Source: an optimization exercise on an open RTL-to-GDS flow (aim: small area). Production flows keep margins and buffers that such runs may drop. At most, simulation tests tie the RTL to the original design; equivalence was not proved. Not every run is shown, and edits may drop behaviour that the tests do not exercise. No functional check of the RTL was part of runs 3 to 6, 10, 12 and 13.

[flow/config.mk]
export PLATFORM = sky130hd
export DESIGN_NAME = impl_top
export DESIGN_NICKNAME = impl_top
export VERILOG_FILES = /design/flow/design.v
export SDC_FILE = /design/flow/constraint.sdc
export NUM_CORES = 4
export LEC_CHECK = 0
export CAP_MARGIN = 20
export CORE_MARGIN = 2
export CORE_UTILIZATION = 65
export SLEW_MARGIN = 20
[flow/constraint.sdc]
create_clock -name core_clock -period 10.0 [get_ports {clk}]
set_input_delay 2.0000 -clock core_clock [delete_from_list [all_inputs] [get_ports {clk}]]
set_output_delay 2.0000 -clock core_clock [all_outputs]
set_load 0.01 [all_outputs]
[flow/design.v]
module impl_top (
input               clk     ,
input               sw_0    ,
input   wire        uart_rxd,
output  wire        uart_txd,
output  wire [7:0]  led,
output  wire uart_rx_break,
output  wire uart_rx_valid,
output  wire uart_tx_busy,
output  wire uart_rx_fe,
output  wire uart_rx_pe,
output  wire [10:0] uart_rx_data,
output  wire [199:0] sbus_frame,
output  wire sbus_frame_valid
);
wire rst = !sw_0;
reg rxd_0, rxd_1;
always @(posedge clk) begin
    if (rst) begin
        rxd_0 <= 1'b1;
        rxd_1 <= 1'b1;
    end else begin
        rxd_0 <= uart_rxd;
        rxd_1 <= rxd_0;
    end
end
reg [8:0] r_cnt;
reg [3:0] r_ph;
wire r_idle = r_ph == 4'd0;
wire r_stop = r_ph == 4'd14;
wire r_c500 = r_cnt == 9'd500;
wire r_c250 = r_cnt == 9'd250;
wire r_valid = r_stop && r_c250;
always @(posedge clk) begin
    if (rst || r_idle || r_c500 || r_valid)
        r_cnt <= 9'd0;
    else
        r_cnt <= r_cnt + 1'b1;
end
always @(posedge clk) begin
    if (rst)
        r_ph <= 4'd0;
    else if (r_idle) begin
        if (!rxd_1) r_ph <= 4'd1;
    end else if (r_ph == 4'd13)
        r_ph <= 4'd14;
    else if (r_stop) begin
        if (r_c250) r_ph <= 4'd0;
    end else if (r_c500)
        r_ph <= r_ph + 1'b1;
end
reg [10:0] r_sr;
always @(posedge clk) begin
    if (r_c250 && !r_stop)
        r_sr <= {rxd_1, r_sr[10:1]};
end
reg r_sel;
always @(posedge clk) begin
    r_sel <= sw_0 && r_stop;
end
reg seen;
always @(posedge clk) begin
    if (rst)
        seen <= 1'b0;
    else if (r_valid)
        seen <= 1'b1;
end
reg [10:0] d_reg;
always @(posedge clk) begin
    if (rst)
        d_reg <= 11'h0F0;
    else if (r_valid)
        d_reg <= r_sr;
end
assign uart_rx_data = r_sel ? r_sr
                            : {d_reg[10:8], d_reg[7:4] & {4{seen}}, d_reg[3:0]};
assign led = d_reg[7:0];
assign uart_rx_valid = r_valid;
assign uart_rx_break = r_valid && ~|r_sr;
assign uart_rx_pe = ^uart_rx_data[8:0];
assign uart_rx_fe = ~&uart_rx_data[10:9];
reg [8:0] t_cnt;
reg [3:0] t_ph;
wire t_idle = t_ph == 4'd0;
wire t_c500 = t_cnt == 9'd500;
always @(posedge clk) begin
    if (rst || t_c500)
        t_cnt <= 9'd0;
    else
        t_cnt <= t_cnt + !t_idle;
end
always @(posedge clk) begin
    if (rst)
        t_ph <= 4'd0;
    else if (t_idle) begin
        if (r_valid) t_ph <= 4'd1;
    end else if (t_ph == 4'd13)
        t_ph <= 4'd14;
    else if (t_ph == 4'd14)
        t_ph <= 4'd0;
    else if (t_c500)
        t_ph <= t_ph + 1'b1;
end
reg t_bit;
always @(*) begin
    case (t_ph)
        4'd2 : t_bit = d_reg[0];
        4'd3 : t_bit = d_reg[1];
        4'd4 : t_bit = d_reg[2];
        4'd5 : t_bit = d_reg[3];
        4'd6 : t_bit = d_reg[4];
        4'd7 : t_bit = d_reg[5];
        4'd8 : t_bit = d_reg[6];
        4'd9 : t_bit = d_reg[7];
        4'd10: t_bit = d_reg[8];
        4'd11: t_bit = d_reg[9];
        4'd12: t_bit = d_reg[10];
        4'd13: t_bit = d_reg[10];
        4'd1 : t_bit = 1'b0;
        default: t_bit = 1'b1;
    endcase
end
reg txd_reg;
always @(posedge clk) begin
    if (rst)
        txd_reg <= 1'b1;
    else
        txd_reg <= t_bit;
end
assign uart_txd = txd_reg;
assign uart_tx_busy = !t_idle;
wire [183:0] w_n;     
reg         w_hdr;    
reg [183:0] f_n;      
reg         f_cap;    
reg         f_vld_n;
wire [7:0] w_in_n = ~{d_reg[7:1], d_reg[0] | !seen};
reg [22:0]  w0_n;     
reg [160:0] wx_n;     
always @(posedge clk or negedge sw_0) begin
    if (!sw_0)
        w0_n <= 23'd0;
    else if (r_valid)
        w0_n <= {w_in_n[0], w0_n[22:1]};
end
always @(posedge clk) begin
    if (r_valid)
        wx_n <= {w_in_n[7:1], wx_n[160:7]};
end
genvar k;
generate
    for (k = 0; k < 23; k = k + 1) begin : g_win
        assign w_n[8*k+7:8*k] = {wx_n[7*k+6:7*k], w0_n[k]};
    end
endgenerate
always @(posedge clk) begin
    if (rst)
        w_hdr <= 1'b0;
    else if (r_valid)
        w_hdr <= w_n[7:0] == 8'h0F;
end
wire match = w_hdr && d_reg[7:0] == 8'h00;
always @(posedge clk) begin
    if (match)
        f_n <= w_n;
end
always @(posedge clk) begin
    if (rst) begin
        f_cap   <= 1'b0;
        f_vld_n <= 1'b1;
    end else begin
        f_cap   <= f_cap | match;
        f_vld_n <= !match;
    end
end
assign sbus_frame = {{8{!f_cap}}, ~(f_n & {184{f_cap}}), 4'hF, {4{!f_cap}}};
assign sbus_frame_valid = f_vld_n;
endmodule
[flow/flow/run.sh]
#!/bin/bash
# The standard ORFS flow (standard.sh, standard synthesis unchanged)
# with two changes: port buffers use the smallest buffer cell, and the clock
# tree is built from clkbuf_4 cells in small sink clusters, without dummy loads.
set -euo pipefail
bash standard.sh \
  "BUFFER_PORTS_ARGS=-buffer_cell sky130_fd_sc_hd__buf_1" \
  "CTS_ARGS=-sink_clustering_enable -repair_clock_nets -dont_use_dummy_load -buf_list sky130_fd_sc_hd__clkbuf_4 -sink_clustering_size 8 -sink_clustering_max_diameter 60" \
  finish > flow.log 2>&1
[flow/standard.sh]
#!/bin/bash
# synth_recipe.tcl (not shown) runs the flow's synth.tcl, then flattens the netlist and writes it again
# the make line also repeats each setting of config.mk as NAME=value (left out here)
make -C /OpenROAD-flow-scripts/flow DESIGN_CONFIG=/design/flow/config.mk WORK_HOME=/design/flow/orfs CLKGATE_MAP_FILE= SYNTH_SCRIPT=/design/flow/synth_recipe.tcl "${@:-finish}"
Run 1, the metal 1 layer:
Drawn at 3 px/um.
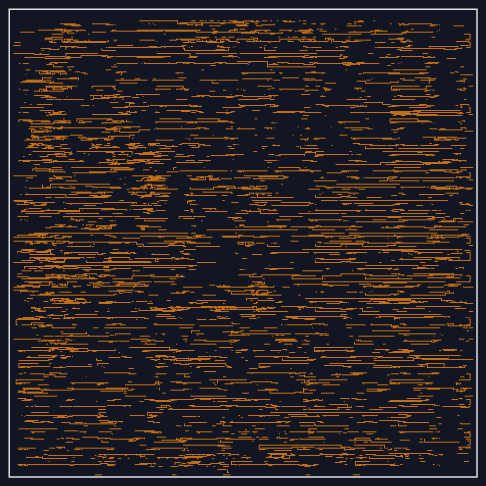
nets with wire on the layer	1054
wire length on this layer	11000 um
share of all routed wire	44%
main direction	horizontal
total wire length: 25100 um
met1 Usage GRT: 30.0%
Via Count: 7887

Run 1, metal 2:
Drawn at 3 px/um.
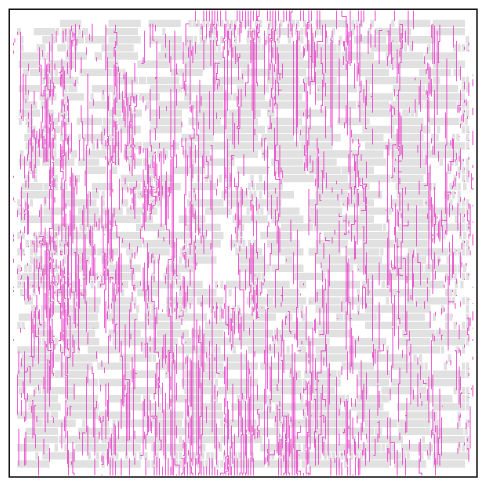
wire length on this layer	12100 um
main direction	vertical
longest straight run	95.5 um
GRT met2 Usage: 33.0%

Run 1, metal 3:
Drawn at 4 px/um.
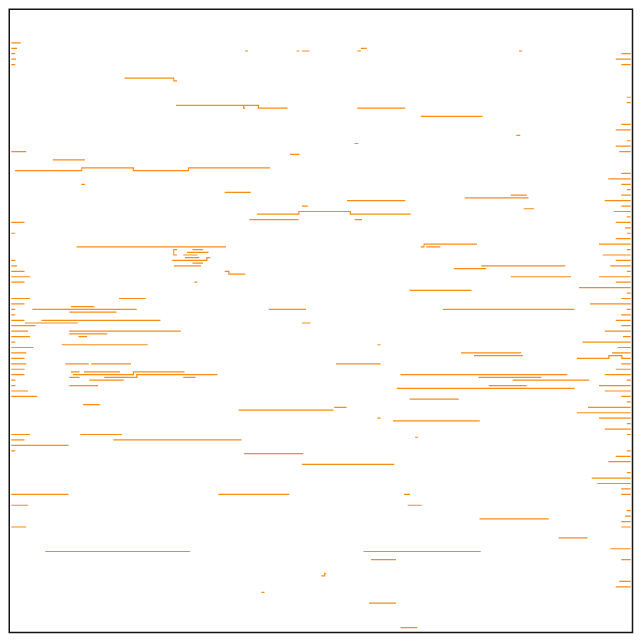
share of all routed wire	6.2%
main direction	horizontal
nets with wire on the layer	170
wire length on this layer	1550 um
longest straight run	44.2 um

-- run 1: cells by family after synthesis --
kind of cell	after synthesis
multiplexers	8
buffers and inverters	78
other	1
AND/OR/NAND/NOR	373
flip-flops	424
XOR/XNOR	19
AO/OA/AOI/OAI	52
adder cells (fa/ha/maj)	5
-- run 1: per-layer routing --
layer	share of wire [%]	vias up
li1	-	3809
met1	44	3744
met2	48	291
met3	6.2	43
met4	1.9	0
met5	0	-
-- run 1: final timing paths --
| path | to | cells after the start | start | slack, ns |
|---|---|---|---|---|
| setup / recovery | uart_rx_valid | 6 | r_cnt[0] | 4.71 |
| hold / removal | rxd_1 | 1 | rxd_0 | 0.42 |
| setup reg to reg | w_hdr | 8 | r_cnt[0] | 6.29 |
| hold reg to reg | rxd_1 | 1 | rxd_0 | 0.42 |
| max in group asynchronous | w0_n[4] | 2 | sw_0 | 8.12 |
| min in group asynchronous | w0_n[11] | 2 | sw_0 | 1.46 |
==> flow_metrics.py, run 1 <==
metrics = {
    "global_route": {
        "grt_usage_pct": 20.7,
        "grt_pass1_wl_um": 38400,
    },
    "place": {
        "gp_congestion": 0.832,
        "port_buffers": 224,
        "place_hpwl_um": 15500,
    },
    "cts": {
        "cts_hold_buffers": 0,
        "cts-root-buf": "clkbuf_4",
    },
    "die": {
        "nWellTaps": 285,
        "rows": 55,
        "die_area_um2": 24200,
    },
    "sta": {
        "final-hold-violation-count": 0,
        "post-route-period-util_pct": 52.9,
        "max_slew_margin_pct": 35.1,
        "hold_ws_ns": 0.416,
    },
    "finish": {
        "final_area_um2": 16300,
        "final_cell_mix": "edfxtp_1 (356), nand2_1 (294), buf_1 (223)",
        "largest_reg_flops": 184,
        "nFlopsAndLatches": 424,
        "insertedDiodeCount": 1,
    },
    "worst_setup_path": {
        "crit_arrival_ns": 3.29,
        "criticalPathCategory": "reg -> out",
        "crit_path_cell_trace": "inv_1, ha_1, and4bb_2, nand3_2, inv_8, buf_1",
    },
    "synthesis": {
        "synth_top_area_cell": "edfxtp_1",
        "muxShareOfSynthArea_pct": 0.755,
        "syn_area_um2": 14900,
        "synth_top_cell_area_share_pct": 71.7,
        "synthXorXnorAreaFrac_pct": 1.41,
    },
    "detailed_routing": {
        "drc": 0,
        "firstDrtPassIters": 5,
        "via_per_inst": 5.35,
    },
    "outcome": {
        "status": "no timing/DRC/antenna violations",
    },
}
==> run 2, diff against run 1 <==
--- a/flow/config.mk
+++ b/flow/config.mk
@@ -7,5 +7,5 @@
 export LEC_CHECK = 0
 export CAP_MARGIN = 20
 export CORE_MARGIN = 2
-export CORE_UTILIZATION = 65
+export CORE_UTILIZATION = 40
 export SLEW_MARGIN = 20
Run 2, metal 2:
Drawn at 2 px/um.
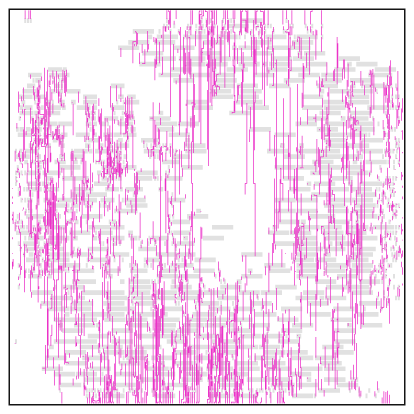
total wire length: 28400 um
GRT met2 Usage: 23.3%
Via Count: 7944

Run 2, the metal 1 layer:
Drawn at 2 px/um.
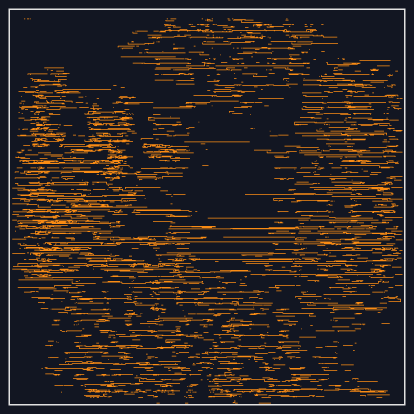
met1 Usage GRT: 20.0%

Run 2, metal 4:
Drawn at 3 px/um.
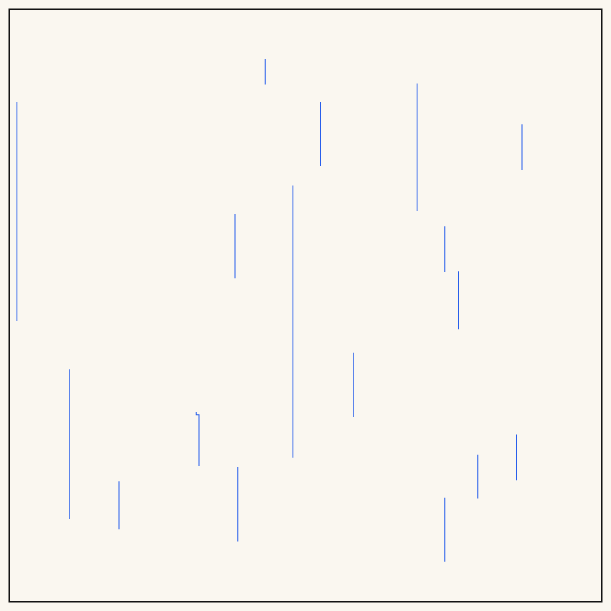
share of all routed wire	1.7%
main direction	vertical
longest straight run	90.4 um
wire length on this layer	484 um
nets with wire on the layer	7

Run 2, metal 3:
Drawn at 3 px/um.
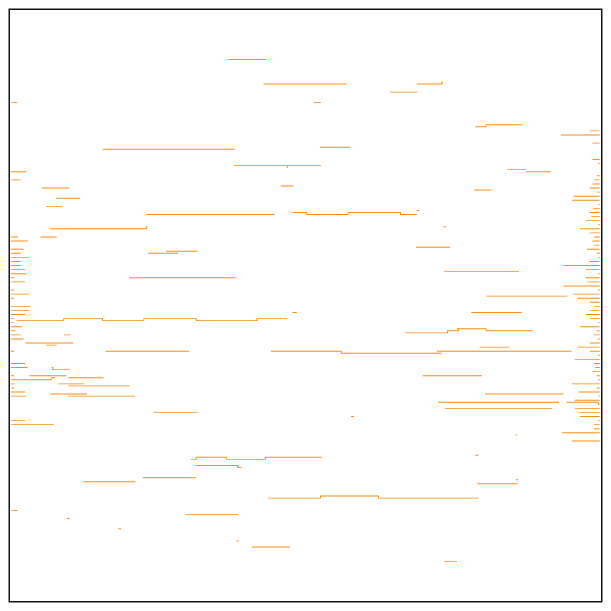
nets with wire on the layer	139
main direction	horizontal
wire length on this layer	1610 um
met3 usage: 3.19%

==> flow_metrics.py, run 2 <==
metrics = {
    "outcome": {
        "status": "no timing/DRC/antenna violations",
    },
    "place": {
        "place_hpwl_um": 17700,
        "port_buffers": 224,
        "gp_congestion": 0.778,
    },
    "worst_hold_path": {
        "hold_path_depth": 0,
        "min_to": "wx_n[148]",
        "hold_path_startpoint": "wx_n[155]",
    },
    "worst_setup_path": {
        "regToRegSetupSlack_ns": 6.39,
        "rr_endpoint": "wx_n[3]",
        "criticalPathCategory": "reg -> out",
        "crit_start": "r_cnt[0]",
        "crit_arrival_ns": 3.26,
        "worstReg2RegStart": "r_cnt[0]",
        "worst-path-stages": 6,
        "crit_path_cell_trace": "inv_1, ha_1, and4bb_2, nand3_2, inv_8, buf_1",
        "cp_num_buf_inv": 3,
        "critical_path.top_delay_family": "buffers and inverters",
        "r2r_cells": 6,
    },
    "cts": {
        "cts-root-buf": "clkbuf_4",
        "cts_hold_buffers": 0,
        "cts_tree": "yes",
    },
    "die": {
        "die_area_um2": 38800,
        "rows": 70,
        "io_pins": 229,
    },
    "synthesis": {
        "synthXorXnorAreaFrac_pct": 1.41,
        "synth_top_area_cell": "edfxtp_1",
        "synth_top_family_by_area": "simple AND/OR/NAND/NOR gates",
        "syn_area_um2": 14900,
    },
    "detailed_routing": {
        "via_per_inst": 4.79,
        "drc": 0,
        "firstDrtPassIters": 5,
    },
    "finish": {
        "largest_reg_flops": 184,
        "final_cell_mix": "edfxtp_1 (356), nand2_1 (294), buf_1 (223)",
    },
    "sta": {
        "post-route-period-util_pct": 52.6,
        "max_slew_margin_pct": 26.9,
        "finalMaxSlewViolations": 0,
    },
    "global_route": {
        "grt_pass1_wl_um": 43500,
        "grt_usage_pct": 14.5,
    },
}
[run 2: changes by cell type in the layout (fill, tap and decap cells not counted)]
cell      previous run  this run
buf_4                3         4
clkbuf_4            58        59
[run 2: per-stage QoR]
step | hold slack, ns | std cells | cell area, um^2 | setup WS, ns
2_1_floorplan | 0.386 | 963 | 14900 | 3.10
3_3_place_gp | 0.393 | 1599 | 16100 | 5.50
3_5_place_dp | 0.392 | 1599 | 16100 | 5.44
4_1_cts | 0.388 | 1658 | 16500 | 4.59
5_1_grt | 0.410 | 1659 | 16500 | 4.41
6_report | 0.389 | 1659 | 16500 | 4.74
[run 2: cell type report]
type / instances / area (um^2)
fill: 3346 / 20200
clock buffer: 59 / 443
timing repair buffer: 229 / 892
tap: 468 / 586
inverter: 17 / 71.3
antenna: 1 / 2.50
multi-input combinational: 461 / 2370
sequential: 424 / 12200
[run 2: routing by layer]
| metal | GRT usage, % | part of all wire (%) |
|---|---|---|
| met5 | 0 | 0 |
| met4 | 4.48 | 1.7 |
| met3 | 3.19 | 5.7 |
| met2 | 23.3 | 48 |
| met1 | 20.0 | 45 |
Run 2, placed standard cells:
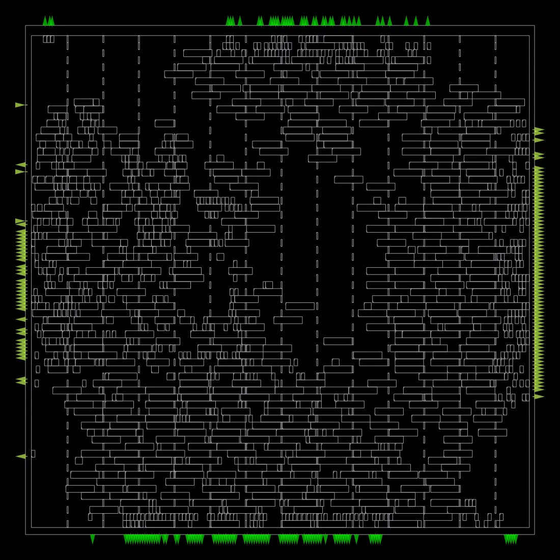

==> run 3, diff against run 2 <==
--- a/flow/design.v
+++ b/flow/design.v
@@ -24,16 +24,16 @@
         rxd_1 <= rxd_0;
     end
 end
-reg [8:0] r_cnt;
+reg [9:0] r_cnt;
 reg [3:0] r_ph;
 wire r_idle = r_ph == 4'd0;
 wire r_stop = r_ph == 4'd14;
-wire r_c500 = r_cnt == 9'd500;
-wire r_c250 = r_cnt == 9'd250;
+wire r_c500 = r_cnt == 10'd500;
+wire r_c250 = r_cnt == 10'd250;
 wire r_valid = r_stop && r_c250;
 always @(posedge clk) begin
     if (rst || r_idle || r_c500 || r_valid)
-        r_cnt <= 9'd0;
+        r_cnt <= 10'd0;
     else
         r_cnt <= r_cnt + 1'b1;
 end
@@ -79,13 +79,13 @@
 assign uart_rx_break = r_valid && ~|r_sr;
 assign uart_rx_pe = ^uart_rx_data[8:0];
 assign uart_rx_fe = ~&uart_rx_data[10:9];
-reg [8:0] t_cnt;
+reg [9:0] t_cnt;
 reg [3:0] t_ph;
 wire t_idle = t_ph == 4'd0;
-wire t_c500 = t_cnt == 9'd500;
+wire t_c500 = t_cnt == 10'd500;
 always @(posedge clk) begin
     if (rst || t_c500)
-        t_cnt <= 9'd0;
+        t_cnt <= 10'd0;
     else
         t_cnt <= t_cnt + !t_idle;
 end
==> flow/run.sh (new file) <==
#!/bin/bash
# synth_recipe.tcl (not shown) runs the flow's synth.tcl, then flattens the netlist and writes it again
# the make line also repeats each setting of config.mk as NAME=value (left out here)
make -C /OpenROAD-flow-scripts/flow DESIGN_CONFIG=/design/flow/config.mk WORK_HOME=/design/flow/orfs CLKGATE_MAP_FILE= SYNTH_SCRIPT=/design/flow/synth_recipe.tcl finish
removed: flow/flow/run.sh
removed: flow/standard.sh
Run 3, placed standard cells:
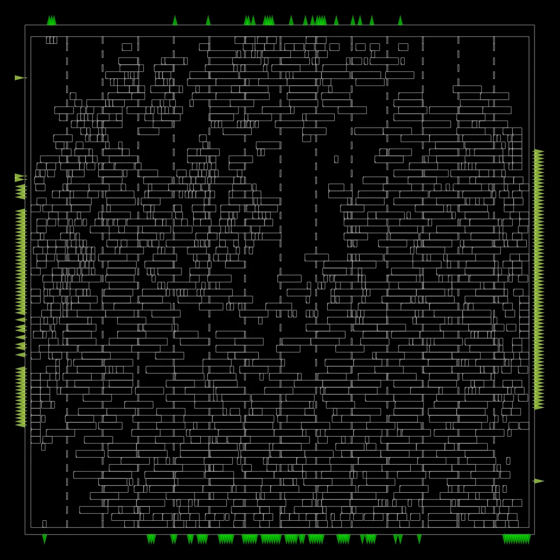
Seq/total area: 64.5%
fin cells: 1699
# fillers: 3095

Run 3, metal 3:
Drawn at 3 px/um.
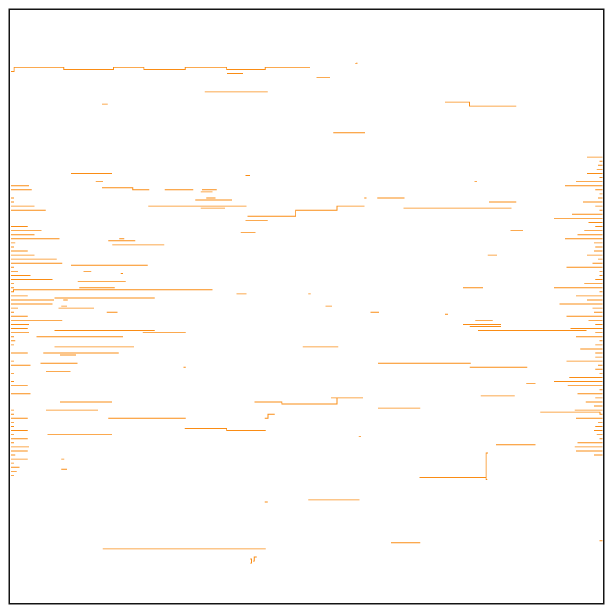
share of all routed wire	6.5%
nets with wire on the layer	180

Run 3, the metal 1 layer:
Drawn at 2 px/um.
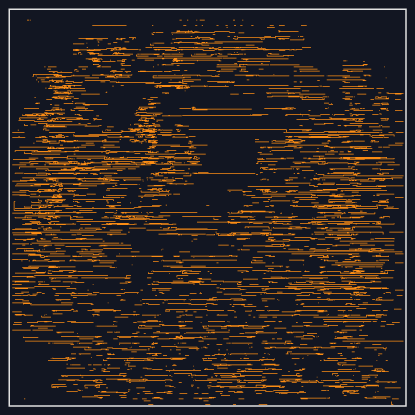
wire length on this layer	13300 um
main direction	horizontal
share of all routed wire	46%
nets with wire on the layer	1081
Via Count: 8081
met1 Usage GRT: 20.7%
total wire length: 28800 um

Run 3, metal 2:
Drawn at 2 px/um.
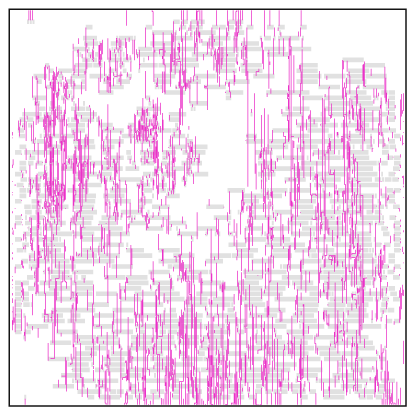
GRT met2 Usage: 22.7%

==> flow_metrics.py, run 3 <==
metrics = {
    "cts": {
        "clkLatencyLatePin_ns": 0.53,
        "cts_tree": "yes",
        "numClockSinks": 426,
        "cts_hold_buffers": 0,
        "cts-root-buf": "clkbuf_16",
    },
    "finish": {
        "final_cell_mix": "edfxtp_1 (356), nand2_1 (299), clkdlybuf4s50_1 (223)",
        "area_growth_pct": 26.2,
        "largest_reg_flops": 184,
        "insertedDiodeCount": 0,
    },
    "worst_setup_path": {
        "r2r_cells": 6,
        "criticalPathCategory": "reg -> out",
        "worst_setup_path_start_kind": "flip-flop",
        "critical_path.top_delay_family": "simple AND/OR/NAND/NOR gates",
        "regToRegSetupSlack_ns": 7.07,
        "worst-path-stages": 7,
        "crit_start": "r_cnt[0]",
        "critPathSlowestCell": "and3_4",
        "rr_endpoint": "wx_n[53]",
        "crit_arrival_ns": 3.11,
        "cp_num_buf_inv": 2,
        "slowest_delay_ns": 0.64,
        "critPathCapture": "uart_rx_break",
        "crit_path_cell_trace": "inv_1, ha_1, nand4bb_1, nor2_1, and3_4, and4_1, clkdlybuf4s50_1",
        "cp_max_fo": 43,
    },
    "die": {
        "die_area_um2": 39100,
        "rows": 70,
        "io_pins": 229,
    },
    "sta": {
        "finalMaxSlewViolations": 0,
        "post-route-period-util_pct": 51.1,
        "max_slew_margin_pct": 37.5,
        "final-hold-violation-count": 0,
    },
    "synthesis": {
        "synthXorXnorAreaFrac_pct": 1.43,
        "synth_top_family_by_area": "simple AND/OR/NAND/NOR gates",
        "synth_compound_area_share_pct": 2.23,
        "syn_area_um2": 15000,
        "synth_top_area_cell": "edfxtp_1",
        "synth_top_cell_area_share_pct": 71.3,
        "muxShareOfSynthArea_pct": 0.843,
        "synth.distinct_cells": 56,
        "ys_warn_count": 1,
    },
    "place": {
        "place_hpwl_um": 17500,
        "gp_congestion": 0.794,
        "port_buffers": 224,
    },
    "worst_hold_path": {
        "min_to": "rxd_1",
        "holdCritPathClass": "reg -> reg",
        "hold_path_depth": 1,
        "hold_path_startpoint": "rxd_0",
    },
    "outcome": {
        "status": "no timing/DRC/antenna violations",
    },
    "detailed_routing": {
        "via_per_inst": 4.76,
        "drc": 0,
        "wl_met2_um": 13000,
        "wl_met3_um": 1870,
        "met1_length_um": 13300,
        "routed.top_layer": "met4",
        "firstDrtPassIters": 5,
    },
    "global_route": {
        "grt_usage_pct": 14.6,
        "grt_pass1_wl_um": 44200,
    },
}
run 3: layout make-up:
cell class / count / area [um^2]
Clock buffer: 60 / 1160
Clock inverter: 19 / 144
Tap cell: 468 / 586
Sequential cell: 426 / 12200
Fill cell: 3095 / 17900
Multi-Input combinational cell: 475 / 2400
Inverter: 18 / 67.6
Timing Repair Buffer: 233 / 2360
run 3: through the flow:
step / instances / instance area (um^2) / utilization, % / hold slack (ns)
after floorplan: 986 / 15000 / - / 0.386
after global placement: 1618 / 17600 / 47.7 / 0.395
after detailed placement: 1618 / 17600 / 47.7 / 0.394
after CTS: 1697 / 18900 / 51.3 / 0.408
after global routing: 1699 / 18900 / 51.4 / 0.420
final: 1699 / 18900 / 51.4 / 0.407
run 3: logic make-up after synthesis:
kind of cell	count (synthesis)
AO/OA/AOI/OAI	48
XOR/XNOR	23
adder cells (fa/ha/maj)	5
buffers and inverters	85
flip-flops	426
multiplexers	9
other	1
AND/OR/NAND/NOR	386
run 3: metal layers:
metal / up-vias / GRT usage [%]
li1: 3856 / -
met4: 0 / 4.43
met5: - / 0
met1: 3899 / 20.7
met3: 47 / 3.19
met2: 279 / 22.7
Run 3, metal 4:
Drawn at 3 px/um.
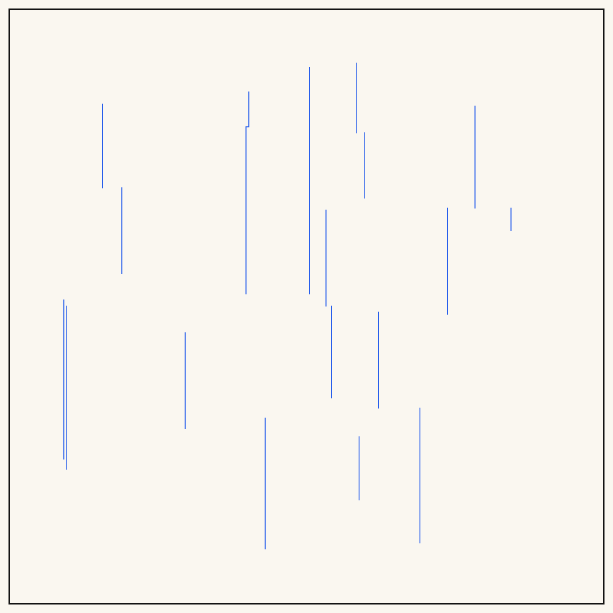

==> run 4, diff against run 3 <==
--- a/flow/config.mk
+++ b/flow/config.mk
@@ -5,6 +5,7 @@
 export SDC_FILE = /design/flow/constraint.sdc
 export NUM_CORES = 4
 export LEC_CHECK = 0
+export ABC_AREA = 1
 export CAP_MARGIN = 20
 export CORE_MARGIN = 2
 export CORE_UTILIZATION = 40
Run 4, metal 4:
Drawn at 3 px/um.
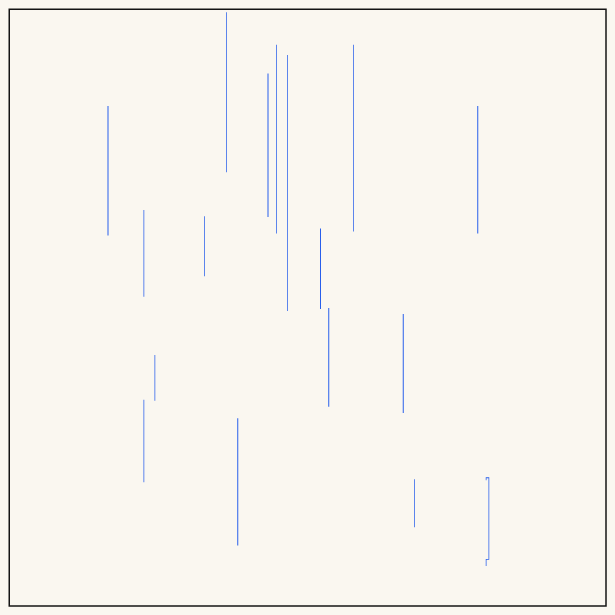
Via Count: 8347
total wire length: 29900 um

Run 4, metal 2:
Drawn at 2 px/um.
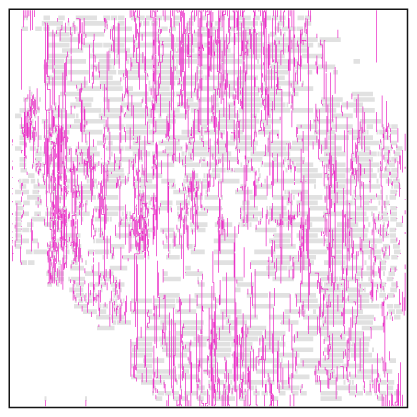
nets with wire on the layer	1090
wire length on this layer	14500 um

Run 4, metal 3:
Drawn at 3 px/um.
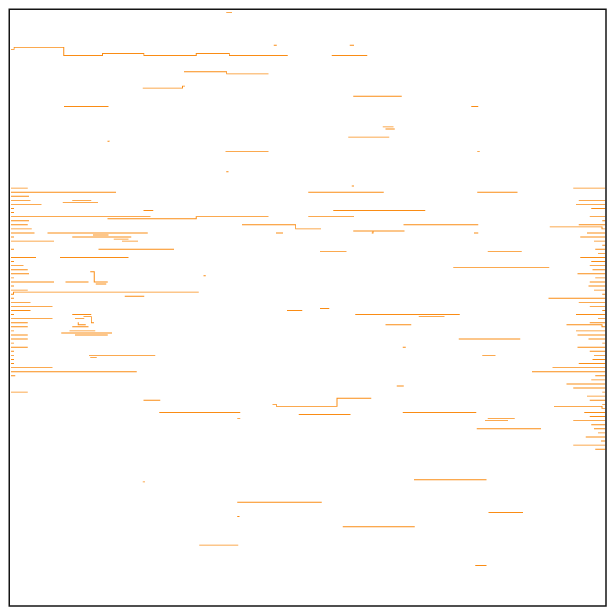
nets with wire on the layer	147
longest straight run	61.6 um
wire length on this layer	1860 um
main direction	horizontal
met3 usage: 3.29%

Run 4, placed standard cells:
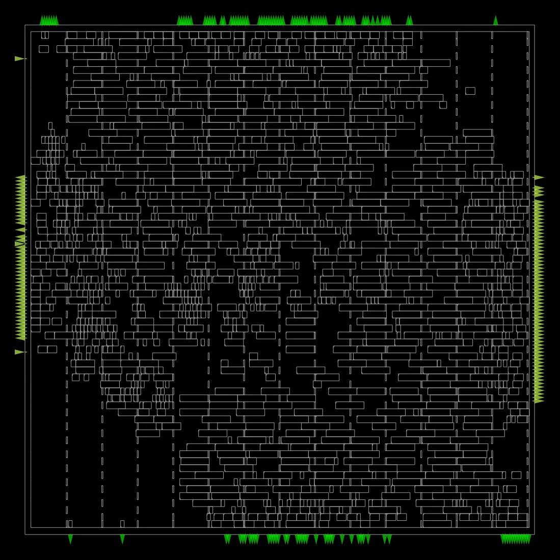
Floorplan Core Area: 37500 um^2
# fillers: 3214
Core Util, Final: 51.1%
Seq/total area: 63.7%

==> flow_metrics.py, run 4 <==
metrics = {
    "detailed_routing": {
        "drc": 0,
        "via_per_inst": 4.62,
    },
    "worst_hold_path": {
        "hold_path_depth": 1,
        "holdCritPathClass": "reg -> reg",
    },
    "finish": {
        "area_growth_pct": 26.7,
        "fin_cells": 1807,
        "insertedDiodeCount": 0,
        "final_area_um2": 19200,
    },
    "die": {
        "io_pins": 229,
    },
    "outcome": {
        "status": "no timing/DRC/antenna violations",
    },
    "cts": {
        "cts_hold_buffers": 0,
        "cts_tree": "yes",
        "clkLatencyLatePin_ns": 0.53,
    },
    "worst_setup_path": {
        "crit_start": "f_cap",
        "worst-path-stages": 3,
        "critPathCapture": "sbus_frame[196]",
        "regToRegSetupSlack_ns": 6.16,
        "r2r_cells": 8,
    },
    "sta": {
        "finalMaxSlewViolations": 0,
        "hold_ws_ns": 0.417,
    },
    "synthesis": {
        "syn_area_um2": 15100,
        "synth_top_area_cell": "edfxtp_1",
        "synth.distinct_cells": 45,
    },
    "place": {
        "dp.cells": 1729,
        "place_hpwl_um": 19100,
    },
}
==> run 4: changes by cell type after synthesis, sizes merged, moves of 9 or more <==
cell    change
o21ai      +30
xnor2      -13
a21boi     -13
inv        +42
a21oi       +9
a211oi      +9
nor2       +16
nand3      +15
clkbuf      -9
==> run 4: area by class of cell <==
class	count	area [um^2]	area share, %
clock buffer	45	1080	5.66
timing repair buffer	229	2290	11.9
tap	511	639	3.34
clock inverter	33	332	1.73
sequential	426	12200	63.7
multi-input combinational	503	2370	12.4
inverter	60	233	1.21
==> run 4: cell families after synthesis <==
kind of cell    after synthesis  synth area share [%]
compound gates               75                  2.95
xor+xnor                     11                 0.637
other cells                   1                0.0248
fa+ha+maj                     5                 0.414
simple gates                408                  11.5
flops                       426                  80.7
buf+inv                     115                  3.77
==> run 4: per-layer routing <==
metal	part of all wire [%]	track usage, %	wire length, um
met2	49	24.8	14500
met1	43	20.5	12900
met3	6.2	3.29	1860
met5	0	0	0
met4	2.2	4.28	666
==> run 5, diff against run 4 <==
==> flow/flow/run.sh (new file) <==
#!/bin/bash
# Standard ORFS flow with smaller port buffers and a lighter clock tree.
set -euo pipefail
bash standard.sh \
  "BUFFER_PORTS_ARGS=-buffer_cell sky130_fd_sc_hd__buf_1" \
  "CTS_ARGS=-sink_clustering_enable -repair_clock_nets -dont_use_dummy_load -buf_list {sky130_fd_sc_hd__clkbuf_2 sky130_fd_sc_hd__clkbuf_4 sky130_fd_sc_hd__clkbuf_8}" \
  finish > flow.log 2>&1
==> flow/standard.sh (new file) <==
#!/bin/bash
# synth_recipe.tcl (not shown) runs the flow's synth.tcl, then flattens the netlist and writes it again
# the make line also repeats each setting of config.mk as NAME=value (left out here)
make -C /OpenROAD-flow-scripts/flow DESIGN_CONFIG=/design/flow/config.mk WORK_HOME=/design/flow/orfs CLKGATE_MAP_FILE= SYNTH_SCRIPT=/design/flow/synth_recipe.tcl "${@:-finish}"
--- a/flow/config.mk
+++ b/flow/config.mk
@@ -5,7 +5,6 @@
 export SDC_FILE = /design/flow/constraint.sdc
 export NUM_CORES = 4
 export LEC_CHECK = 0
-export ABC_AREA = 1
 export CAP_MARGIN = 20
 export CORE_MARGIN = 2
 export CORE_UTILIZATION = 40
removed: flow/run.sh
==> flow_metrics.py, run 5 <==
metrics = {
    "outcome": {
        "status": "no timing/DRC/antenna violations",
    },
    "die": {
        "rows": 70,
        "io_pins": 229,
        "die_area_um2": 39100,
    },
    "detailed_routing": {
        "firstDrtPassIters": 5,
        "wl_met2_um": 13200,
        "met1_length_um": 12700,
        "via_per_inst": 4.83,
    },
    "synthesis": {
        "synth_top_area_cell": "edfxtp_1",
        "synthXorXnorAreaFrac_pct": 1.43,
        "synth_top_family_by_area": "simple AND/OR/NAND/NOR gates",
        "ys_warn_count": 1,
        "synth_top_cell_area_share_pct": 71.3,
        "muxShareOfSynthArea_pct": 0.843,
        "syn_area_um2": 15000,
        "synth.distinct_cells": 56,
    },
    "sta": {
        "post-route-period-util_pct": 56.0,
        "final-hold-violation-count": 0,
        "fin_ws_ns": 4.40,
        "hold_ws_ns": 0.409,
    },
    "worst_setup_path": {
        "crit_arrival_ns": 3.60,
        "worstReg2RegStart": "r_cnt[0]",
        "critPathSlowestCell": "and3_4",
        "criticalPathCategory": "reg -> out",
        "slowest_delay_ns": 0.72,
        "cp_max_fo": 56,
        "crit_start": "r_cnt[0]",
        "regToRegSetupSlack_ns": 6.37,
    },
    "worst_hold_path": {
        "hold_path_depth": 1,
        "holdCritPathClass": "reg -> reg",
    },
    "cts": {
        "cts-root-buf": "clkbuf_8",
        "clkLatencyLatePin_ns": 0.59,
        "cts_tree": "yes",
        "cts_hold_buffers": 0,
    },
    "place": {
        "port_buffers": 224,
        "place_hpwl_um": 17300,
        "placed_area_um2": 16200,
    },
    "finish": {
        "largest_reg_flops": 184,
        "fin_util_pct": 46.6,
        "final_area_um2": 17100,
        "area_growth_pct": 14.3,
    },
    "global_route": {
        "grt_usage_pct": 14.7,
        "grt_pass1_wl_um": 43800,
    },
}
run 5: cell types whose count changed after synthesis, moves of 7 or more:
cell | before | now
inv_1 | 55 | 18
o21ai_0 | 35 | 9
nand3_1 | 25 | 12
nor2_1 | 51 | 38
xnor2_1 | 4 | 17
a21boi_1 | 0 | 12
a21oi_1 | 12 | 3
clkbuf_1 | 21 | 30
a211oi_1 | 8 | 0
buf_2 | 2 | 9
run 5: cell families (layout without fill, tap and decap cells):
family,after synthesis,in the layout
xor+xnor,23,23
compound gates,48,48
other cells,1,4
buf+inv,85,319
mux,9,9
flops,426,426
simple gates,386,386
fa+ha+maj,5,5
run 5: critical path, delay by kind of cell (launching register included):
family                   cells  cell delay [ns]
adder cells (fa/ha/maj)      1             0.14
buffers and inverters        3             0.94
flip-flops                   1             0.34
AND/OR/NAND/NOR              4             1.51
run 5: area by class of cell:
class	instances	area, um^2
inverters	18	67.6
repair buffers	232	935
clock buffers	69	950
multi-input cells	475	2400
flip-flops and latches	426	12200
well taps	468	586
fillers	3287	19600
run 5: layer usage:
layer / vias up / global-route usage, %
met5: - / 0
met4: 0 / 5.49
met3: 34 / 3.86
met2: 325 / 22.5
met1: 3942 / 20.2
li1: 3860 / -
Run 5, metal 3:
Drawn at 3 px/um.
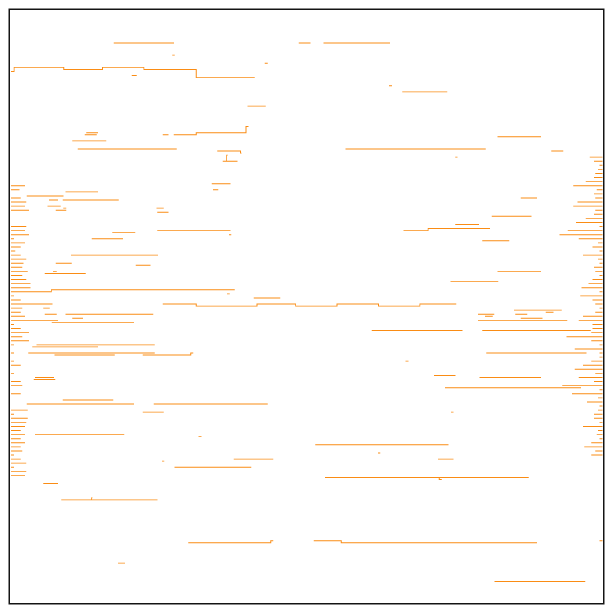
total wire length: 28600 um
met3 usage: 3.86%
Via Count: 8161

Run 5, metal 2:
Drawn at 2 px/um.
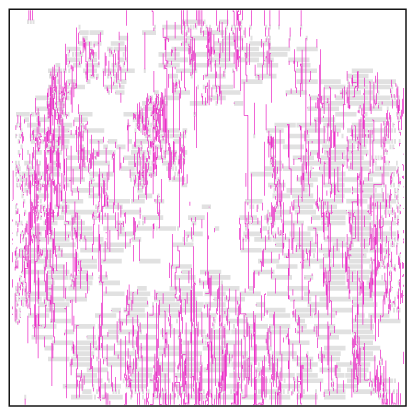
share of all routed wire	46%
longest straight run	65.6 um
GRT met2 Usage: 22.5%

Run 5, metal 4:
Drawn at 3 px/um.
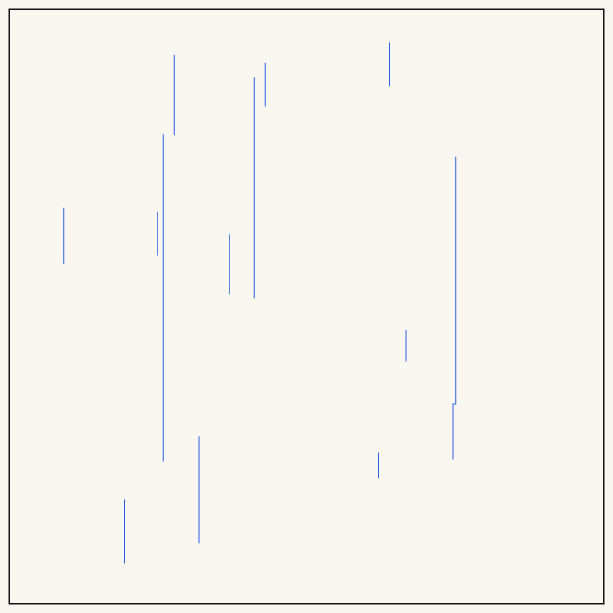
nets with wire on the layer	9
longest straight run	109 um
wire length on this layer	466 um
share of all routed wire	1.6%

Run 5, the metal 1 layer:
Drawn at 2 px/um.
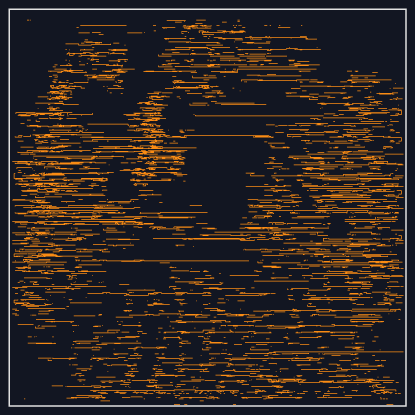
longest straight run	64.9 um
nets with wire on the layer	1101
wire length on this layer	12700 um
met1 Usage GRT: 20.2%

Run 5, placed standard cells:
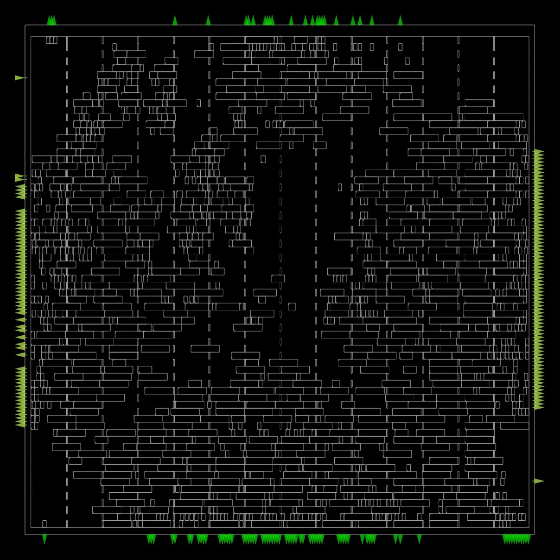

==> run 6, diff against run 5 <==
--- a/flow/design.v
+++ b/flow/design.v
@@ -16,26 +16,21 @@
 wire rst = !sw_0;
 reg rxd_0, rxd_1;
 always @(posedge clk) begin
-    if (rst) begin
-        rxd_0 <= 1'b1;
-        rxd_1 <= 1'b1;
-    end else begin
-        rxd_0 <= uart_rxd;
-        rxd_1 <= rxd_0;
-    end
+    rxd_0 <= uart_rxd | rst;
+    rxd_1 <= rxd_0;
 end
-reg [9:0] r_cnt;
+reg [8:0] r_cnt;
 reg [3:0] r_ph;
 wire r_idle = r_ph == 4'd0;
 wire r_stop = r_ph == 4'd14;
-wire r_c500 = r_cnt == 10'd500;
-wire r_c250 = r_cnt == 10'd250;
+wire r_c500 = r_cnt == 9'd67;
+wire r_c250 = r_cnt == 9'd358;
 wire r_valid = r_stop && r_c250;
 always @(posedge clk) begin
-    if (rst || r_idle || r_c500 || r_valid)
-        r_cnt <= 10'd0;
+    if (r_idle || r_c500 || r_valid)
+        r_cnt <= 9'd0;
     else
-        r_cnt <= r_cnt + 1'b1;
+        r_cnt <= {r_cnt[7:0], ~(r_cnt[8] ^ r_cnt[4])};
 end
 always @(posedge clk) begin
     if (rst)
@@ -56,7 +51,7 @@
 end
 reg r_sel;
 always @(posedge clk) begin
-    r_sel <= sw_0 && r_stop;
+    r_sel <= r_stop;
 end
 reg seen;
 always @(posedge clk) begin
@@ -79,15 +74,15 @@
 assign uart_rx_break = r_valid && ~|r_sr;
 assign uart_rx_pe = ^uart_rx_data[8:0];
 assign uart_rx_fe = ~&uart_rx_data[10:9];
-reg [9:0] t_cnt;
+reg [8:0] t_cnt;
 reg [3:0] t_ph;
 wire t_idle = t_ph == 4'd0;
-wire t_c500 = t_cnt == 10'd500;
+wire t_c500 = t_cnt == 9'd67;
 always @(posedge clk) begin
-    if (rst || t_c500)
-        t_cnt <= 10'd0;
+    if (t_c500)
+        t_cnt <= 9'd0;
     else
-        t_cnt <= t_cnt + !t_idle;
+        t_cnt <= t_idle ? {7'd0, seen, seen} : {t_cnt[7:0], ~(t_cnt[8] ^ t_cnt[4])};
 end
 always @(posedge clk) begin
     if (rst)
@@ -122,10 +117,7 @@
 end
 reg txd_reg;
 always @(posedge clk) begin
-    if (rst)
-        txd_reg <= 1'b1;
-    else
-        txd_reg <= t_bit;
+    txd_reg <= t_bit;
 end
 assign uart_txd = txd_reg;
 assign uart_tx_busy = !t_idle;
@@ -165,13 +157,13 @@
         f_n <= w_n;
 end
 always @(posedge clk) begin
-    if (rst) begin
-        f_cap   <= 1'b0;
-        f_vld_n <= 1'b1;
-    end else begin
-        f_cap   <= f_cap | match;
-        f_vld_n <= !match;
-    end
+    if (rst)
+        f_cap <= 1'b0;
+    else
+        f_cap <= f_cap | match;
+end
+always @(posedge clk) begin
+    f_vld_n <= !match;
 end
 assign sbus_frame = {{8{!f_cap}}, ~(f_n & {184{f_cap}}), 4'hF, {4{!f_cap}}};
 assign sbus_frame_valid = f_vld_n;
==> flow/flow/run.sh (replaced) <==
#!/bin/bash
# The standard ORFS flow (standard.sh, standard synthesis unchanged)
# with two changes: port buffers use the smallest buffer cell, and the clock
# tree is built from clkbuf_4 cells in small sink clusters, without dummy loads.
set -euo pipefail
bash standard.sh \
  "BUFFER_PORTS_ARGS=-buffer_cell sky130_fd_sc_hd__buf_1" \
  "CTS_ARGS=-sink_clustering_enable -repair_clock_nets -dont_use_dummy_load -buf_list sky130_fd_sc_hd__clkbuf_4 -sink_clustering_size 10 -sink_clustering_max_diameter 60" \
  finish > flow.log 2>&1
--- a/flow/config.mk
+++ b/flow/config.mk
@@ -7,5 +7,5 @@
 export LEC_CHECK = 0
 export CAP_MARGIN = 20
 export CORE_MARGIN = 2
-export CORE_UTILIZATION = 40
+export CORE_UTILIZATION = 65
 export SLEW_MARGIN = 20
Run 6, placed standard cells:
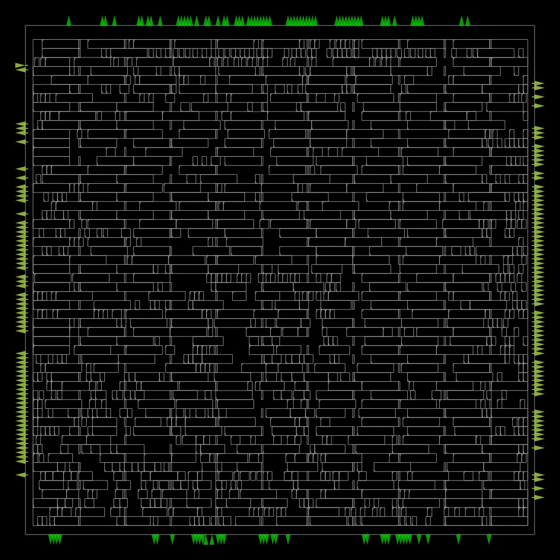
fin cells: 1409
# fillers: 1439
Core Util, Final: 72.5%
Floorplan Core Area: 22000 um^2
Tap Count: 280

Run 6, metal 3:
Drawn at 4 px/um.
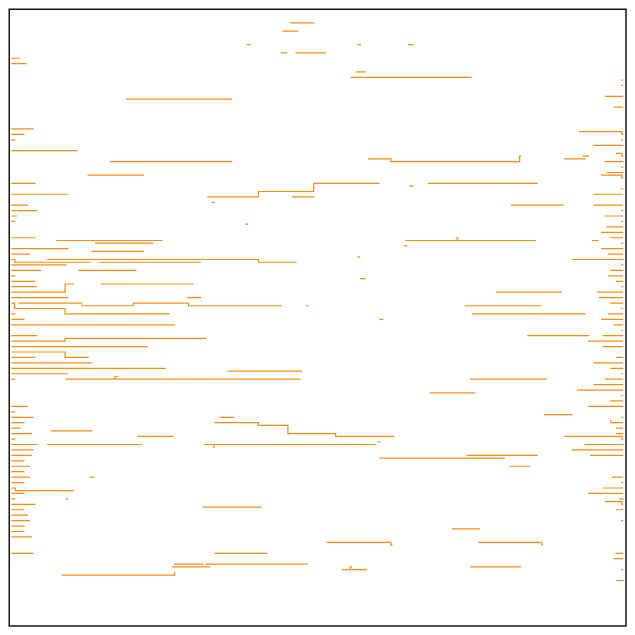
met3 usage: 5.47%
total wire length: 25000 um

==> flow_metrics.py, run 6 <==
metrics = {
    "worst_setup_path": {
        "cp_num_buf_inv": 3,
        "critPathCapture": "uart_rx_valid",
        "worst-path-stages": 5,
        "crit_start": "r_ph[1]",
        "worstReg2RegStart": "r_ph[1]",
        "critical_path.top_delay_family": "buffers and inverters",
        "cp_max_fo": 125,
        "crit_path_cell_trace": "and4b_1, nand4_1, buf_4, inv_8, buf_1",
    },
    "sta": {
        "hold_ws_ns": 0.354,
        "fin_ws_ns": 4.69,
        "final-hold-violation-count": 0,
        "post-route-period-util_pct": 53.1,
    },
    "global_route": {
        "grt_pass1_wl_um": 38400,
        "grt_usage_pct": 20.9,
        "met2_usage_pct": 33.2,
    },
    "detailed_routing": {
        "via_per_inst": 5.37,
        "firstDrtPassIters": 5,
        "wl_met2_um": 11600,
        "drc": 0,
    },
    "finish": {
        "area_growth_pct": 9.06,
        "final_cell_mix": "edfxtp_1 (356), nand2_1 (288), buf_1 (223)",
    },
    "synthesis": {
        "synth_top_family_by_area": "simple AND/OR/NAND/NOR gates",
        "ys_warn_count": 1,
        "syn_area_um2": 14600,
        "synth_top_area_cell": "edfxtp_1",
    },
    "worst_hold_path": {
        "hold_path_startpoint": "rxd_0",
        "holdCritPathClass": "reg -> reg",
    },
    "place": {
        "dp.cells": 1359,
        "placed_area_um2": 15500,
        "port_buffers": 224,
    },
    "cts": {
        "cts-root-buf": "clkbuf_4",
    },
    "outcome": {
        "status": "no timing/DRC/antenna violations",
    },
}
Run 6, the metal 1 layer:
Drawn at 3 px/um.
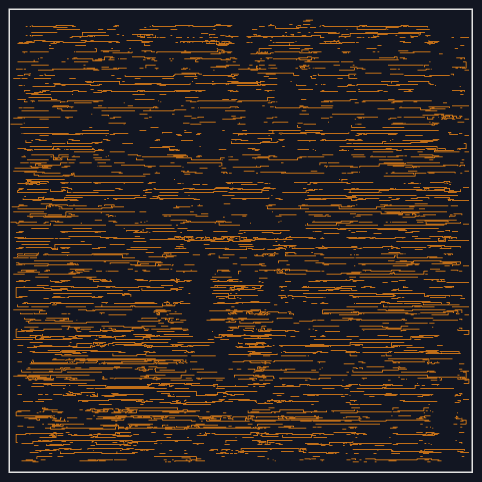
met1 Usage GRT: 29.3%
Via Count: 7564

Run 6, metal 4:
Drawn at 4 px/um.
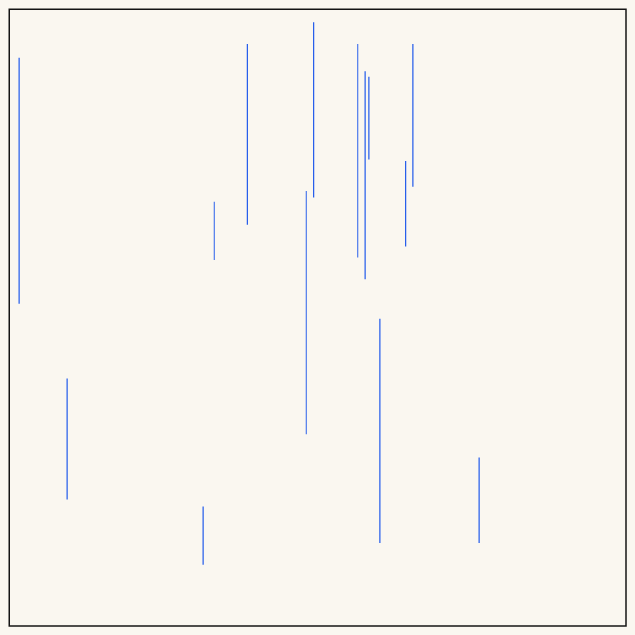
share of all routed wire	2.1%
longest straight run	61.2 um
nets with wire on the layer	11
wire length on this layer	527 um

## run 6: cell type report
class	instances	area (um^2)	share of cell area, %
Sequential cell	424	12200	76.5
Multi-Input combinational cell	415	2070	13.0
Timing Repair Buffer	229	912	5.73
Clock buffer	48	360	2.26
Tap cell	280	350	2.20
Inverter	12	52.6	0.330
Antenna cell	1	2.50	0.0157
## run 6: cells by family after synthesis
kind of cell	after synthesis
xor gates and xnor gates	8
muxes	9
AOI/OAI and AO/OA	47
and+or+nand+nor	347
buffers and inverters	78
other	1
DFF	424
## run 6: worst min-delay path by stage
stage | endpoint | slack, ns | cells after the start
floorplan | rxd_1 | 0.31 | 0
global placement | rxd_1 | 0.31 | 0
detailed placement | rxd_1 | 0.32 | 0
CTS | rxd_1 | 0.34 | 0
global route | rxd_1 | 0.35 | 0
finish | rxd_1 | 0.35 | 0
==> run 7, diff against run 6 <==
--- a/flow/design.v
+++ b/flow/design.v
@@ -22,7 +22,7 @@
 reg [8:0] r_cnt;
 reg [3:0] r_ph;
 wire r_idle = r_ph == 4'd0;
-wire r_stop = r_ph == 4'd14;
+wire r_stop = r_ph == 4'd13;
 wire r_c500 = r_cnt == 9'd67;
 wire r_c250 = r_cnt == 9'd358;
 wire r_valid = r_stop && r_c250;
@@ -32,17 +32,12 @@
     else
         r_cnt <= {r_cnt[7:0], ~(r_cnt[8] ^ r_cnt[4])};
 end
+wire r_adv = (r_idle && !rxd_1) || r_c500;
 always @(posedge clk) begin
-    if (rst)
+    if (rst || r_valid)
         r_ph <= 4'd0;
-    else if (r_idle) begin
-        if (!rxd_1) r_ph <= 4'd1;
-    end else if (r_ph == 4'd13)
-        r_ph <= 4'd14;
-    else if (r_stop) begin
-        if (r_c250) r_ph <= 4'd0;
-    end else if (r_c500)
-        r_ph <= r_ph + 1'b1;
+    else
+        r_ph <= r_ph + r_adv;
 end
 reg [10:0] r_sr;
 always @(posedge clk) begin
@@ -51,7 +46,7 @@
 end
 reg r_sel;
 always @(posedge clk) begin
-    r_sel <= r_stop;
+    r_sel <= r_stop && r_cnt != 9'd0;
 end
 reg seen;
 always @(posedge clk) begin
@@ -60,15 +55,21 @@
     else if (r_valid)
         seen <= 1'b1;
 end
-reg [10:0] d_reg;
+reg [7:0] d_lo;      
+reg [2:0] d_hi;
 always @(posedge clk) begin
     if (rst)
-        d_reg <= 11'h0F0;
+        d_lo <= 8'hF0;
     else if (r_valid)
-        d_reg <= r_sr;
+        d_lo <= r_sr[7:0];
 end
+always @(posedge clk) begin
+    if (r_valid)
+        d_hi <= r_sr[10:8];
+end
+wire [10:0] d_reg = {d_hi, d_lo};
 assign uart_rx_data = r_sel ? r_sr
-                            : {d_reg[10:8], d_reg[7:4] & {4{seen}}, d_reg[3:0]};
+                            : {d_reg[10:4] & {7{seen}}, d_reg[3:0]};
 assign led = d_reg[7:0];
 assign uart_rx_valid = r_valid;
 assign uart_rx_break = r_valid && ~|r_sr;
@@ -84,17 +85,13 @@
     else
         t_cnt <= t_idle ? {7'd0, seen, seen} : {t_cnt[7:0], ~(t_cnt[8] ^ t_cnt[4])};
 end
+wire t_tail = t_ph == 4'd13;
+wire t_adv = (t_idle && r_valid) || t_c500;
 always @(posedge clk) begin
-    if (rst)
+    if (rst || (t_tail && t_cnt[0]))
         t_ph <= 4'd0;
-    else if (t_idle) begin
-        if (r_valid) t_ph <= 4'd1;
-    end else if (t_ph == 4'd13)
-        t_ph <= 4'd14;
-    else if (t_ph == 4'd14)
-        t_ph <= 4'd0;
-    else if (t_c500)
-        t_ph <= t_ph + 1'b1;
+    else
+        t_ph <= t_ph + t_adv;
 end
 reg t_bit;
 always @(*) begin
@@ -110,7 +107,7 @@
         4'd10: t_bit = d_reg[8];
         4'd11: t_bit = d_reg[9];
         4'd12: t_bit = d_reg[10];
-        4'd13: t_bit = d_reg[10];
+        4'd13: t_bit = d_reg[10] | t_cnt[0];
         4'd1 : t_bit = 1'b0;
         default: t_bit = 1'b1;
     endcase
--- a/flow/config.mk
+++ b/flow/config.mk
@@ -7,5 +7,5 @@
 export LEC_CHECK = 0
 export CAP_MARGIN = 20
 export CORE_MARGIN = 2
-export CORE_UTILIZATION = 65
+export CORE_UTILIZATION = 80
 export SLEW_MARGIN = 20
Run 7, placed standard cells:
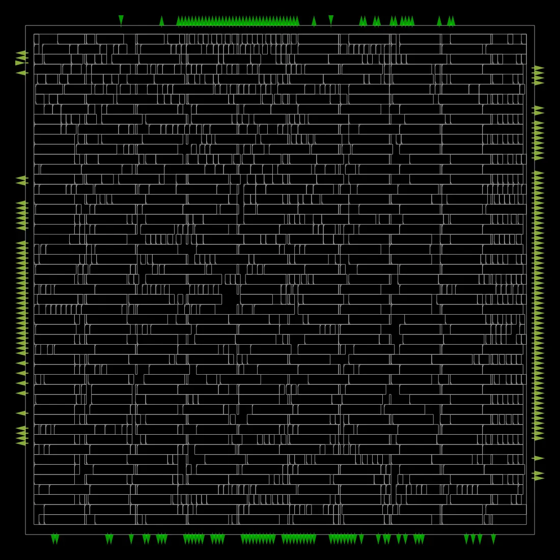
Seq/total area: 77.3%
# fillers: 742
Tap Count: 229

Run 7, metal 3:
Drawn at 4 px/um.
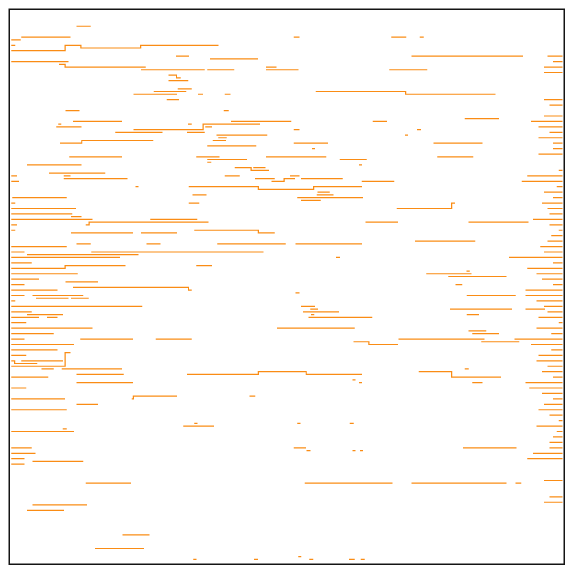
longest straight run	42.8 um
wire length on this layer	2200 um
main direction	horizontal

==> flow_metrics.py, run 7 <==
metrics = {
    "finish": {
        "largest_reg_flops": 184,
        "final_area_um2": 15800,
        "insertedDiodeCount": 0,
        "fin_cells": 1354,
    },
    "detailed_routing": {
        "via_per_inst": 5.77,
        "wl_met3_um": 2200,
        "met1_length_um": 10100,
        "drc": 0,
    },
    "global_route": {
        "grt_usage_pct": 27.8,
        "busiest_layer": "met2",
        "met3_usage_pct": 6.30,
        "grt_pass1_wl_um": 41000,
    },
    "synthesis": {
        "synth_top_area_cell": "edfxtp_1",
        "syn_area_um2": 14400,
        "synth.distinct_cells": 46,
    },
    "worst_setup_path": {
        "crit_arrival_ns": 3.14,
        "crit_start": "r_cnt[0]",
        "worstReg2RegStart": "r_cnt[0]",
        "critical_path.top_delay_family": "simple AND/OR/NAND/NOR gates",
        "critPathCapture": "uart_rx_break",
        "critPathSlowestCell": "buf_4",
        "worst_setup_path_start_kind": "flip-flop",
        "rr_endpoint": "wx_n[130]",
        "crit_path_cell_trace": "nand4b_1, or2_2, nor3_4, buf_4, and4_1, buf_1",
        "slowest_delay_ns": 0.78,
    },
    "cts": {
        "cts_tree": "yes",
        "clkLatencyLatePin_ns": 0.67,
        "cts-root-buf": "clkbuf_4",
        "numClockSinks": 424,
    },
    "place": {
        "port_buffers": 224,
        "dp.cells": 1306,
        "gp_congestion": 0.835,
    },
    "sta": {
        "final-hold-violation-count": 0,
        "hold_ws_ns": 0.347,
        "finalMaxSlewViolations": 0,
    },
    "worst_hold_path": {
        "min_to": "rxd_1",
        "hold_path_startpoint": "rxd_0",
        "holdCritPathClass": "reg -> reg",
        "hold_path_depth": 0,
    },
    "die": {
        "die_area_um2": 19100,
    },
    "outcome": {
        "status": "no timing/DRC/antenna violations",
    },
}
Run 7, metal 2:
Drawn at 3 px/um.
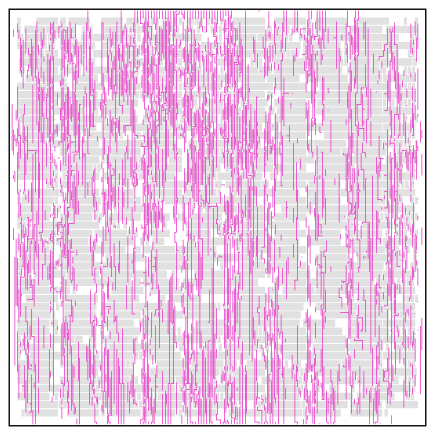
GRT met2 Usage: 46.6%
total wire length: 26500 um
Via Count: 7806

Run 7, the metal 1 layer:
Drawn at 3 px/um.
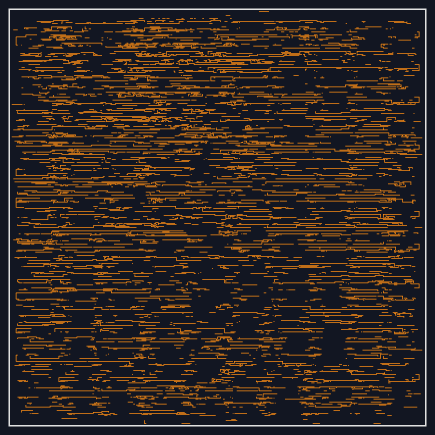
nets with wire on the layer	1011
main direction	horizontal
met1 Usage GRT: 37.7%

==> run 7: cells by family (layout without fill, tap and decap cells) <==
kind of cell | Yosys count | count (layout) | share of synthesized area [%]
muxes | 5 | 5 | 0.364
DFF | 424 | 424 | 84.4
and+or+nand+nor | 354 | 354 | 10.4
xor gates and xnor gates | 11 | 11 | 0.953
AOI/OAI and AO/OA | 31 | 31 | 1.29
other | 1 | 4 | 0.0260
buffers and inverters | 64 | 292 | 2.15
adders and majority gates | 4 | 4 | 0.347
==> run 7: worst register-to-register path: stages (launching register included) <==
cell      delay (ns)
dfxtp_1         0.35
nand4b_1        0.26
or2_2           0.37
nor3_4          0.21
buf_4           0.78
buf_4           1.05
==> run 7: final cells by class <==
type | instances | area (um^2) | share of cell area [%]
Sequential cell | 424 | 12200 | 77.3
Multi-Input combinational cell | 409 | 1980 | 12.6
Timing Repair Buffer | 232 | 906 | 5.74
Clock buffer | 48 | 360 | 2.28
Tap cell | 229 | 287 | 1.82
Inverter | 12 | 45.0 | 0.285
Run 7, metal 4:
Drawn at 4 px/um.
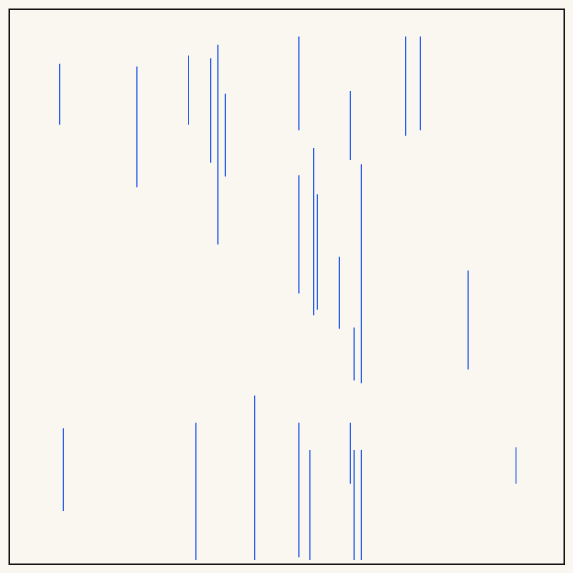

==> run 8, diff against run 7 <==
--- a/flow/flow/run.sh
+++ b/flow/flow/run.sh
@@ -6,4 +6,5 @@
 bash standard.sh \
   "BUFFER_PORTS_ARGS=-buffer_cell sky130_fd_sc_hd__buf_1" \
   "CTS_ARGS=-sink_clustering_enable -repair_clock_nets -dont_use_dummy_load -buf_list sky130_fd_sc_hd__clkbuf_4 -sink_clustering_size 10 -sink_clustering_max_diameter 60" \
+  "RECOVER_POWER=100" \
   finish > flow.log 2>&1
--- a/flow/config.mk
+++ b/flow/config.mk
@@ -7,5 +7,5 @@
 export LEC_CHECK = 0
 export CAP_MARGIN = 20
 export CORE_MARGIN = 2
-export CORE_UTILIZATION = 80
+export CORE_UTILIZATION = 65
 export SLEW_MARGIN = 20
Run 8, metal 4:
Drawn at 4 px/um.
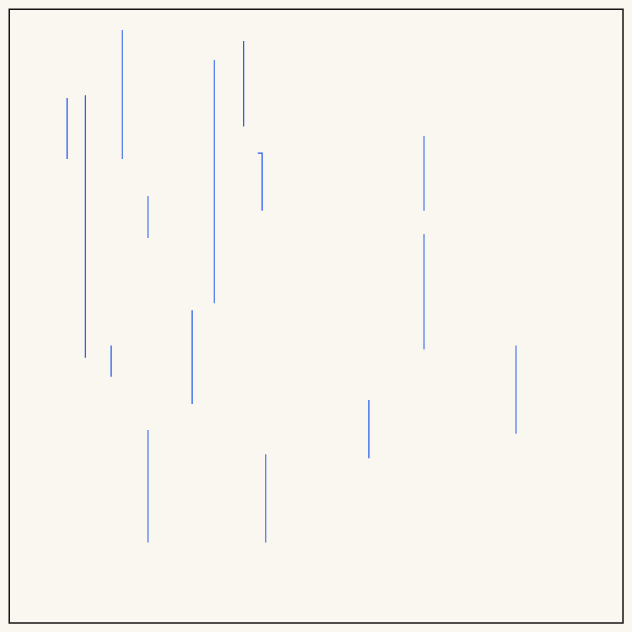
share of all routed wire	1.6%
wire length on this layer	382 um
longest straight run	65.3 um
main direction	vertical
nets with wire on the layer	9
total wire length: 24500 um
Via Count: 7480

Run 8, metal 2:
Drawn at 3 px/um.
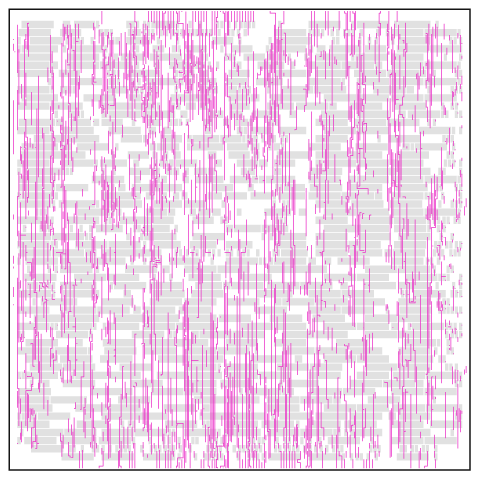
GRT met2 Usage: 32.8%

Run 8, metal 3:
Drawn at 4 px/um.
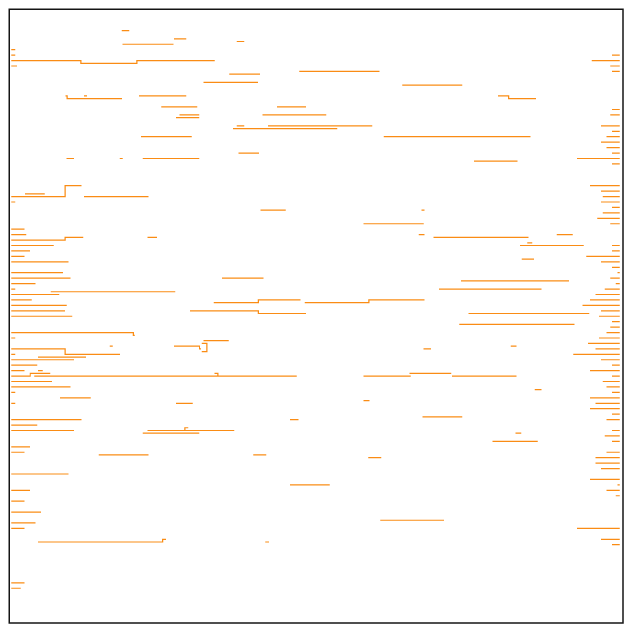
met3 usage: 4.51%

Run 8, placed standard cells:
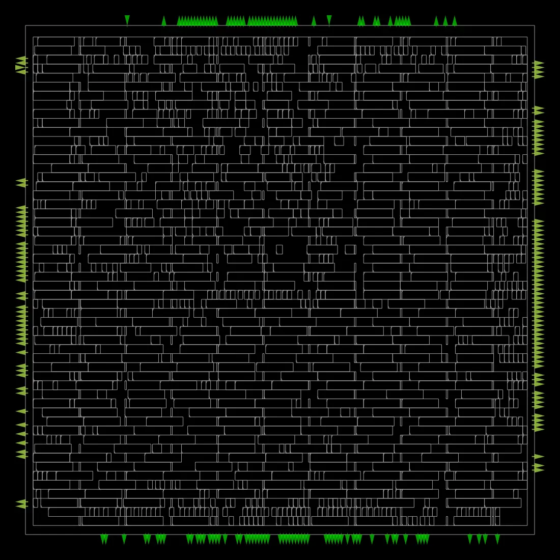
fin cells: 1406
# fillers: 1398

==> flow_metrics.py, run 8 <==
metrics = {
    "synthesis": {
        "synth_top_area_cell": "edfxtp_1",
        "synth.distinct_cells": 46,
        "ys_warn_count": 1,
        "synth_top_cell_area_share_pct": 74.6,
        "syn_area_um2": 14400,
    },
    "worst_setup_path": {
        "criticalPathCategory": "reg -> out",
        "worst_setup_path_start_kind": "flip-flop",
        "crit_start": "f_cap",
        "critPathCapture": "sbus_frame[143]",
        "regToRegSetupSlack_ns": 3.40,
        "cp_max_fo": 112,
        "rr_endpoint": "f_n[77]",
        "critPathSlowestCell": "dfxtp_1",
        "slowest_delay_ns": 2.06,
        "worstReg2RegStart": "d_lo[3]",
        "r2r_cells": 5,
    },
    "flow_run": {
        "maxCapViolCount": 10,
    },
    "finish": {
        "clkbuf_count": 48,
        "multi_input_gates": 409,
        "insertedDiodeCount": 1,
        "largest_cell_class": "flip-flops and latches",
        "nonClockInverterCount": 12,
        "final_cell_mix": "edfxtp_1 (359), nand2_1 (288), buf_1 (223)",
        "nNonClkBuffers": 232,
        "nFlopsAndLatches": 424,
        "largest_reg_flops": 184,
        "buf_share_pct": 5.55,
        "seq_share_pct": 77.3,
        "clock_area_share_pct": 2.28,
    },
    "sta": {
        "max_slew_margin_pct": -147,
        "final-hold-violation-count": 0,
        "finalMaxSlewViolations": 598,
        "post-route-period-util_pct": 68.7,
        "hold_ws_ns": 0.337,
    },
    "die": {
        "die_area_um2": 23400,
        "rows": 54,
        "io_pins": 229,
    },
    "global_route": {
        "grt_pass1_wl_um": 38100,
        "grt_usage_pct": 20.7,
    },
    "worst_hold_path": {
        "holdCritPathClass": "reg -> reg",
        "hold_path_startpoint": "rxd_0",
        "min_to": "rxd_1",
        "hold_path_depth": 0,
    },
    "place": {
        "dp.cells": 1357,
        "placed_area_um2": 15500,
        "place_hpwl_um": 15200,
        "gp_congestion": 0.842,
        "dp_slack_ns": 5.79,
    },
    "cts": {
        "cts-root-buf": "clkbuf_4",
        "cts_tree": "yes",
        "numClockSinks": 424,
        "cts_hold_buffers": 0,
    },
    "detailed_routing": {
        "via_per_inst": 5.32,
        "drc": 0,
        "firstDrtPassIters": 7,
    },
    "outcome": {
        "violations": "capacitance limit, slew limit",
        "status": "finished with violations",
    },
}
-- run 8: cell counts after synthesis --
No cell type changed its count.
-- run 8: critical path: cells and delay by family, from the launching register on --
| kind | cells | cell delay (ns) |
|---|---|---|
| buffers and inverters | 2 | 1.85 |
| flip-flops | 1 | 2.06 |
| AND/OR/NAND/NOR | 1 | 0.23 |
-- run 8: logic make-up (layout without fill, tap and decap cells) --
logic type / Yosys count / after routing / share of synthesized area [%]
AO/OA/AOI/OAI: 31 / 31 / 1.29
XOR/XNOR: 11 / 11 / 0.953
adder cells (fa/ha/maj): 4 / 4 / 0.347
buffers and inverters: 64 / 292 / 2.15
flip-flops: 424 / 424 / 84.4
multiplexers: 5 / 5 / 0.364
other: 1 / 5 / 0.0260
AND/OR/NAND/NOR: 354 / 354 / 10.4
-- run 8: routing by layer --
layer  vias to the layer above  GRT usage, %  part of all wire [%]
met1                      3609          29.9                    43
met2                       256          32.8                    48
met3                        33          4.51                   6.5
met4                         0          5.86                   1.6
li1                       3582             -                     -
met5                         -             0                     0
==> run 9, diff against run 8 <==
--- a/flow/flow/run.sh
+++ b/flow/flow/run.sh
@@ -6,5 +6,4 @@
 bash standard.sh \
   "BUFFER_PORTS_ARGS=-buffer_cell sky130_fd_sc_hd__buf_1" \
   "CTS_ARGS=-sink_clustering_enable -repair_clock_nets -dont_use_dummy_load -buf_list sky130_fd_sc_hd__clkbuf_4 -sink_clustering_size 10 -sink_clustering_max_diameter 60" \
-  "RECOVER_POWER=100" \
   finish > flow.log 2>&1
Run 9, placed standard cells:
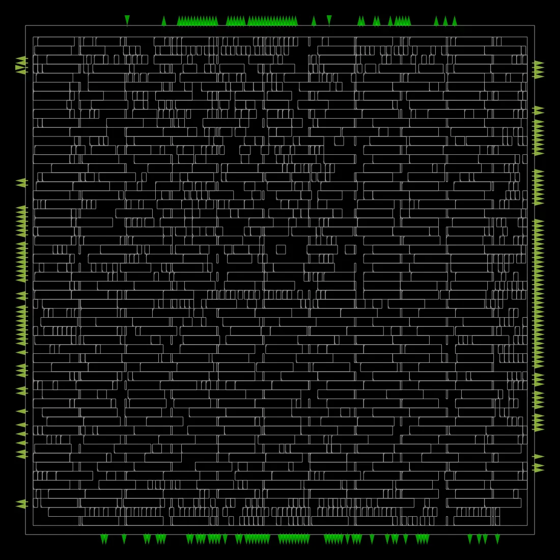
# fillers: 1386
Tap Count: 280
Core Util, Final: 72.6%
Floorplan Core Area: 21800 um^2
Seq/total area: 77.0%

Run 9, the metal 1 layer:
Drawn at 3 px/um.
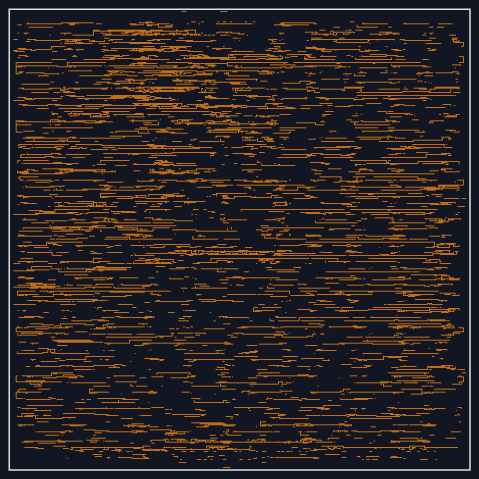
wire length on this layer	10700 um
share of all routed wire	44%

Run 9, metal 2:
Drawn at 3 px/um.
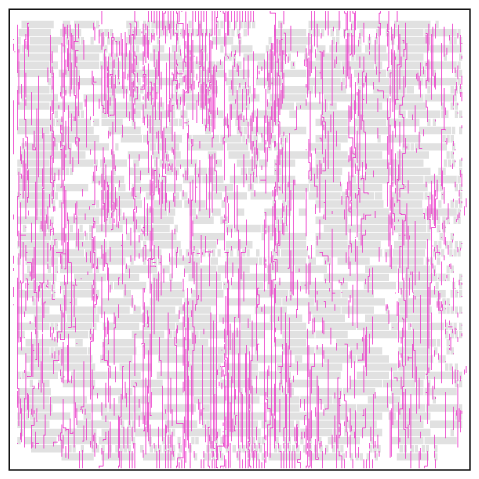
nets with wire on the layer	960
share of all routed wire	48%

Run 9, metal 3:
Drawn at 4 px/um.
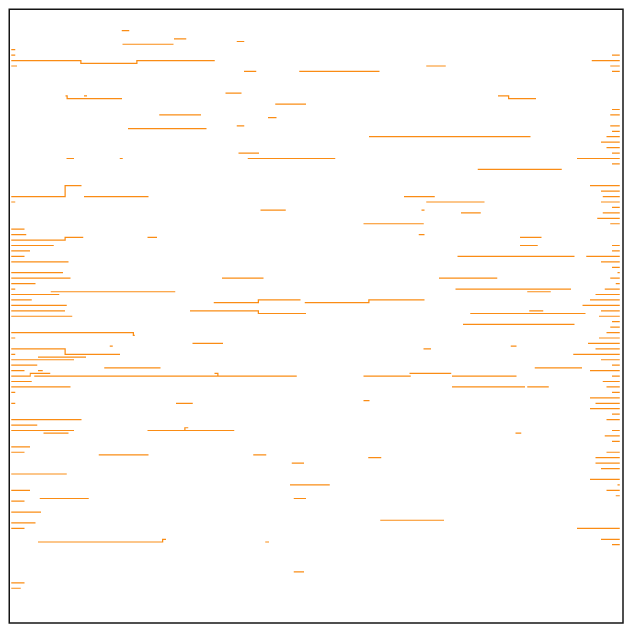
total wire length: 24500 um
Via Count: 7438

==> flow_metrics.py, run 9 <==
metrics = {
    "place": {
        "placed_area_um2": 15500,
        "place_hpwl_um": 15200,
        "dp.cells": 1357,
        "port_buffers": 224,
        "dp_slack_ns": 5.79,
    },
    "finish": {
        "final_area_um2": 15800,
    },
    "cts": {
        "cts_hold_buffers": 0,
        "cts_tree": "yes",
    },
    "detailed_routing": {
        "wl_met2_um": 11800,
        "wl_met3_um": 1540,
        "via_per_inst": 5.29,
        "drc": 0,
        "firstDrtPassIters": 7,
    },
    "worst_setup_path": {
        "critPathSlowestCell": "dfxtp_4",
        "crit_path_cell_trace": "buf_4, nand2_1, buf_1",
        "critical_path.top_delay_family": "buffers and inverters",
    },
    "die": {
        "io_pins": 229,
    },
    "global_route": {
        "busiest_layer": "met2",
        "grt_pass1_wl_um": 38100,
        "met2_usage_pct": 32.8,
    },
    "synthesis": {
        "synth_simple_gate_area_share_pct": 10.4,
        "syn_area_um2": 14400,
        "muxShareOfSynthArea_pct": 0.364,
        "yosys.area_share.adder_pct": 0.347,
    },
    "outcome": {
        "status": "no timing/DRC/antenna violations",
    },
    "flow_run": {
        "maxCapViolCount": 0,
    },
    "sta": {
        "max_slew_margin_pct": 32.0,
        "fin_ws_ns": 5.16,
    },
}
==> run 9: path summary, 6_finish.rpt <==
kind	from	to	slack, ns	cells past startpoint
hold / removal	rxd_0	rxd_1	0.34	0
hold reg to reg	rxd_0	rxd_1	0.34	0
setup reg to reg	d_lo[3]	f_n[77]	6.97	5
max in group asynchronous	sw_0	w0_n[9]	7.97	1
min in group asynchronous	sw_0	w0_n[14]	1.45	1
setup / recovery	f_cap	sbus_frame[143]	5.16	3
==> run 9: cells by family after synthesis <==
group,Yosys count
flops,424
xor+xnor,11
buf+inv,64
mux,5
other cells,1
compound gates,31
fa+ha+maj,4
simple gates,354
==> run 9: final cells by class <==
class | count | area, um^2 | area share [%]
antenna | 1 | 2.50 | 0.0158
clock buffer | 48 | 360 | 2.27
inverter | 12 | 45.0 | 0.284
multi-input combinational | 409 | 1990 | 12.5
sequential | 424 | 12200 | 77.0
tap | 280 | 350 | 2.21
timing repair buffer | 232 | 902 | 5.69
==> run 10, diff against run 9 <==
--- a/flow/design.v
+++ b/flow/design.v
@@ -126,8 +126,8 @@
 wire [7:0] w_in_n = ~{d_reg[7:1], d_reg[0] | !seen};
 reg [22:0]  w0_n;     
 reg [160:0] wx_n;     
-always @(posedge clk or negedge sw_0) begin
-    if (!sw_0)
+always @(posedge clk) begin
+    if (rst)
         w0_n <= 23'd0;
     else if (r_valid)
         w0_n <= {w_in_n[0], w0_n[22:1]};
==> flow/flow/run.sh (replaced) <==
#!/bin/bash
# The standard flow (standard.sh) with three changes:
#  - after the standard synthesis (unchanged, so every register keeps its
#    name and cell), the combinational cells are mapped again by ABC with an
#    area-oriented script (resyn.log); the flip-flops are not touched;
#  - port buffers use the smallest buffer cell;
#  - the clock tree is built from clkbuf_4 cells in small sink clusters,
#    without dummy loads.
set -euo pipefail
KNOBS=(
  "BUFFER_PORTS_ARGS=-buffer_cell sky130_fd_sc_hd__buf_1"
  "CTS_ARGS=-sink_clustering_enable -repair_clock_nets -dont_use_dummy_load -buf_list sky130_fd_sc_hd__clkbuf_4 -sink_clustering_size 10 -sink_clustering_max_diameter 60"
)
bash standard.sh "${KNOBS[@]}" synth > flow_synth.log 2>&1

RES=orfs/results/$FLOW_PLATFORM/impl_top/base
LIB=$FLOW_HOME/platforms/$FLOW_PLATFORM/lib/sky130_fd_sc_hd__tt_025C_1v80.lib
YOSYS=$(command -v yosys || echo "$FLOW_HOME/../tools/install/yosys/bin/yosys")
python3 flow/cellmodels.py "$LIB" cellmodels.v > cellmodels.log 2>&1
cp $RES/1_2_yosys.v 1_2_yosys_standard.v
cat > abc_area.script <<EOS
strash
dch -f
amap
topo
EOS
cat > resyn.ys <<EOS
read_liberty -lib $LIB
read_verilog 1_2_yosys_standard.v
hierarchy -top $FLOW_TOP
techmap -map cellmodels.v
opt -purge
techmap
opt -purge
abc -liberty $LIB -dont_use *lpflow* -dont_use *probe* -script abc_area.script
opt_clean -purge
hilomap -singleton -hicell sky130_fd_sc_hd__conb_1 HI -locell sky130_fd_sc_hd__conb_1 LO
insbuf -buf sky130_fd_sc_hd__buf_4 A X
check -assert -mapped
stat -liberty $LIB
write_verilog -noattr -nohex -nodec 1_2_yosys_resyn.v
EOS
"$YOSYS" -s resyn.ys > resyn.log 2>&1
cp 1_2_yosys_resyn.v $RES/1_2_yosys.v
rm -f $RES/1_synth.odb $RES/1_synth.sdc

bash standard.sh "${KNOBS[@]}" finish > flow.log 2>&1
==> flow/flow/cellmodels.py (new file) <==
#!/usr/bin/env python3
"""Write Verilog models of the liberty's combinational cells (for yosys techmap).

usage: cellmodels.py LIBERTY OUT.v
Cells with a ff, latch or statetable group, or an output without a function,
are left out, so flip-flops stay as they are.
"""
import re
import sys

lib, out = sys.argv[1], sys.argv[2]
txt = open(lib).read()


def group_end(s, i):
    depth = 1
    while depth:
        c = s[i]
        if c == '{':
            depth += 1
        elif c == '}':
            depth -= 1
        i += 1
    return i


def conv(f):
    f = f.replace('!', '~').replace('+', '|').replace('*', '&')
    return re.sub(r'(\w+|\))\s+(?=[\w(~])', r'\1&', f)


mods = []
for m in re.finditer(r'\n\s*cell\s*\(\s*"?(\w+)"?\s*\)\s*\{', txt):
    name = m.group(1)
    body = txt[m.end():group_end(txt, m.end())]
    if re.search(r'\b(ff|latch|statetable)\s*\(', body):
        continue
    pins = []
    for pm in re.finditer(r'\n\s*pin\s*\(\s*"?(\w+)"?\s*\)\s*\{', body):
        pb = body[pm.end():group_end(body, pm.end())]
        d = re.search(r'direction\s*:\s*"?(\w+)"?', pb)
        f = re.search(r'\n\s*function\s*:\s*"([^"]*)"', pb)
        pins.append((pm.group(1), d.group(1) if d else None, f.group(1) if f else None))
    ins = [p for p in pins if p[1] == 'input']
    outs = [p for p in pins if p[1] == 'output']
    if not outs or any(p[2] is None for p in outs):
        continue
    s = 'module %s(%s);\n' % (name, ', '.join(p[0] for p in ins + outs))
    s += ''.join('  input %s;\n' % p[0] for p in ins)
    s += ''.join('  output %s;\n  assign %s = %s;\n' % (p[0], p[0], conv(p[2])) for p in outs)
    mods.append(s + 'endmodule\n')
open(out, 'w').write('\n'.join(mods))
print('%d cell models written to %s' % (len(mods), out))
Run 10, metal 3:
Drawn at 4 px/um.
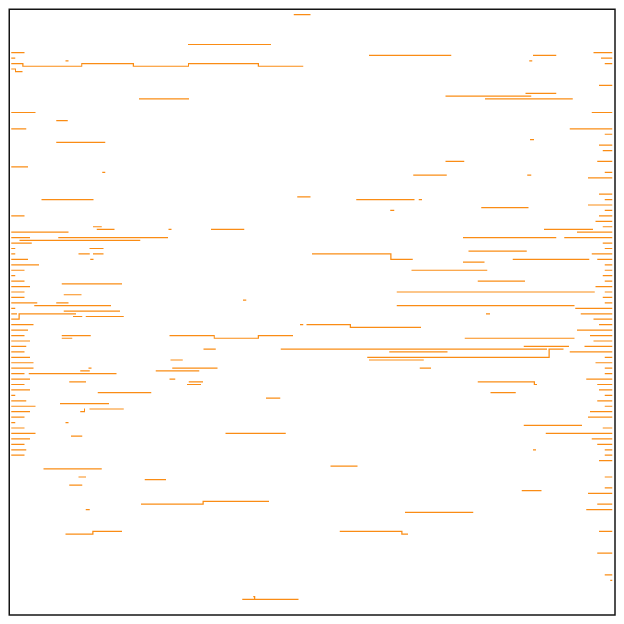
Via Count: 7547
met3 usage: 4.31%
total wire length: 23500 um

Run 10, metal 2:
Drawn at 3 px/um.
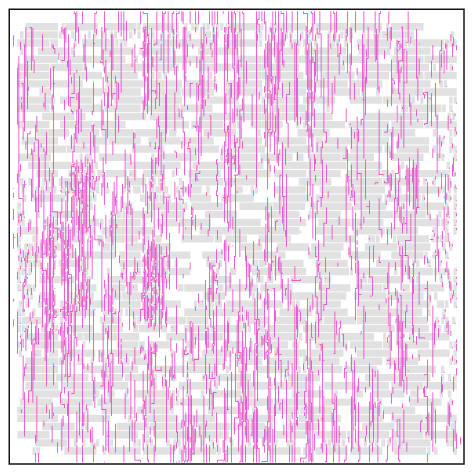
GRT met2 Usage: 31.4%

==> flow_metrics.py, run 10 <==
metrics = {
    "outcome": {
        "status": "no timing/DRC/antenna violations",
    },
    "worst_setup_path": {
        "regToRegSetupSlack_ns": 7.00,
        "crit_start": "r_cnt[8]",
        "worst_setup_path_start_kind": "flip-flop",
        "cp_max_fo": 14,
        "rr_endpoint": "f_n[26]",
        "crit_arrival_ns": 3.04,
        "critPathCapture": "uart_rx_break",
        "worstReg2RegStart": "d_lo[3]",
        "criticalPathCategory": "reg -> out",
        "r2r_cells": 7,
    },
    "place": {
        "gp_congestion": 0.942,
        "dp_slack_ns": 5.64,
        "placed_area_um2": 15200,
        "port_buffers": 224,
        "place_hpwl_um": 14400,
    },
    "finish": {
        "final_area_um2": 15600,
        "final_cell_mix": "edfxtp_1 (359), buf_1 (224), nand2_1 (197)",
        "multi_input_area_um2": 1720,
        "seqCellArea_um2": 12100,
        "largest_reg_flops": 184,
        "area_growth_pct": 11.0,
    },
    "flow_run": {
        "maxCapViolCount": 0,
    },
    "sta": {
        "max_slew_margin_pct": 30.6,
        "final-hold-violation-count": 0,
        "hold_ws_ns": 0.347,
        "post-route-period-util_pct": 50.4,
        "fin_ws_ns": 4.96,
        "finalMaxSlewViolations": 0,
        "clock.fmax_ghz": 0.198,
    },
    "global_route": {
        "antenna_found_initial": 1,
        "grt_usage_pct": 19.8,
        "grt_pass1_wl_um": 34600,
    },
    "die": {
        "rows": 53,
        "io_pins": 229,
        "fp.dieW_um": 151,
        "die_area_um2": 22800,
    },
    "synthesis": {
        "ys_warn_count": 1,
        "syn_area_um2": 14100,
    },
    "cts": {
        "numClockSinks": 424,
        "cts_tree": "yes",
        "cts_hold_buffers": 0,
        "clkLatencyLatePin_ns": 0.66,
        "cts-root-buf": "clkbuf_4",
    },
    "detailed_routing": {
        "drc": 0,
        "firstDrtPassIters": 5,
        "via_per_inst": 5.41,
    },
    "worst_hold_path": {
        "hold_path_startpoint": "rxd_0",
        "min_to": "rxd_1",
        "holdCritPathClass": "reg -> reg",
        "hold_path_depth": 0,
    },
}
Run 10, placed standard cells:
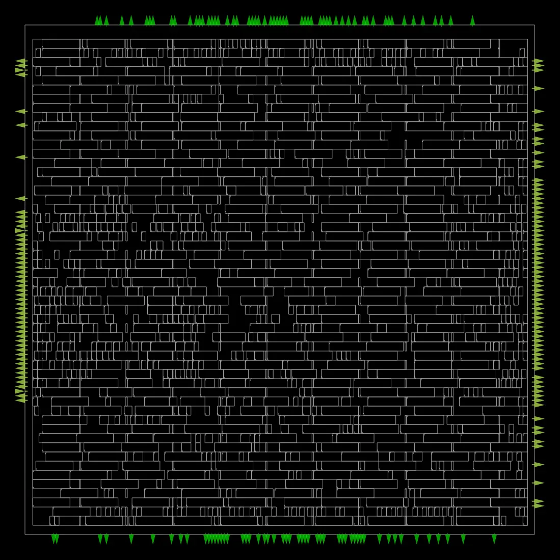
fin cells: 1394
# fillers: 1379
Floorplan Core Area: 21200 um^2

Run 10, the metal 1 layer:
Drawn at 3 px/um.
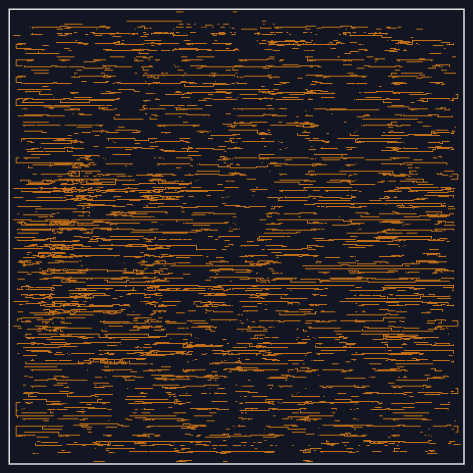
nets with wire on the layer	977
share of all routed wire	43%

-- run 10: critical path, cell delays in order, from the launching register on --
cell and delay (ns):
dfxtp_1 0.38, clkinv_1 0.10, nor4_1 0.31, nand3_1 0.21
nor3_4 0.29, clkinv_1 0.37, nor2_1 0.25, nor4b_1 0.31
buf_1 0.19
-- run 10: final cells by class --
| type | count | share of cell area [%] |
|---|---|---|
| flip-flops and latches | 424 | 77.4 |
| diodes | 2 | 0.0321 |
| clock buffers | 48 | 2.31 |
| multi-input cells | 370 | 11.0 |
| well taps | 275 | 2.20 |
| repair buffers | 229 | 5.84 |
| inverters | 46 | 1.14 |
-- run 10: metal layers --
layer,part of all wire [%],track usage (%)
met1,43,27.9
met2,48,31.4
met3,7.0,4.31
met4,2.3,7.06
met5,0,0
-- run 10: through the flow --
step           util (%)  cells
2_1_floorplan         -    855
3_3_place_gp       71.9   1343
3_5_place_dp       71.9   1343
4_1_cts            73.6   1391
5_1_grt            73.8   1393
6_report           73.8   1394
==> run 11, diff against run 10 <==
--- a/flow/design.v
+++ b/flow/design.v
@@ -126,8 +126,8 @@
 wire [7:0] w_in_n = ~{d_reg[7:1], d_reg[0] | !seen};
 reg [22:0]  w0_n;     
 reg [160:0] wx_n;     
-always @(posedge clk) begin
-    if (rst)
+always @(posedge clk or negedge sw_0) begin
+    if (!sw_0)
         w0_n <= 23'd0;
     else if (r_valid)
         w0_n <= {w_in_n[0], w0_n[22:1]};
Run 11, metal 3:
Drawn at 4 px/um.
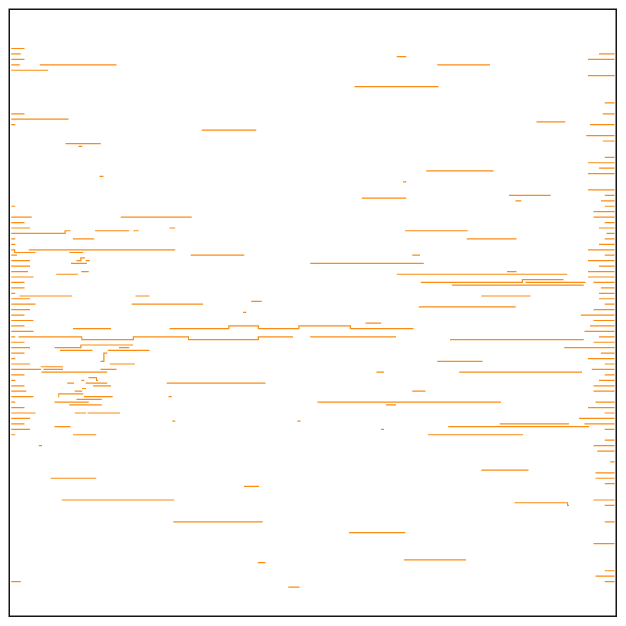
share of all routed wire	7.1%
main direction	horizontal
Via Count: 7426
met3 usage: 3.92%
total wire length: 23100 um

Run 11, metal 4:
Drawn at 4 px/um.
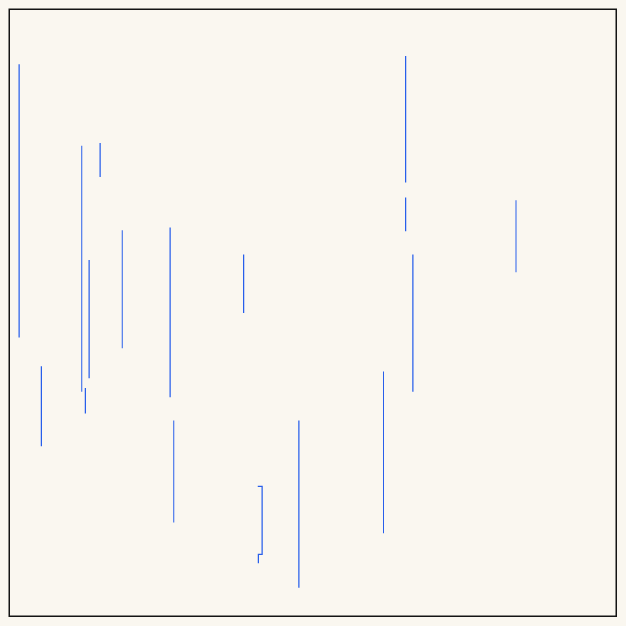
nets with wire on the layer	12
main direction	vertical
share of all routed wire	2.2%
wire length on this layer	497 um

==> flow_metrics.py, run 11 <==
metrics = {
    "outcome": {
        "status": "no timing/DRC/antenna violations",
    },
    "sta": {
        "post-route-period-util_pct": 50.5,
        "max_slew_margin_pct": 37.4,
        "clock.fmax_ghz": 0.198,
        "hold_ws_ns": 0.339,
        "final-hold-violation-count": 0,
        "fin_ws_ns": 4.95,
    },
    "worst_setup_path": {
        "cp_max_fo": 12,
        "worstReg2RegStart": "r_cnt[8]",
        "rr_endpoint": "t_ph[3]",
        "worst_setup_path_start_kind": "flip-flop",
        "criticalPathCategory": "reg -> out",
    },
    "die": {
        "io_pins": 229,
        "fp.dieW_um": 151,
        "die_area_um2": 22900,
        "core-area_um2": 21200,
    },
    "worst_hold_path": {
        "min_to": "rxd_1",
        "hold_path_depth": 0,
        "holdCritPathClass": "reg -> reg",
    },
    "place": {
        "gp_congestion": 0.911,
        "placed_area_um2": 15300,
        "dp_slack_ns": 5.69,
        "place_hpwl_um": 14200,
        "port_buffers": 224,
    },
    "cts": {
        "clkLatencyLatePin_ns": 0.64,
        "cts_hold_buffers": 0,
        "cts_tree": "yes",
        "cts-root-buf": "clkbuf_4",
    },
    "detailed_routing": {
        "wl_met3_um": 1640,
        "firstDrtPassIters": 4,
        "wl_met2_um": 11000,
        "drc": 0,
    },
    "global_route": {
        "grt_pass1_wl_um": 34400,
        "grt_usage_pct": 19.8,
        "antenna_found_initial": 1,
        "busiest_layer": "met2",
        "grt_pass1_vias": 6638,
        "met2_usage_pct": 30.6,
    },
    "finish": {
        "area_growth_pct": 10.8,
        "largest_reg_flops": 184,
        "final_area_um2": 15600,
        "final_cell_mix": "edfxtp_1 (359), buf_1 (223), nand2_1 (190)",
    },
    "synthesis": {
        "syn_area_um2": 14100,
        "ys_warn_count": 1,
    },
    "flow_run": {
        "maxCapViolCount": 0,
    },
}
Run 11, the metal 1 layer:
Drawn at 3 px/um.
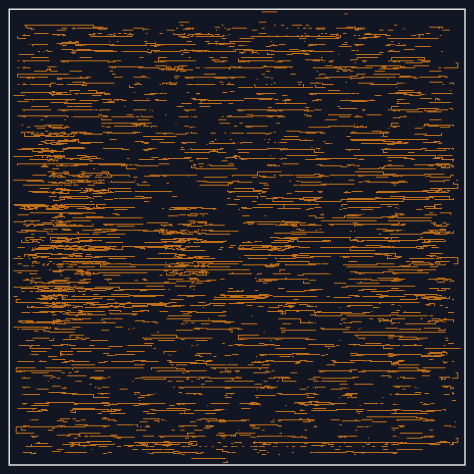
wire length on this layer	9920 um
main direction	horizontal
share of all routed wire	43%
met1 Usage GRT: 29.1%

Run 11, placed standard cells:
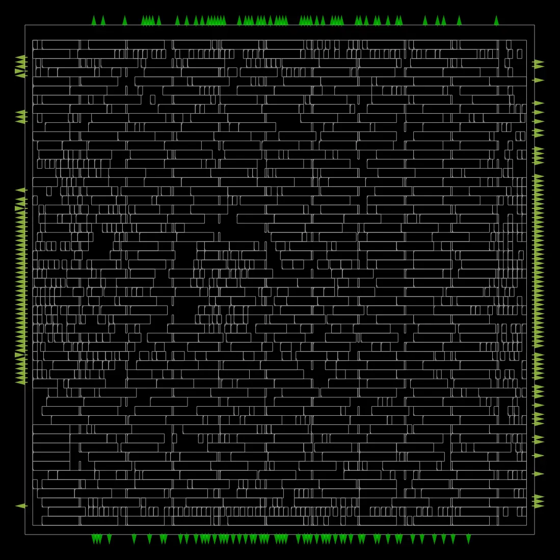
Core Util, Final: 74.0%
seq_cells: 424
std cell rows: 53

## run 11: worst max-delay path by stage
| stage | endpoint | start | slack, ns |
|---|---|---|---|
| after floorplan | uart_rx_break | r_cnt[8] | 1.79 |
| after global placement | uart_rx_break | r_cnt[8] | 5.78 |
| after detailed placement | uart_rx_break | r_cnt[8] | 5.69 |
| after CTS | uart_rx_break | r_cnt[8] | 4.91 |
| after global routing | uart_rx_break | r_cnt[8] | 4.66 |
| final | uart_rx_pe | r_sel | 4.95 |
## run 11: layout make-up
class | instances | area [um^2]
Multi-Input combinational cell | 346 | 1680
Fill cell | 1343 | 5510
Antenna cell | 2 | 5.00
Tap cell | 275 | 344
Timing Repair Buffer | 229 | 892
Sequential cell | 424 | 12200
Inverter | 43 | 169
Clock buffer | 48 | 360
## run 11: critical path: stages (launching register included)
cell	delay [ns]
dfxtp_1	0.57
clkinv_1	0.38
o22ai_1	0.32
clkinv_1	0.14
o22ai_1	0.23
nor2_1	0.06
a21oi_1	0.16
nor2_1	0.06
a21oi_1	0.15
xor2_1	0.16
buf_1	0.16
==> run 12, diff against run 11 <==
--- a/flow/design.v
+++ b/flow/design.v
@@ -118,40 +118,42 @@
 end
 assign uart_txd = txd_reg;
 assign uart_tx_busy = !t_idle;
-wire [183:0] w_n;     
+wire [183:0] w;       
 reg         w_hdr;    
-reg [183:0] f_n;      
+reg [183:0] f;        
 reg         f_cap;    
 reg         f_vld_n;
-wire [7:0] w_in_n = ~{d_reg[7:1], d_reg[0] | !seen};
-reg [22:0]  w0_n;     
-reg [160:0] wx_n;     
-always @(posedge clk or negedge sw_0) begin
-    if (!sw_0)
-        w0_n <= 23'd0;
+wire [7:0] w_in = {d_reg[7:1], d_reg[0] | !seen};
+reg [22:0]  w0;       
+reg [160:0] wx;       
+always @(posedge clk) begin
+    if (rst)
+        w0 <= {23{1'b1}};
     else if (r_valid)
-        w0_n <= {w_in_n[0], w0_n[22:1]};
+        w0 <= {w_in[0], w0[22:1]};
 end
 always @(posedge clk) begin
     if (r_valid)
-        wx_n <= {w_in_n[7:1], wx_n[160:7]};
+        wx <= {w_in[7:1], wx[160:7]};
 end
 genvar k;
 generate
     for (k = 0; k < 23; k = k + 1) begin : g_win
-        assign w_n[8*k+7:8*k] = {wx_n[7*k+6:7*k], w0_n[k]};
+        assign w[8*k+7:8*k] = {wx[7*k+6:7*k], w0[k]};
     end
 endgenerate
 always @(posedge clk) begin
     if (rst)
         w_hdr <= 1'b0;
     else if (r_valid)
-        w_hdr <= w_n[7:0] == 8'h0F;
+        w_hdr <= w[7:0] == 8'hF0;
 end
 wire match = w_hdr && d_reg[7:0] == 8'h00;
 always @(posedge clk) begin
-    if (match)
-        f_n <= w_n;
+    if (rst)
+        f <= {184{1'b1}};
+    else if (match)
+        f <= w;
 end
 always @(posedge clk) begin
     if (rst)
@@ -162,6 +164,6 @@
 always @(posedge clk) begin
     f_vld_n <= !match;
 end
-assign sbus_frame = {{8{!f_cap}}, ~(f_n & {184{f_cap}}), 4'hF, {4{!f_cap}}};
+assign sbus_frame = {{8{!f_cap}}, f, 4'hF, {4{!f_cap}}};
 assign sbus_frame_valid = f_vld_n;
 endmodule
==> flow_metrics.py, run 12 <==
metrics = {
    "detailed_routing": {
        "routed.top_layer": "met4",
        "met1_length_um": 11900,
        "drc": 0,
        "via_per_inst": 6.22,
        "wl_met2_um": 12600,
    },
    "worst_hold_path": {
        "holdCritPathClass": "reg -> reg",
        "hold_path_depth": 0,
    },
    "finish": {
        "final_area_um2": 15000,
        "fillerInstances": 1411,
        "largest_reg_flops": 184,
    },
    "place": {
        "place_hpwl_um": 16100,
        "dp.cells": 1353,
        "placed_area_um2": 14600,
        "gp_congestion": 0.867,
    },
    "worst_setup_path": {
        "regToRegSetupSlack_ns": 6.44,
        "worst_setup_path_start_kind": "flip-flop",
        "r2r_cells": 7,
        "criticalPathCategory": "reg -> out",
        "worstReg2RegStart": "r_cnt[5]",
        "crit_path_cell_trace": "clkinv_1, nor3_1, nand3_1, or2_0, nor2_4, clkinv_1, nor4_1, buf_1",
    },
    "flow_run": {
        "maxCapViolCount": 0,
    },
    "global_route": {
        "antenna_found_initial": 1,
        "grt_use_met1_pct": 35.3,
        "grt_pass1_wl_um": 42800,
        "busiest_layer": "met2",
    },
    "sta": {
        "finalMaxSlewViolations": 0,
        "final-hold-violation-count": 0,
        "max_slew_margin_pct": 24.1,
    },
    "outcome": {
        "status": "no timing/DRC/antenna violations",
    },
    "cts": {
        "cts-root-buf": "clkbuf_4",
        "numClockSinks": 424,
        "cts_tree": "yes",
        "cts_hold_buffers": 0,
    },
    "die": {
        "fp.dieW_um": 148,
        "io_pins": 229,
        "rows": 52,
    },
    "synthesis": {
        "ys_warn_count": 1,
        "syn_area_um2": 13500,
    },
}
[run 12: cell count changes in the layout (fill, tap and decap cells not counted), sizes merged, moves of 11 or more]
cell / change
clkinv: +15
dfxtp: +207
nand2: -169
dfrtp: -23
edfxtp: -184
o221ai: +11
a221o: +180
o22a: -22
[run 12: worst max path at each step]
stage / to
floorplan: f[100]
global placement: uart_rx_break
detailed placement: uart_rx_break
CTS: uart_rx_break
global route: uart_rx_break
finish: uart_rx_break
[run 12: per-stage QoR]
step	hold WS (ns)	utilization [%]	setup WS (ns)
2_1_floorplan	0.310	-	-0.485
3_3_place_gp	0.311	72.0	5.47
3_5_place_dp	0.332	72.0	5.36
4_1_cts	0.385	73.8	4.64
5_1_grt	0.411	73.8	4.38
6_report	0.386	73.8	4.66
[run 12: layout make-up]
type	count	area, um^2	area share [%]
timing repair buffer	231	897	5.99
antenna	1	2.50	0.0167
sequential	424	10200	68.4
inverter	59	234	1.56
clock buffer	48	360	2.40
tap	270	338	2.25
multi-input combinational	369	2910	19.4
[run 12: worst max-delay path: cells and delay by family (launching register included)]
family                 cells  cell delay (ns)
flip-flops                 1             0.35
buffers and inverters      3             0.78
AND/OR/NAND/NOR            5             1.54
Run 12, placed standard cells:
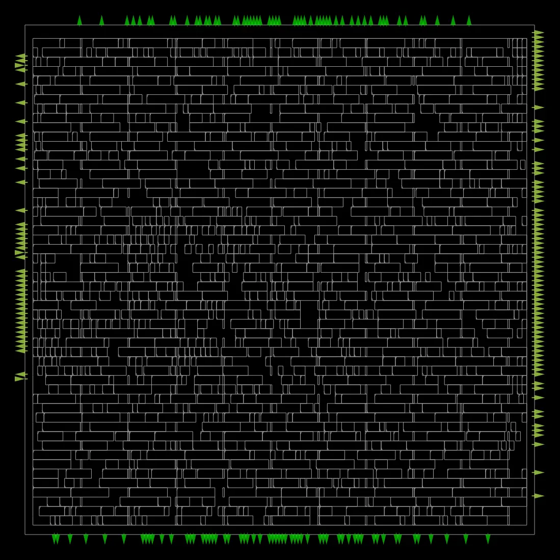
fin cells: 1402
Floorplan Core Area: 20300 um^2
Tap Count: 270

Run 12, metal 3:
Drawn at 4 px/um.
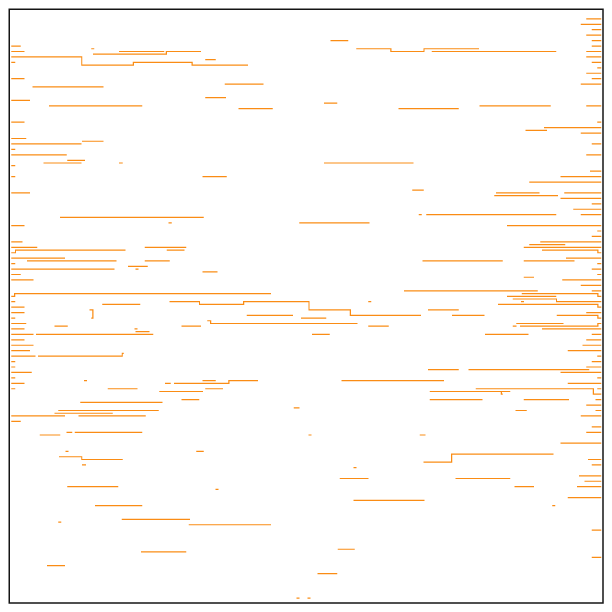
share of all routed wire	7.4%
nets with wire on the layer	171
wire length on this layer	2020 um
main direction	horizontal
Via Count: 8720
met3 usage: 5.00%
total wire length: 27200 um

Run 12, metal 2:
Drawn at 3 px/um.
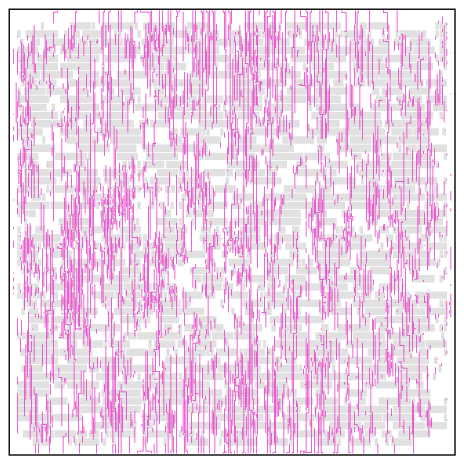
main direction	vertical
longest straight run	40.3 um
nets with wire on the layer	1054
GRT met2 Usage: 36.7%

Run 12, the metal 1 layer:
Drawn at 3 px/um.
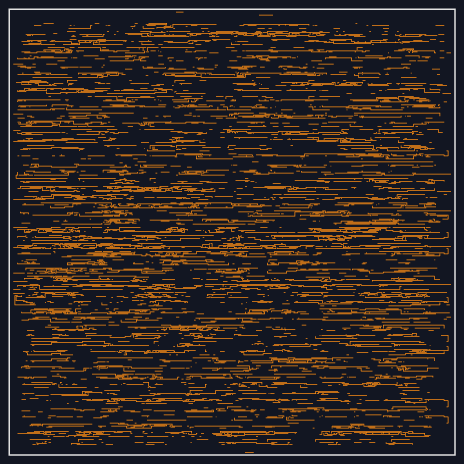
main direction	horizontal
longest straight run	34.5 um
nets with wire on the layer	1022
share of all routed wire	44%

==> run 13, diff against run 12 <==
--- a/flow/design.v
+++ b/flow/design.v
@@ -41,7 +41,9 @@
 end
 reg [10:0] r_sr;
 always @(posedge clk) begin
-    if (r_c250 && !r_stop)
+    if (r_idle)
+        r_sr <= 11'd0;
+    else if (r_c250 && !r_stop)
         r_sr <= {rxd_1, r_sr[10:1]};
 end
 reg r_sel;
@@ -55,21 +57,15 @@
     else if (r_valid)
         seen <= 1'b1;
 end
-reg [7:0] d_lo;      
-reg [2:0] d_hi;
+reg [10:0] d_reg;    
 always @(posedge clk) begin
     if (rst)
-        d_lo <= 8'hF0;
+        d_reg <= 11'h0F0;
     else if (r_valid)
-        d_lo <= r_sr[7:0];
+        d_reg <= r_sr;
 end
-always @(posedge clk) begin
-    if (r_valid)
-        d_hi <= r_sr[10:8];
-end
-wire [10:0] d_reg = {d_hi, d_lo};
 assign uart_rx_data = r_sel ? r_sr
-                            : {d_reg[10:4] & {7{seen}}, d_reg[3:0]};
+                            : {d_reg[10:8], d_reg[7:4] & {4{seen}}, d_reg[3:0]};
 assign led = d_reg[7:0];
 assign uart_rx_valid = r_valid;
 assign uart_rx_break = r_valid && ~|r_sr;
@@ -118,30 +114,18 @@
 end
 assign uart_txd = txd_reg;
 assign uart_tx_busy = !t_idle;
-wire [183:0] w;       
+reg  [183:0] w;       
 reg         w_hdr;    
 reg [183:0] f;        
 reg         f_cap;    
 reg         f_vld_n;
 wire [7:0] w_in = {d_reg[7:1], d_reg[0] | !seen};
-reg [22:0]  w0;       
-reg [160:0] wx;       
 always @(posedge clk) begin
     if (rst)
-        w0 <= {23{1'b1}};
+        w <= {184{1'b1}};
     else if (r_valid)
-        w0 <= {w_in[0], w0[22:1]};
+        w <= {w_in, w[183:8]};
 end
-always @(posedge clk) begin
-    if (r_valid)
-        wx <= {w_in[7:1], wx[160:7]};
-end
-genvar k;
-generate
-    for (k = 0; k < 23; k = k + 1) begin : g_win
-        assign w[8*k+7:8*k] = {wx[7*k+6:7*k], w0[k]};
-    end
-endgenerate
 always @(posedge clk) begin
     if (rst)
         w_hdr <= 1'b0;
--- a/flow/flow/run.sh
+++ b/flow/flow/run.sh
@@ -1,8 +1,9 @@
 #!/bin/bash
 # The standard flow (standard.sh) with three changes:
 #  - after the standard synthesis (unchanged, so every register keeps its
-#    name and cell), the combinational cells are mapped again by ABC with an
-#    area-oriented script (resyn.log); the flip-flops are not touched;
+#    name and cell), the combinational cells are optimised again by ABC
+#    (deepsyn, then area-oriented mapping; resyn.log); the flip-flops are not
+#    touched;
 #  - port buffers use the smallest buffer cell;
 #  - the clock tree is built from clkbuf_4 cells in small sink clusters,
 #    without dummy loads.
@@ -20,6 +21,9 @@
 cp $RES/1_2_yosys.v 1_2_yosys_standard.v
 cat > abc_area.script <<EOS
 strash
+&get -n
+&deepsyn -T 30
+&put
 dch -f
 amap
 topo
Run 13, metal 4:
Drawn at 4 px/um.
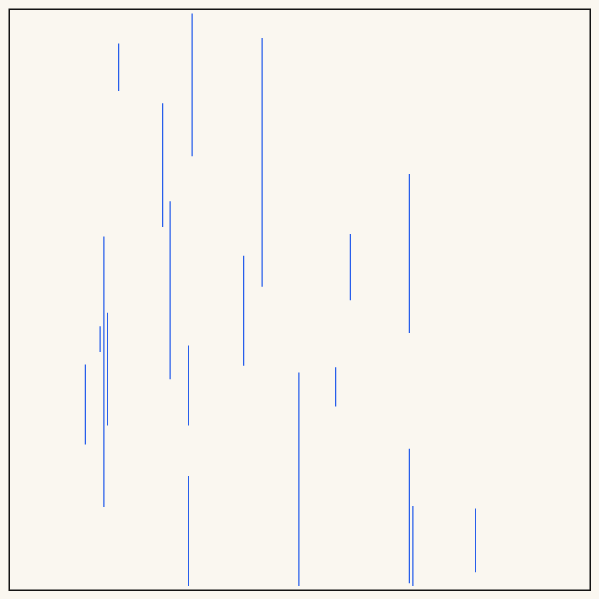
longest straight run	67.3 um
wire length on this layer	566 um
main direction	vertical

Run 13, the metal 1 layer:
Drawn at 3 px/um.
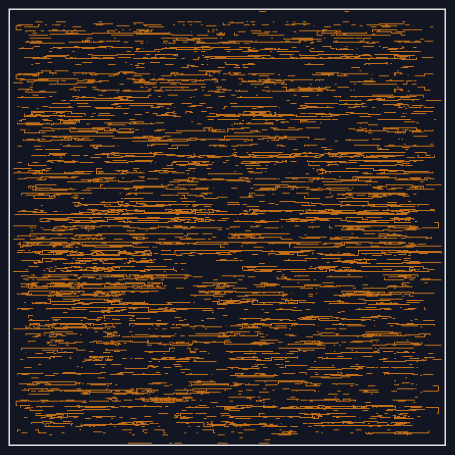
nets with wire on the layer	1176
main direction	horizontal
longest straight run	64.9 um
wire length on this layer	11800 um
share of all routed wire	45%
Via Count: 9286
met1 Usage GRT: 32.0%
total wire length: 26400 um

Run 13, placed standard cells:
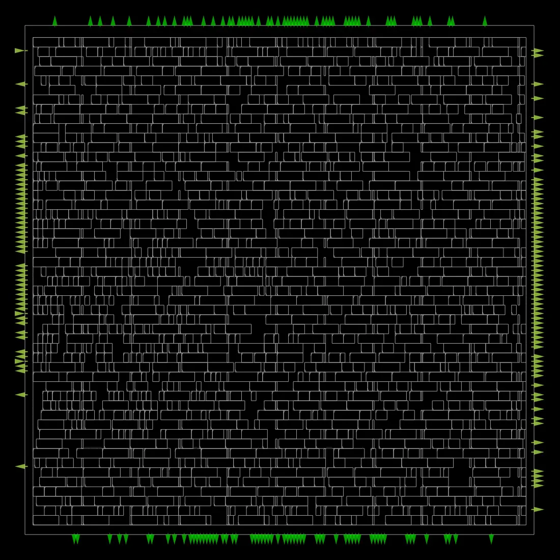
fin cells: 1548
# fillers: 1462
std cell rows: 51
Core Util, Final: 73.8%

Run 13, metal 2:
Drawn at 3 px/um.
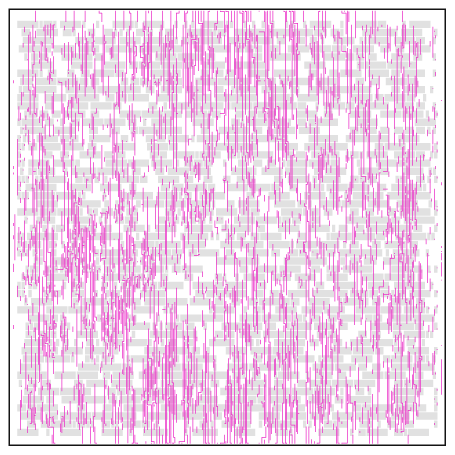
share of all routed wire	47%
nets with wire on the layer	1235
wire length on this layer	12500 um
main direction	vertical
longest straight run	53.4 um
GRT met2 Usage: 40.1%

==> flow_metrics.py, run 13 <==
metrics = {
    "outcome": {
        "status": "no timing/DRC/antenna violations",
    },
    "worst_setup_path": {
        "worst-path-stages": 9,
        "crit_path_cell_trace": "clkinv_1, nand2_1, nor4_1, nand4_1, nor4_1, clkinv_1, nor2_1, nor4b_1, buf_1",
        "worst_setup_path_start_kind": "flip-flop",
        "cp_max_fo": 4,
        "critical_path.top_delay_family": "simple AND/OR/NAND/NOR gates",
        "cp_num_buf_inv": 3,
        "crit_start": "r_cnt[3]",
        "slowest_delay_ns": 0.49,
        "crit_arrival_ns": 2.94,
        "worstReg2RegStart": "r_cnt[3]",
    },
    "synthesis": {
        "ys_warn_count": 1,
    },
    "sta": {
        "clock.fmax_ghz": 0.202,
        "max_slew_margin_pct": 32.9,
        "final-hold-violation-count": 0,
    },
    "flow_run": {
        "maxCapViolCount": 0,
    },
    "place": {
        "place_hpwl_um": 16800,
        "port_buffers": 224,
        "placed_area_um2": 14000,
    },
    "cts": {
        "cts-root-buf": "clkbuf_4",
        "clkLatencyLatePin_ns": 0.67,
        "cts_tree": "yes",
        "numClockSinks": 424,
    },
    "global_route": {
        "grt_usage_pct": 24.2,
        "grt_pass1_vias": 8279,
        "busiest_layer": "met2",
        "grt_pass1_wl_um": 41000,
    },
    "finish": {
        "area_growth_pct": 11.4,
        "final_area_um2": 14400,
        "final_cell_mix": "dfxtp_1 (424), o22a_1 (360), buf_1 (224)",
    },
    "detailed_routing": {
        "drc": 0,
    },
    "worst_hold_path": {
        "hold_path_depth": 0,
        "hold_path_startpoint": "rxd_0",
    },
}
[run 13: layer usage]
metal,vias up,wire length (um)
met2,295,12500
met5,-,0
met4,0,565
met3,41,1560
li1,4510,-
met1,4440,11800
[run 13: worst paths after layout]
kind / to / slack [ns]
hold / removal: rxd_1 / 0.33
setup reg to reg: w[77] / 6.39
hold reg to reg: rxd_1 / 0.33
setup / recovery: uart_rx_break / 5.06
[run 13: cell type report]
cell class,count,area (um^2)
timing repair buffer,232,921
clock buffer,48,360
antenna,1,2.50
tap,265,332
multi-input combinational,529,4070
inverter,49,194
sequential,424,8490
fill,1462,5090
[run 13: through the flow]
stage               cells  worst slack [ns]  hold WS, ns  utilization [%]
detailed placement   1499              5.38        0.315             72.0
global route         1548              4.69        0.349             73.8
CTS                  1547              5.01        0.338             73.8
global placement     1498              5.44        0.312             71.8
floorplan            1025              2.65        0.310                -
finish               1548              5.06        0.332             73.8

==> gallery <==
Metal 4.
Drawn at 4 px/um.
shot_01.png
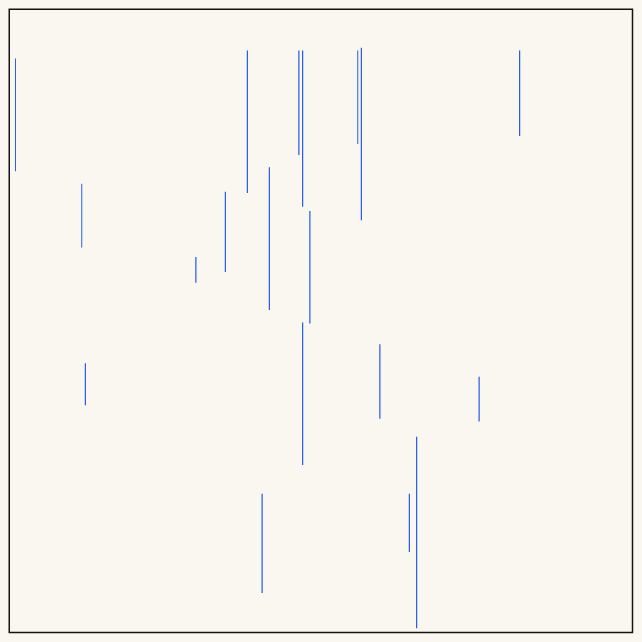
shot_02.png
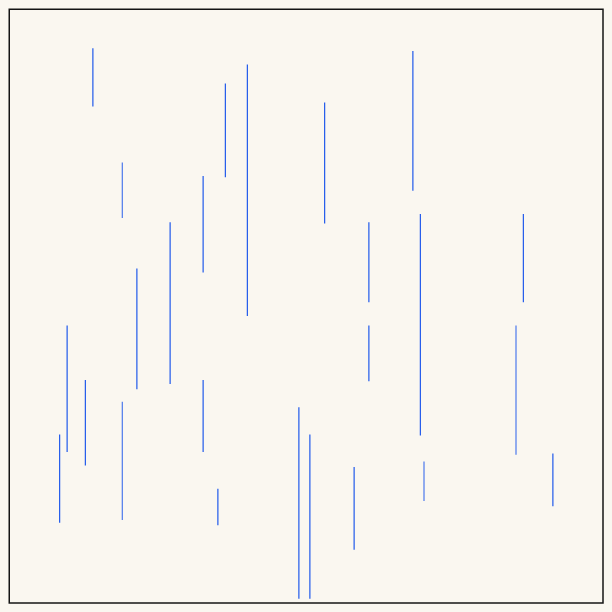
shot_03.png
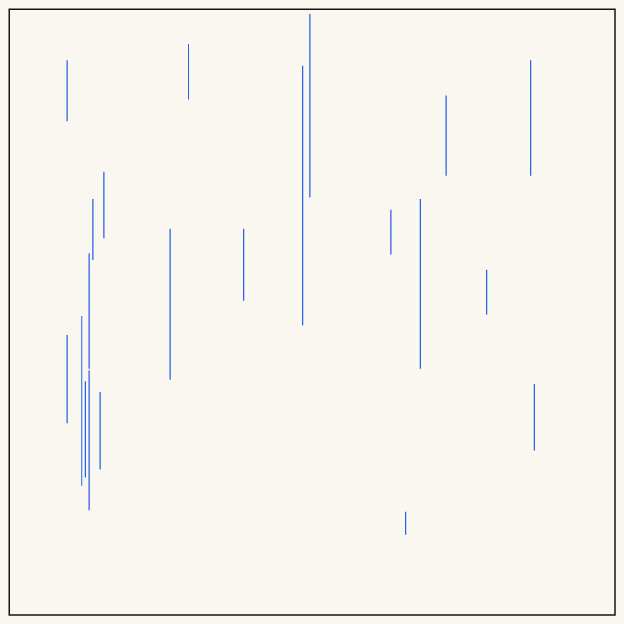
shot_02.png is run 12.
shot_03.png is run 10.
shot_01.png is run 1.

Key to shot_02.png:
main direction	vertical
nets with wire on the layer	12
longest straight run	62.6 um

[re-timing with driven ports]
The results above use ideal ports. As a check the final layouts listed here were re-extracted and re-timed, cells and wires unchanged. Step 1 sets driving cells, clkbuf_16 on the clock port and buf_2 on the other inputs (assumed; they add their load-dependent delay and slew). Step 2 also shifts input and output timing later by t, the mid clock arrival at the registers, as if the neighbouring blocks saw the same clock. Three values: ideal, step 1, step 2; two values: the first two.
run | t, ns | setup WS [ns] | hold slack, ns | worst data-port slew with drivers (ns) | pins driven straight from the clock port
run 1 | 0.696 | 4.708 / 4.667 / 5.362 | 0.416 / 0.416 / 0.416 | 0.03 | 1
run 2 | 0.729 | 4.744 / 4.700 / 5.429 | 0.389 / 0.389 / 0.389 | 0.03 | 1
run 3 | 0.577 | 4.887 / 4.836 / 5.412 | 0.407 / 0.407 / 0.407 | 0.04 | 1
run 4 | 0.571 | 4.783 / 4.730 / 5.301 | 0.417 / 0.417 / 0.417 | 0.03 | 1
run 5 | 0.604 | 4.397 / 4.351 / 4.955 | 0.409 / 0.409 / 0.409 | 0.03 | 1
run 6 | 0.682 | 4.693 / 4.650 / 5.332 | 0.354 / 0.354 / 0.354 | 0.03 | 1
run 7 | 0.669 | 4.862 / 4.823 / 5.493 | 0.347 / 0.347 / 0.347 | 0.03 | 1
run 8 | 0.677 | 3.130 / 3.089 / 3.400 | 0.337 / 0.337 / 0.337 | 0.03 | 1
run 9 | 0.677 | 5.163 / 5.121 / 5.799 | 0.338 / 0.338 / 0.338 | 0.03 | 1
run 10 | 0.669 | 4.957 / 4.913 / 5.582 | 0.347 / 0.347 / 0.347 | 0.03 | 1
run 11 | 0.664 | 4.948 / 4.905 / 5.569 | 0.339 / 0.339 / 0.339 | 0.03 | 1
run 12 | 0.701 | 4.663 / 4.620 / 5.321 | 0.386 / 0.386 / 0.386 | 0.03 | 1
run 13 | 0.685 | 5.059 / 5.015 / 5.250 | 0.332 / 0.332 / 0.332 | 0.03 | 1
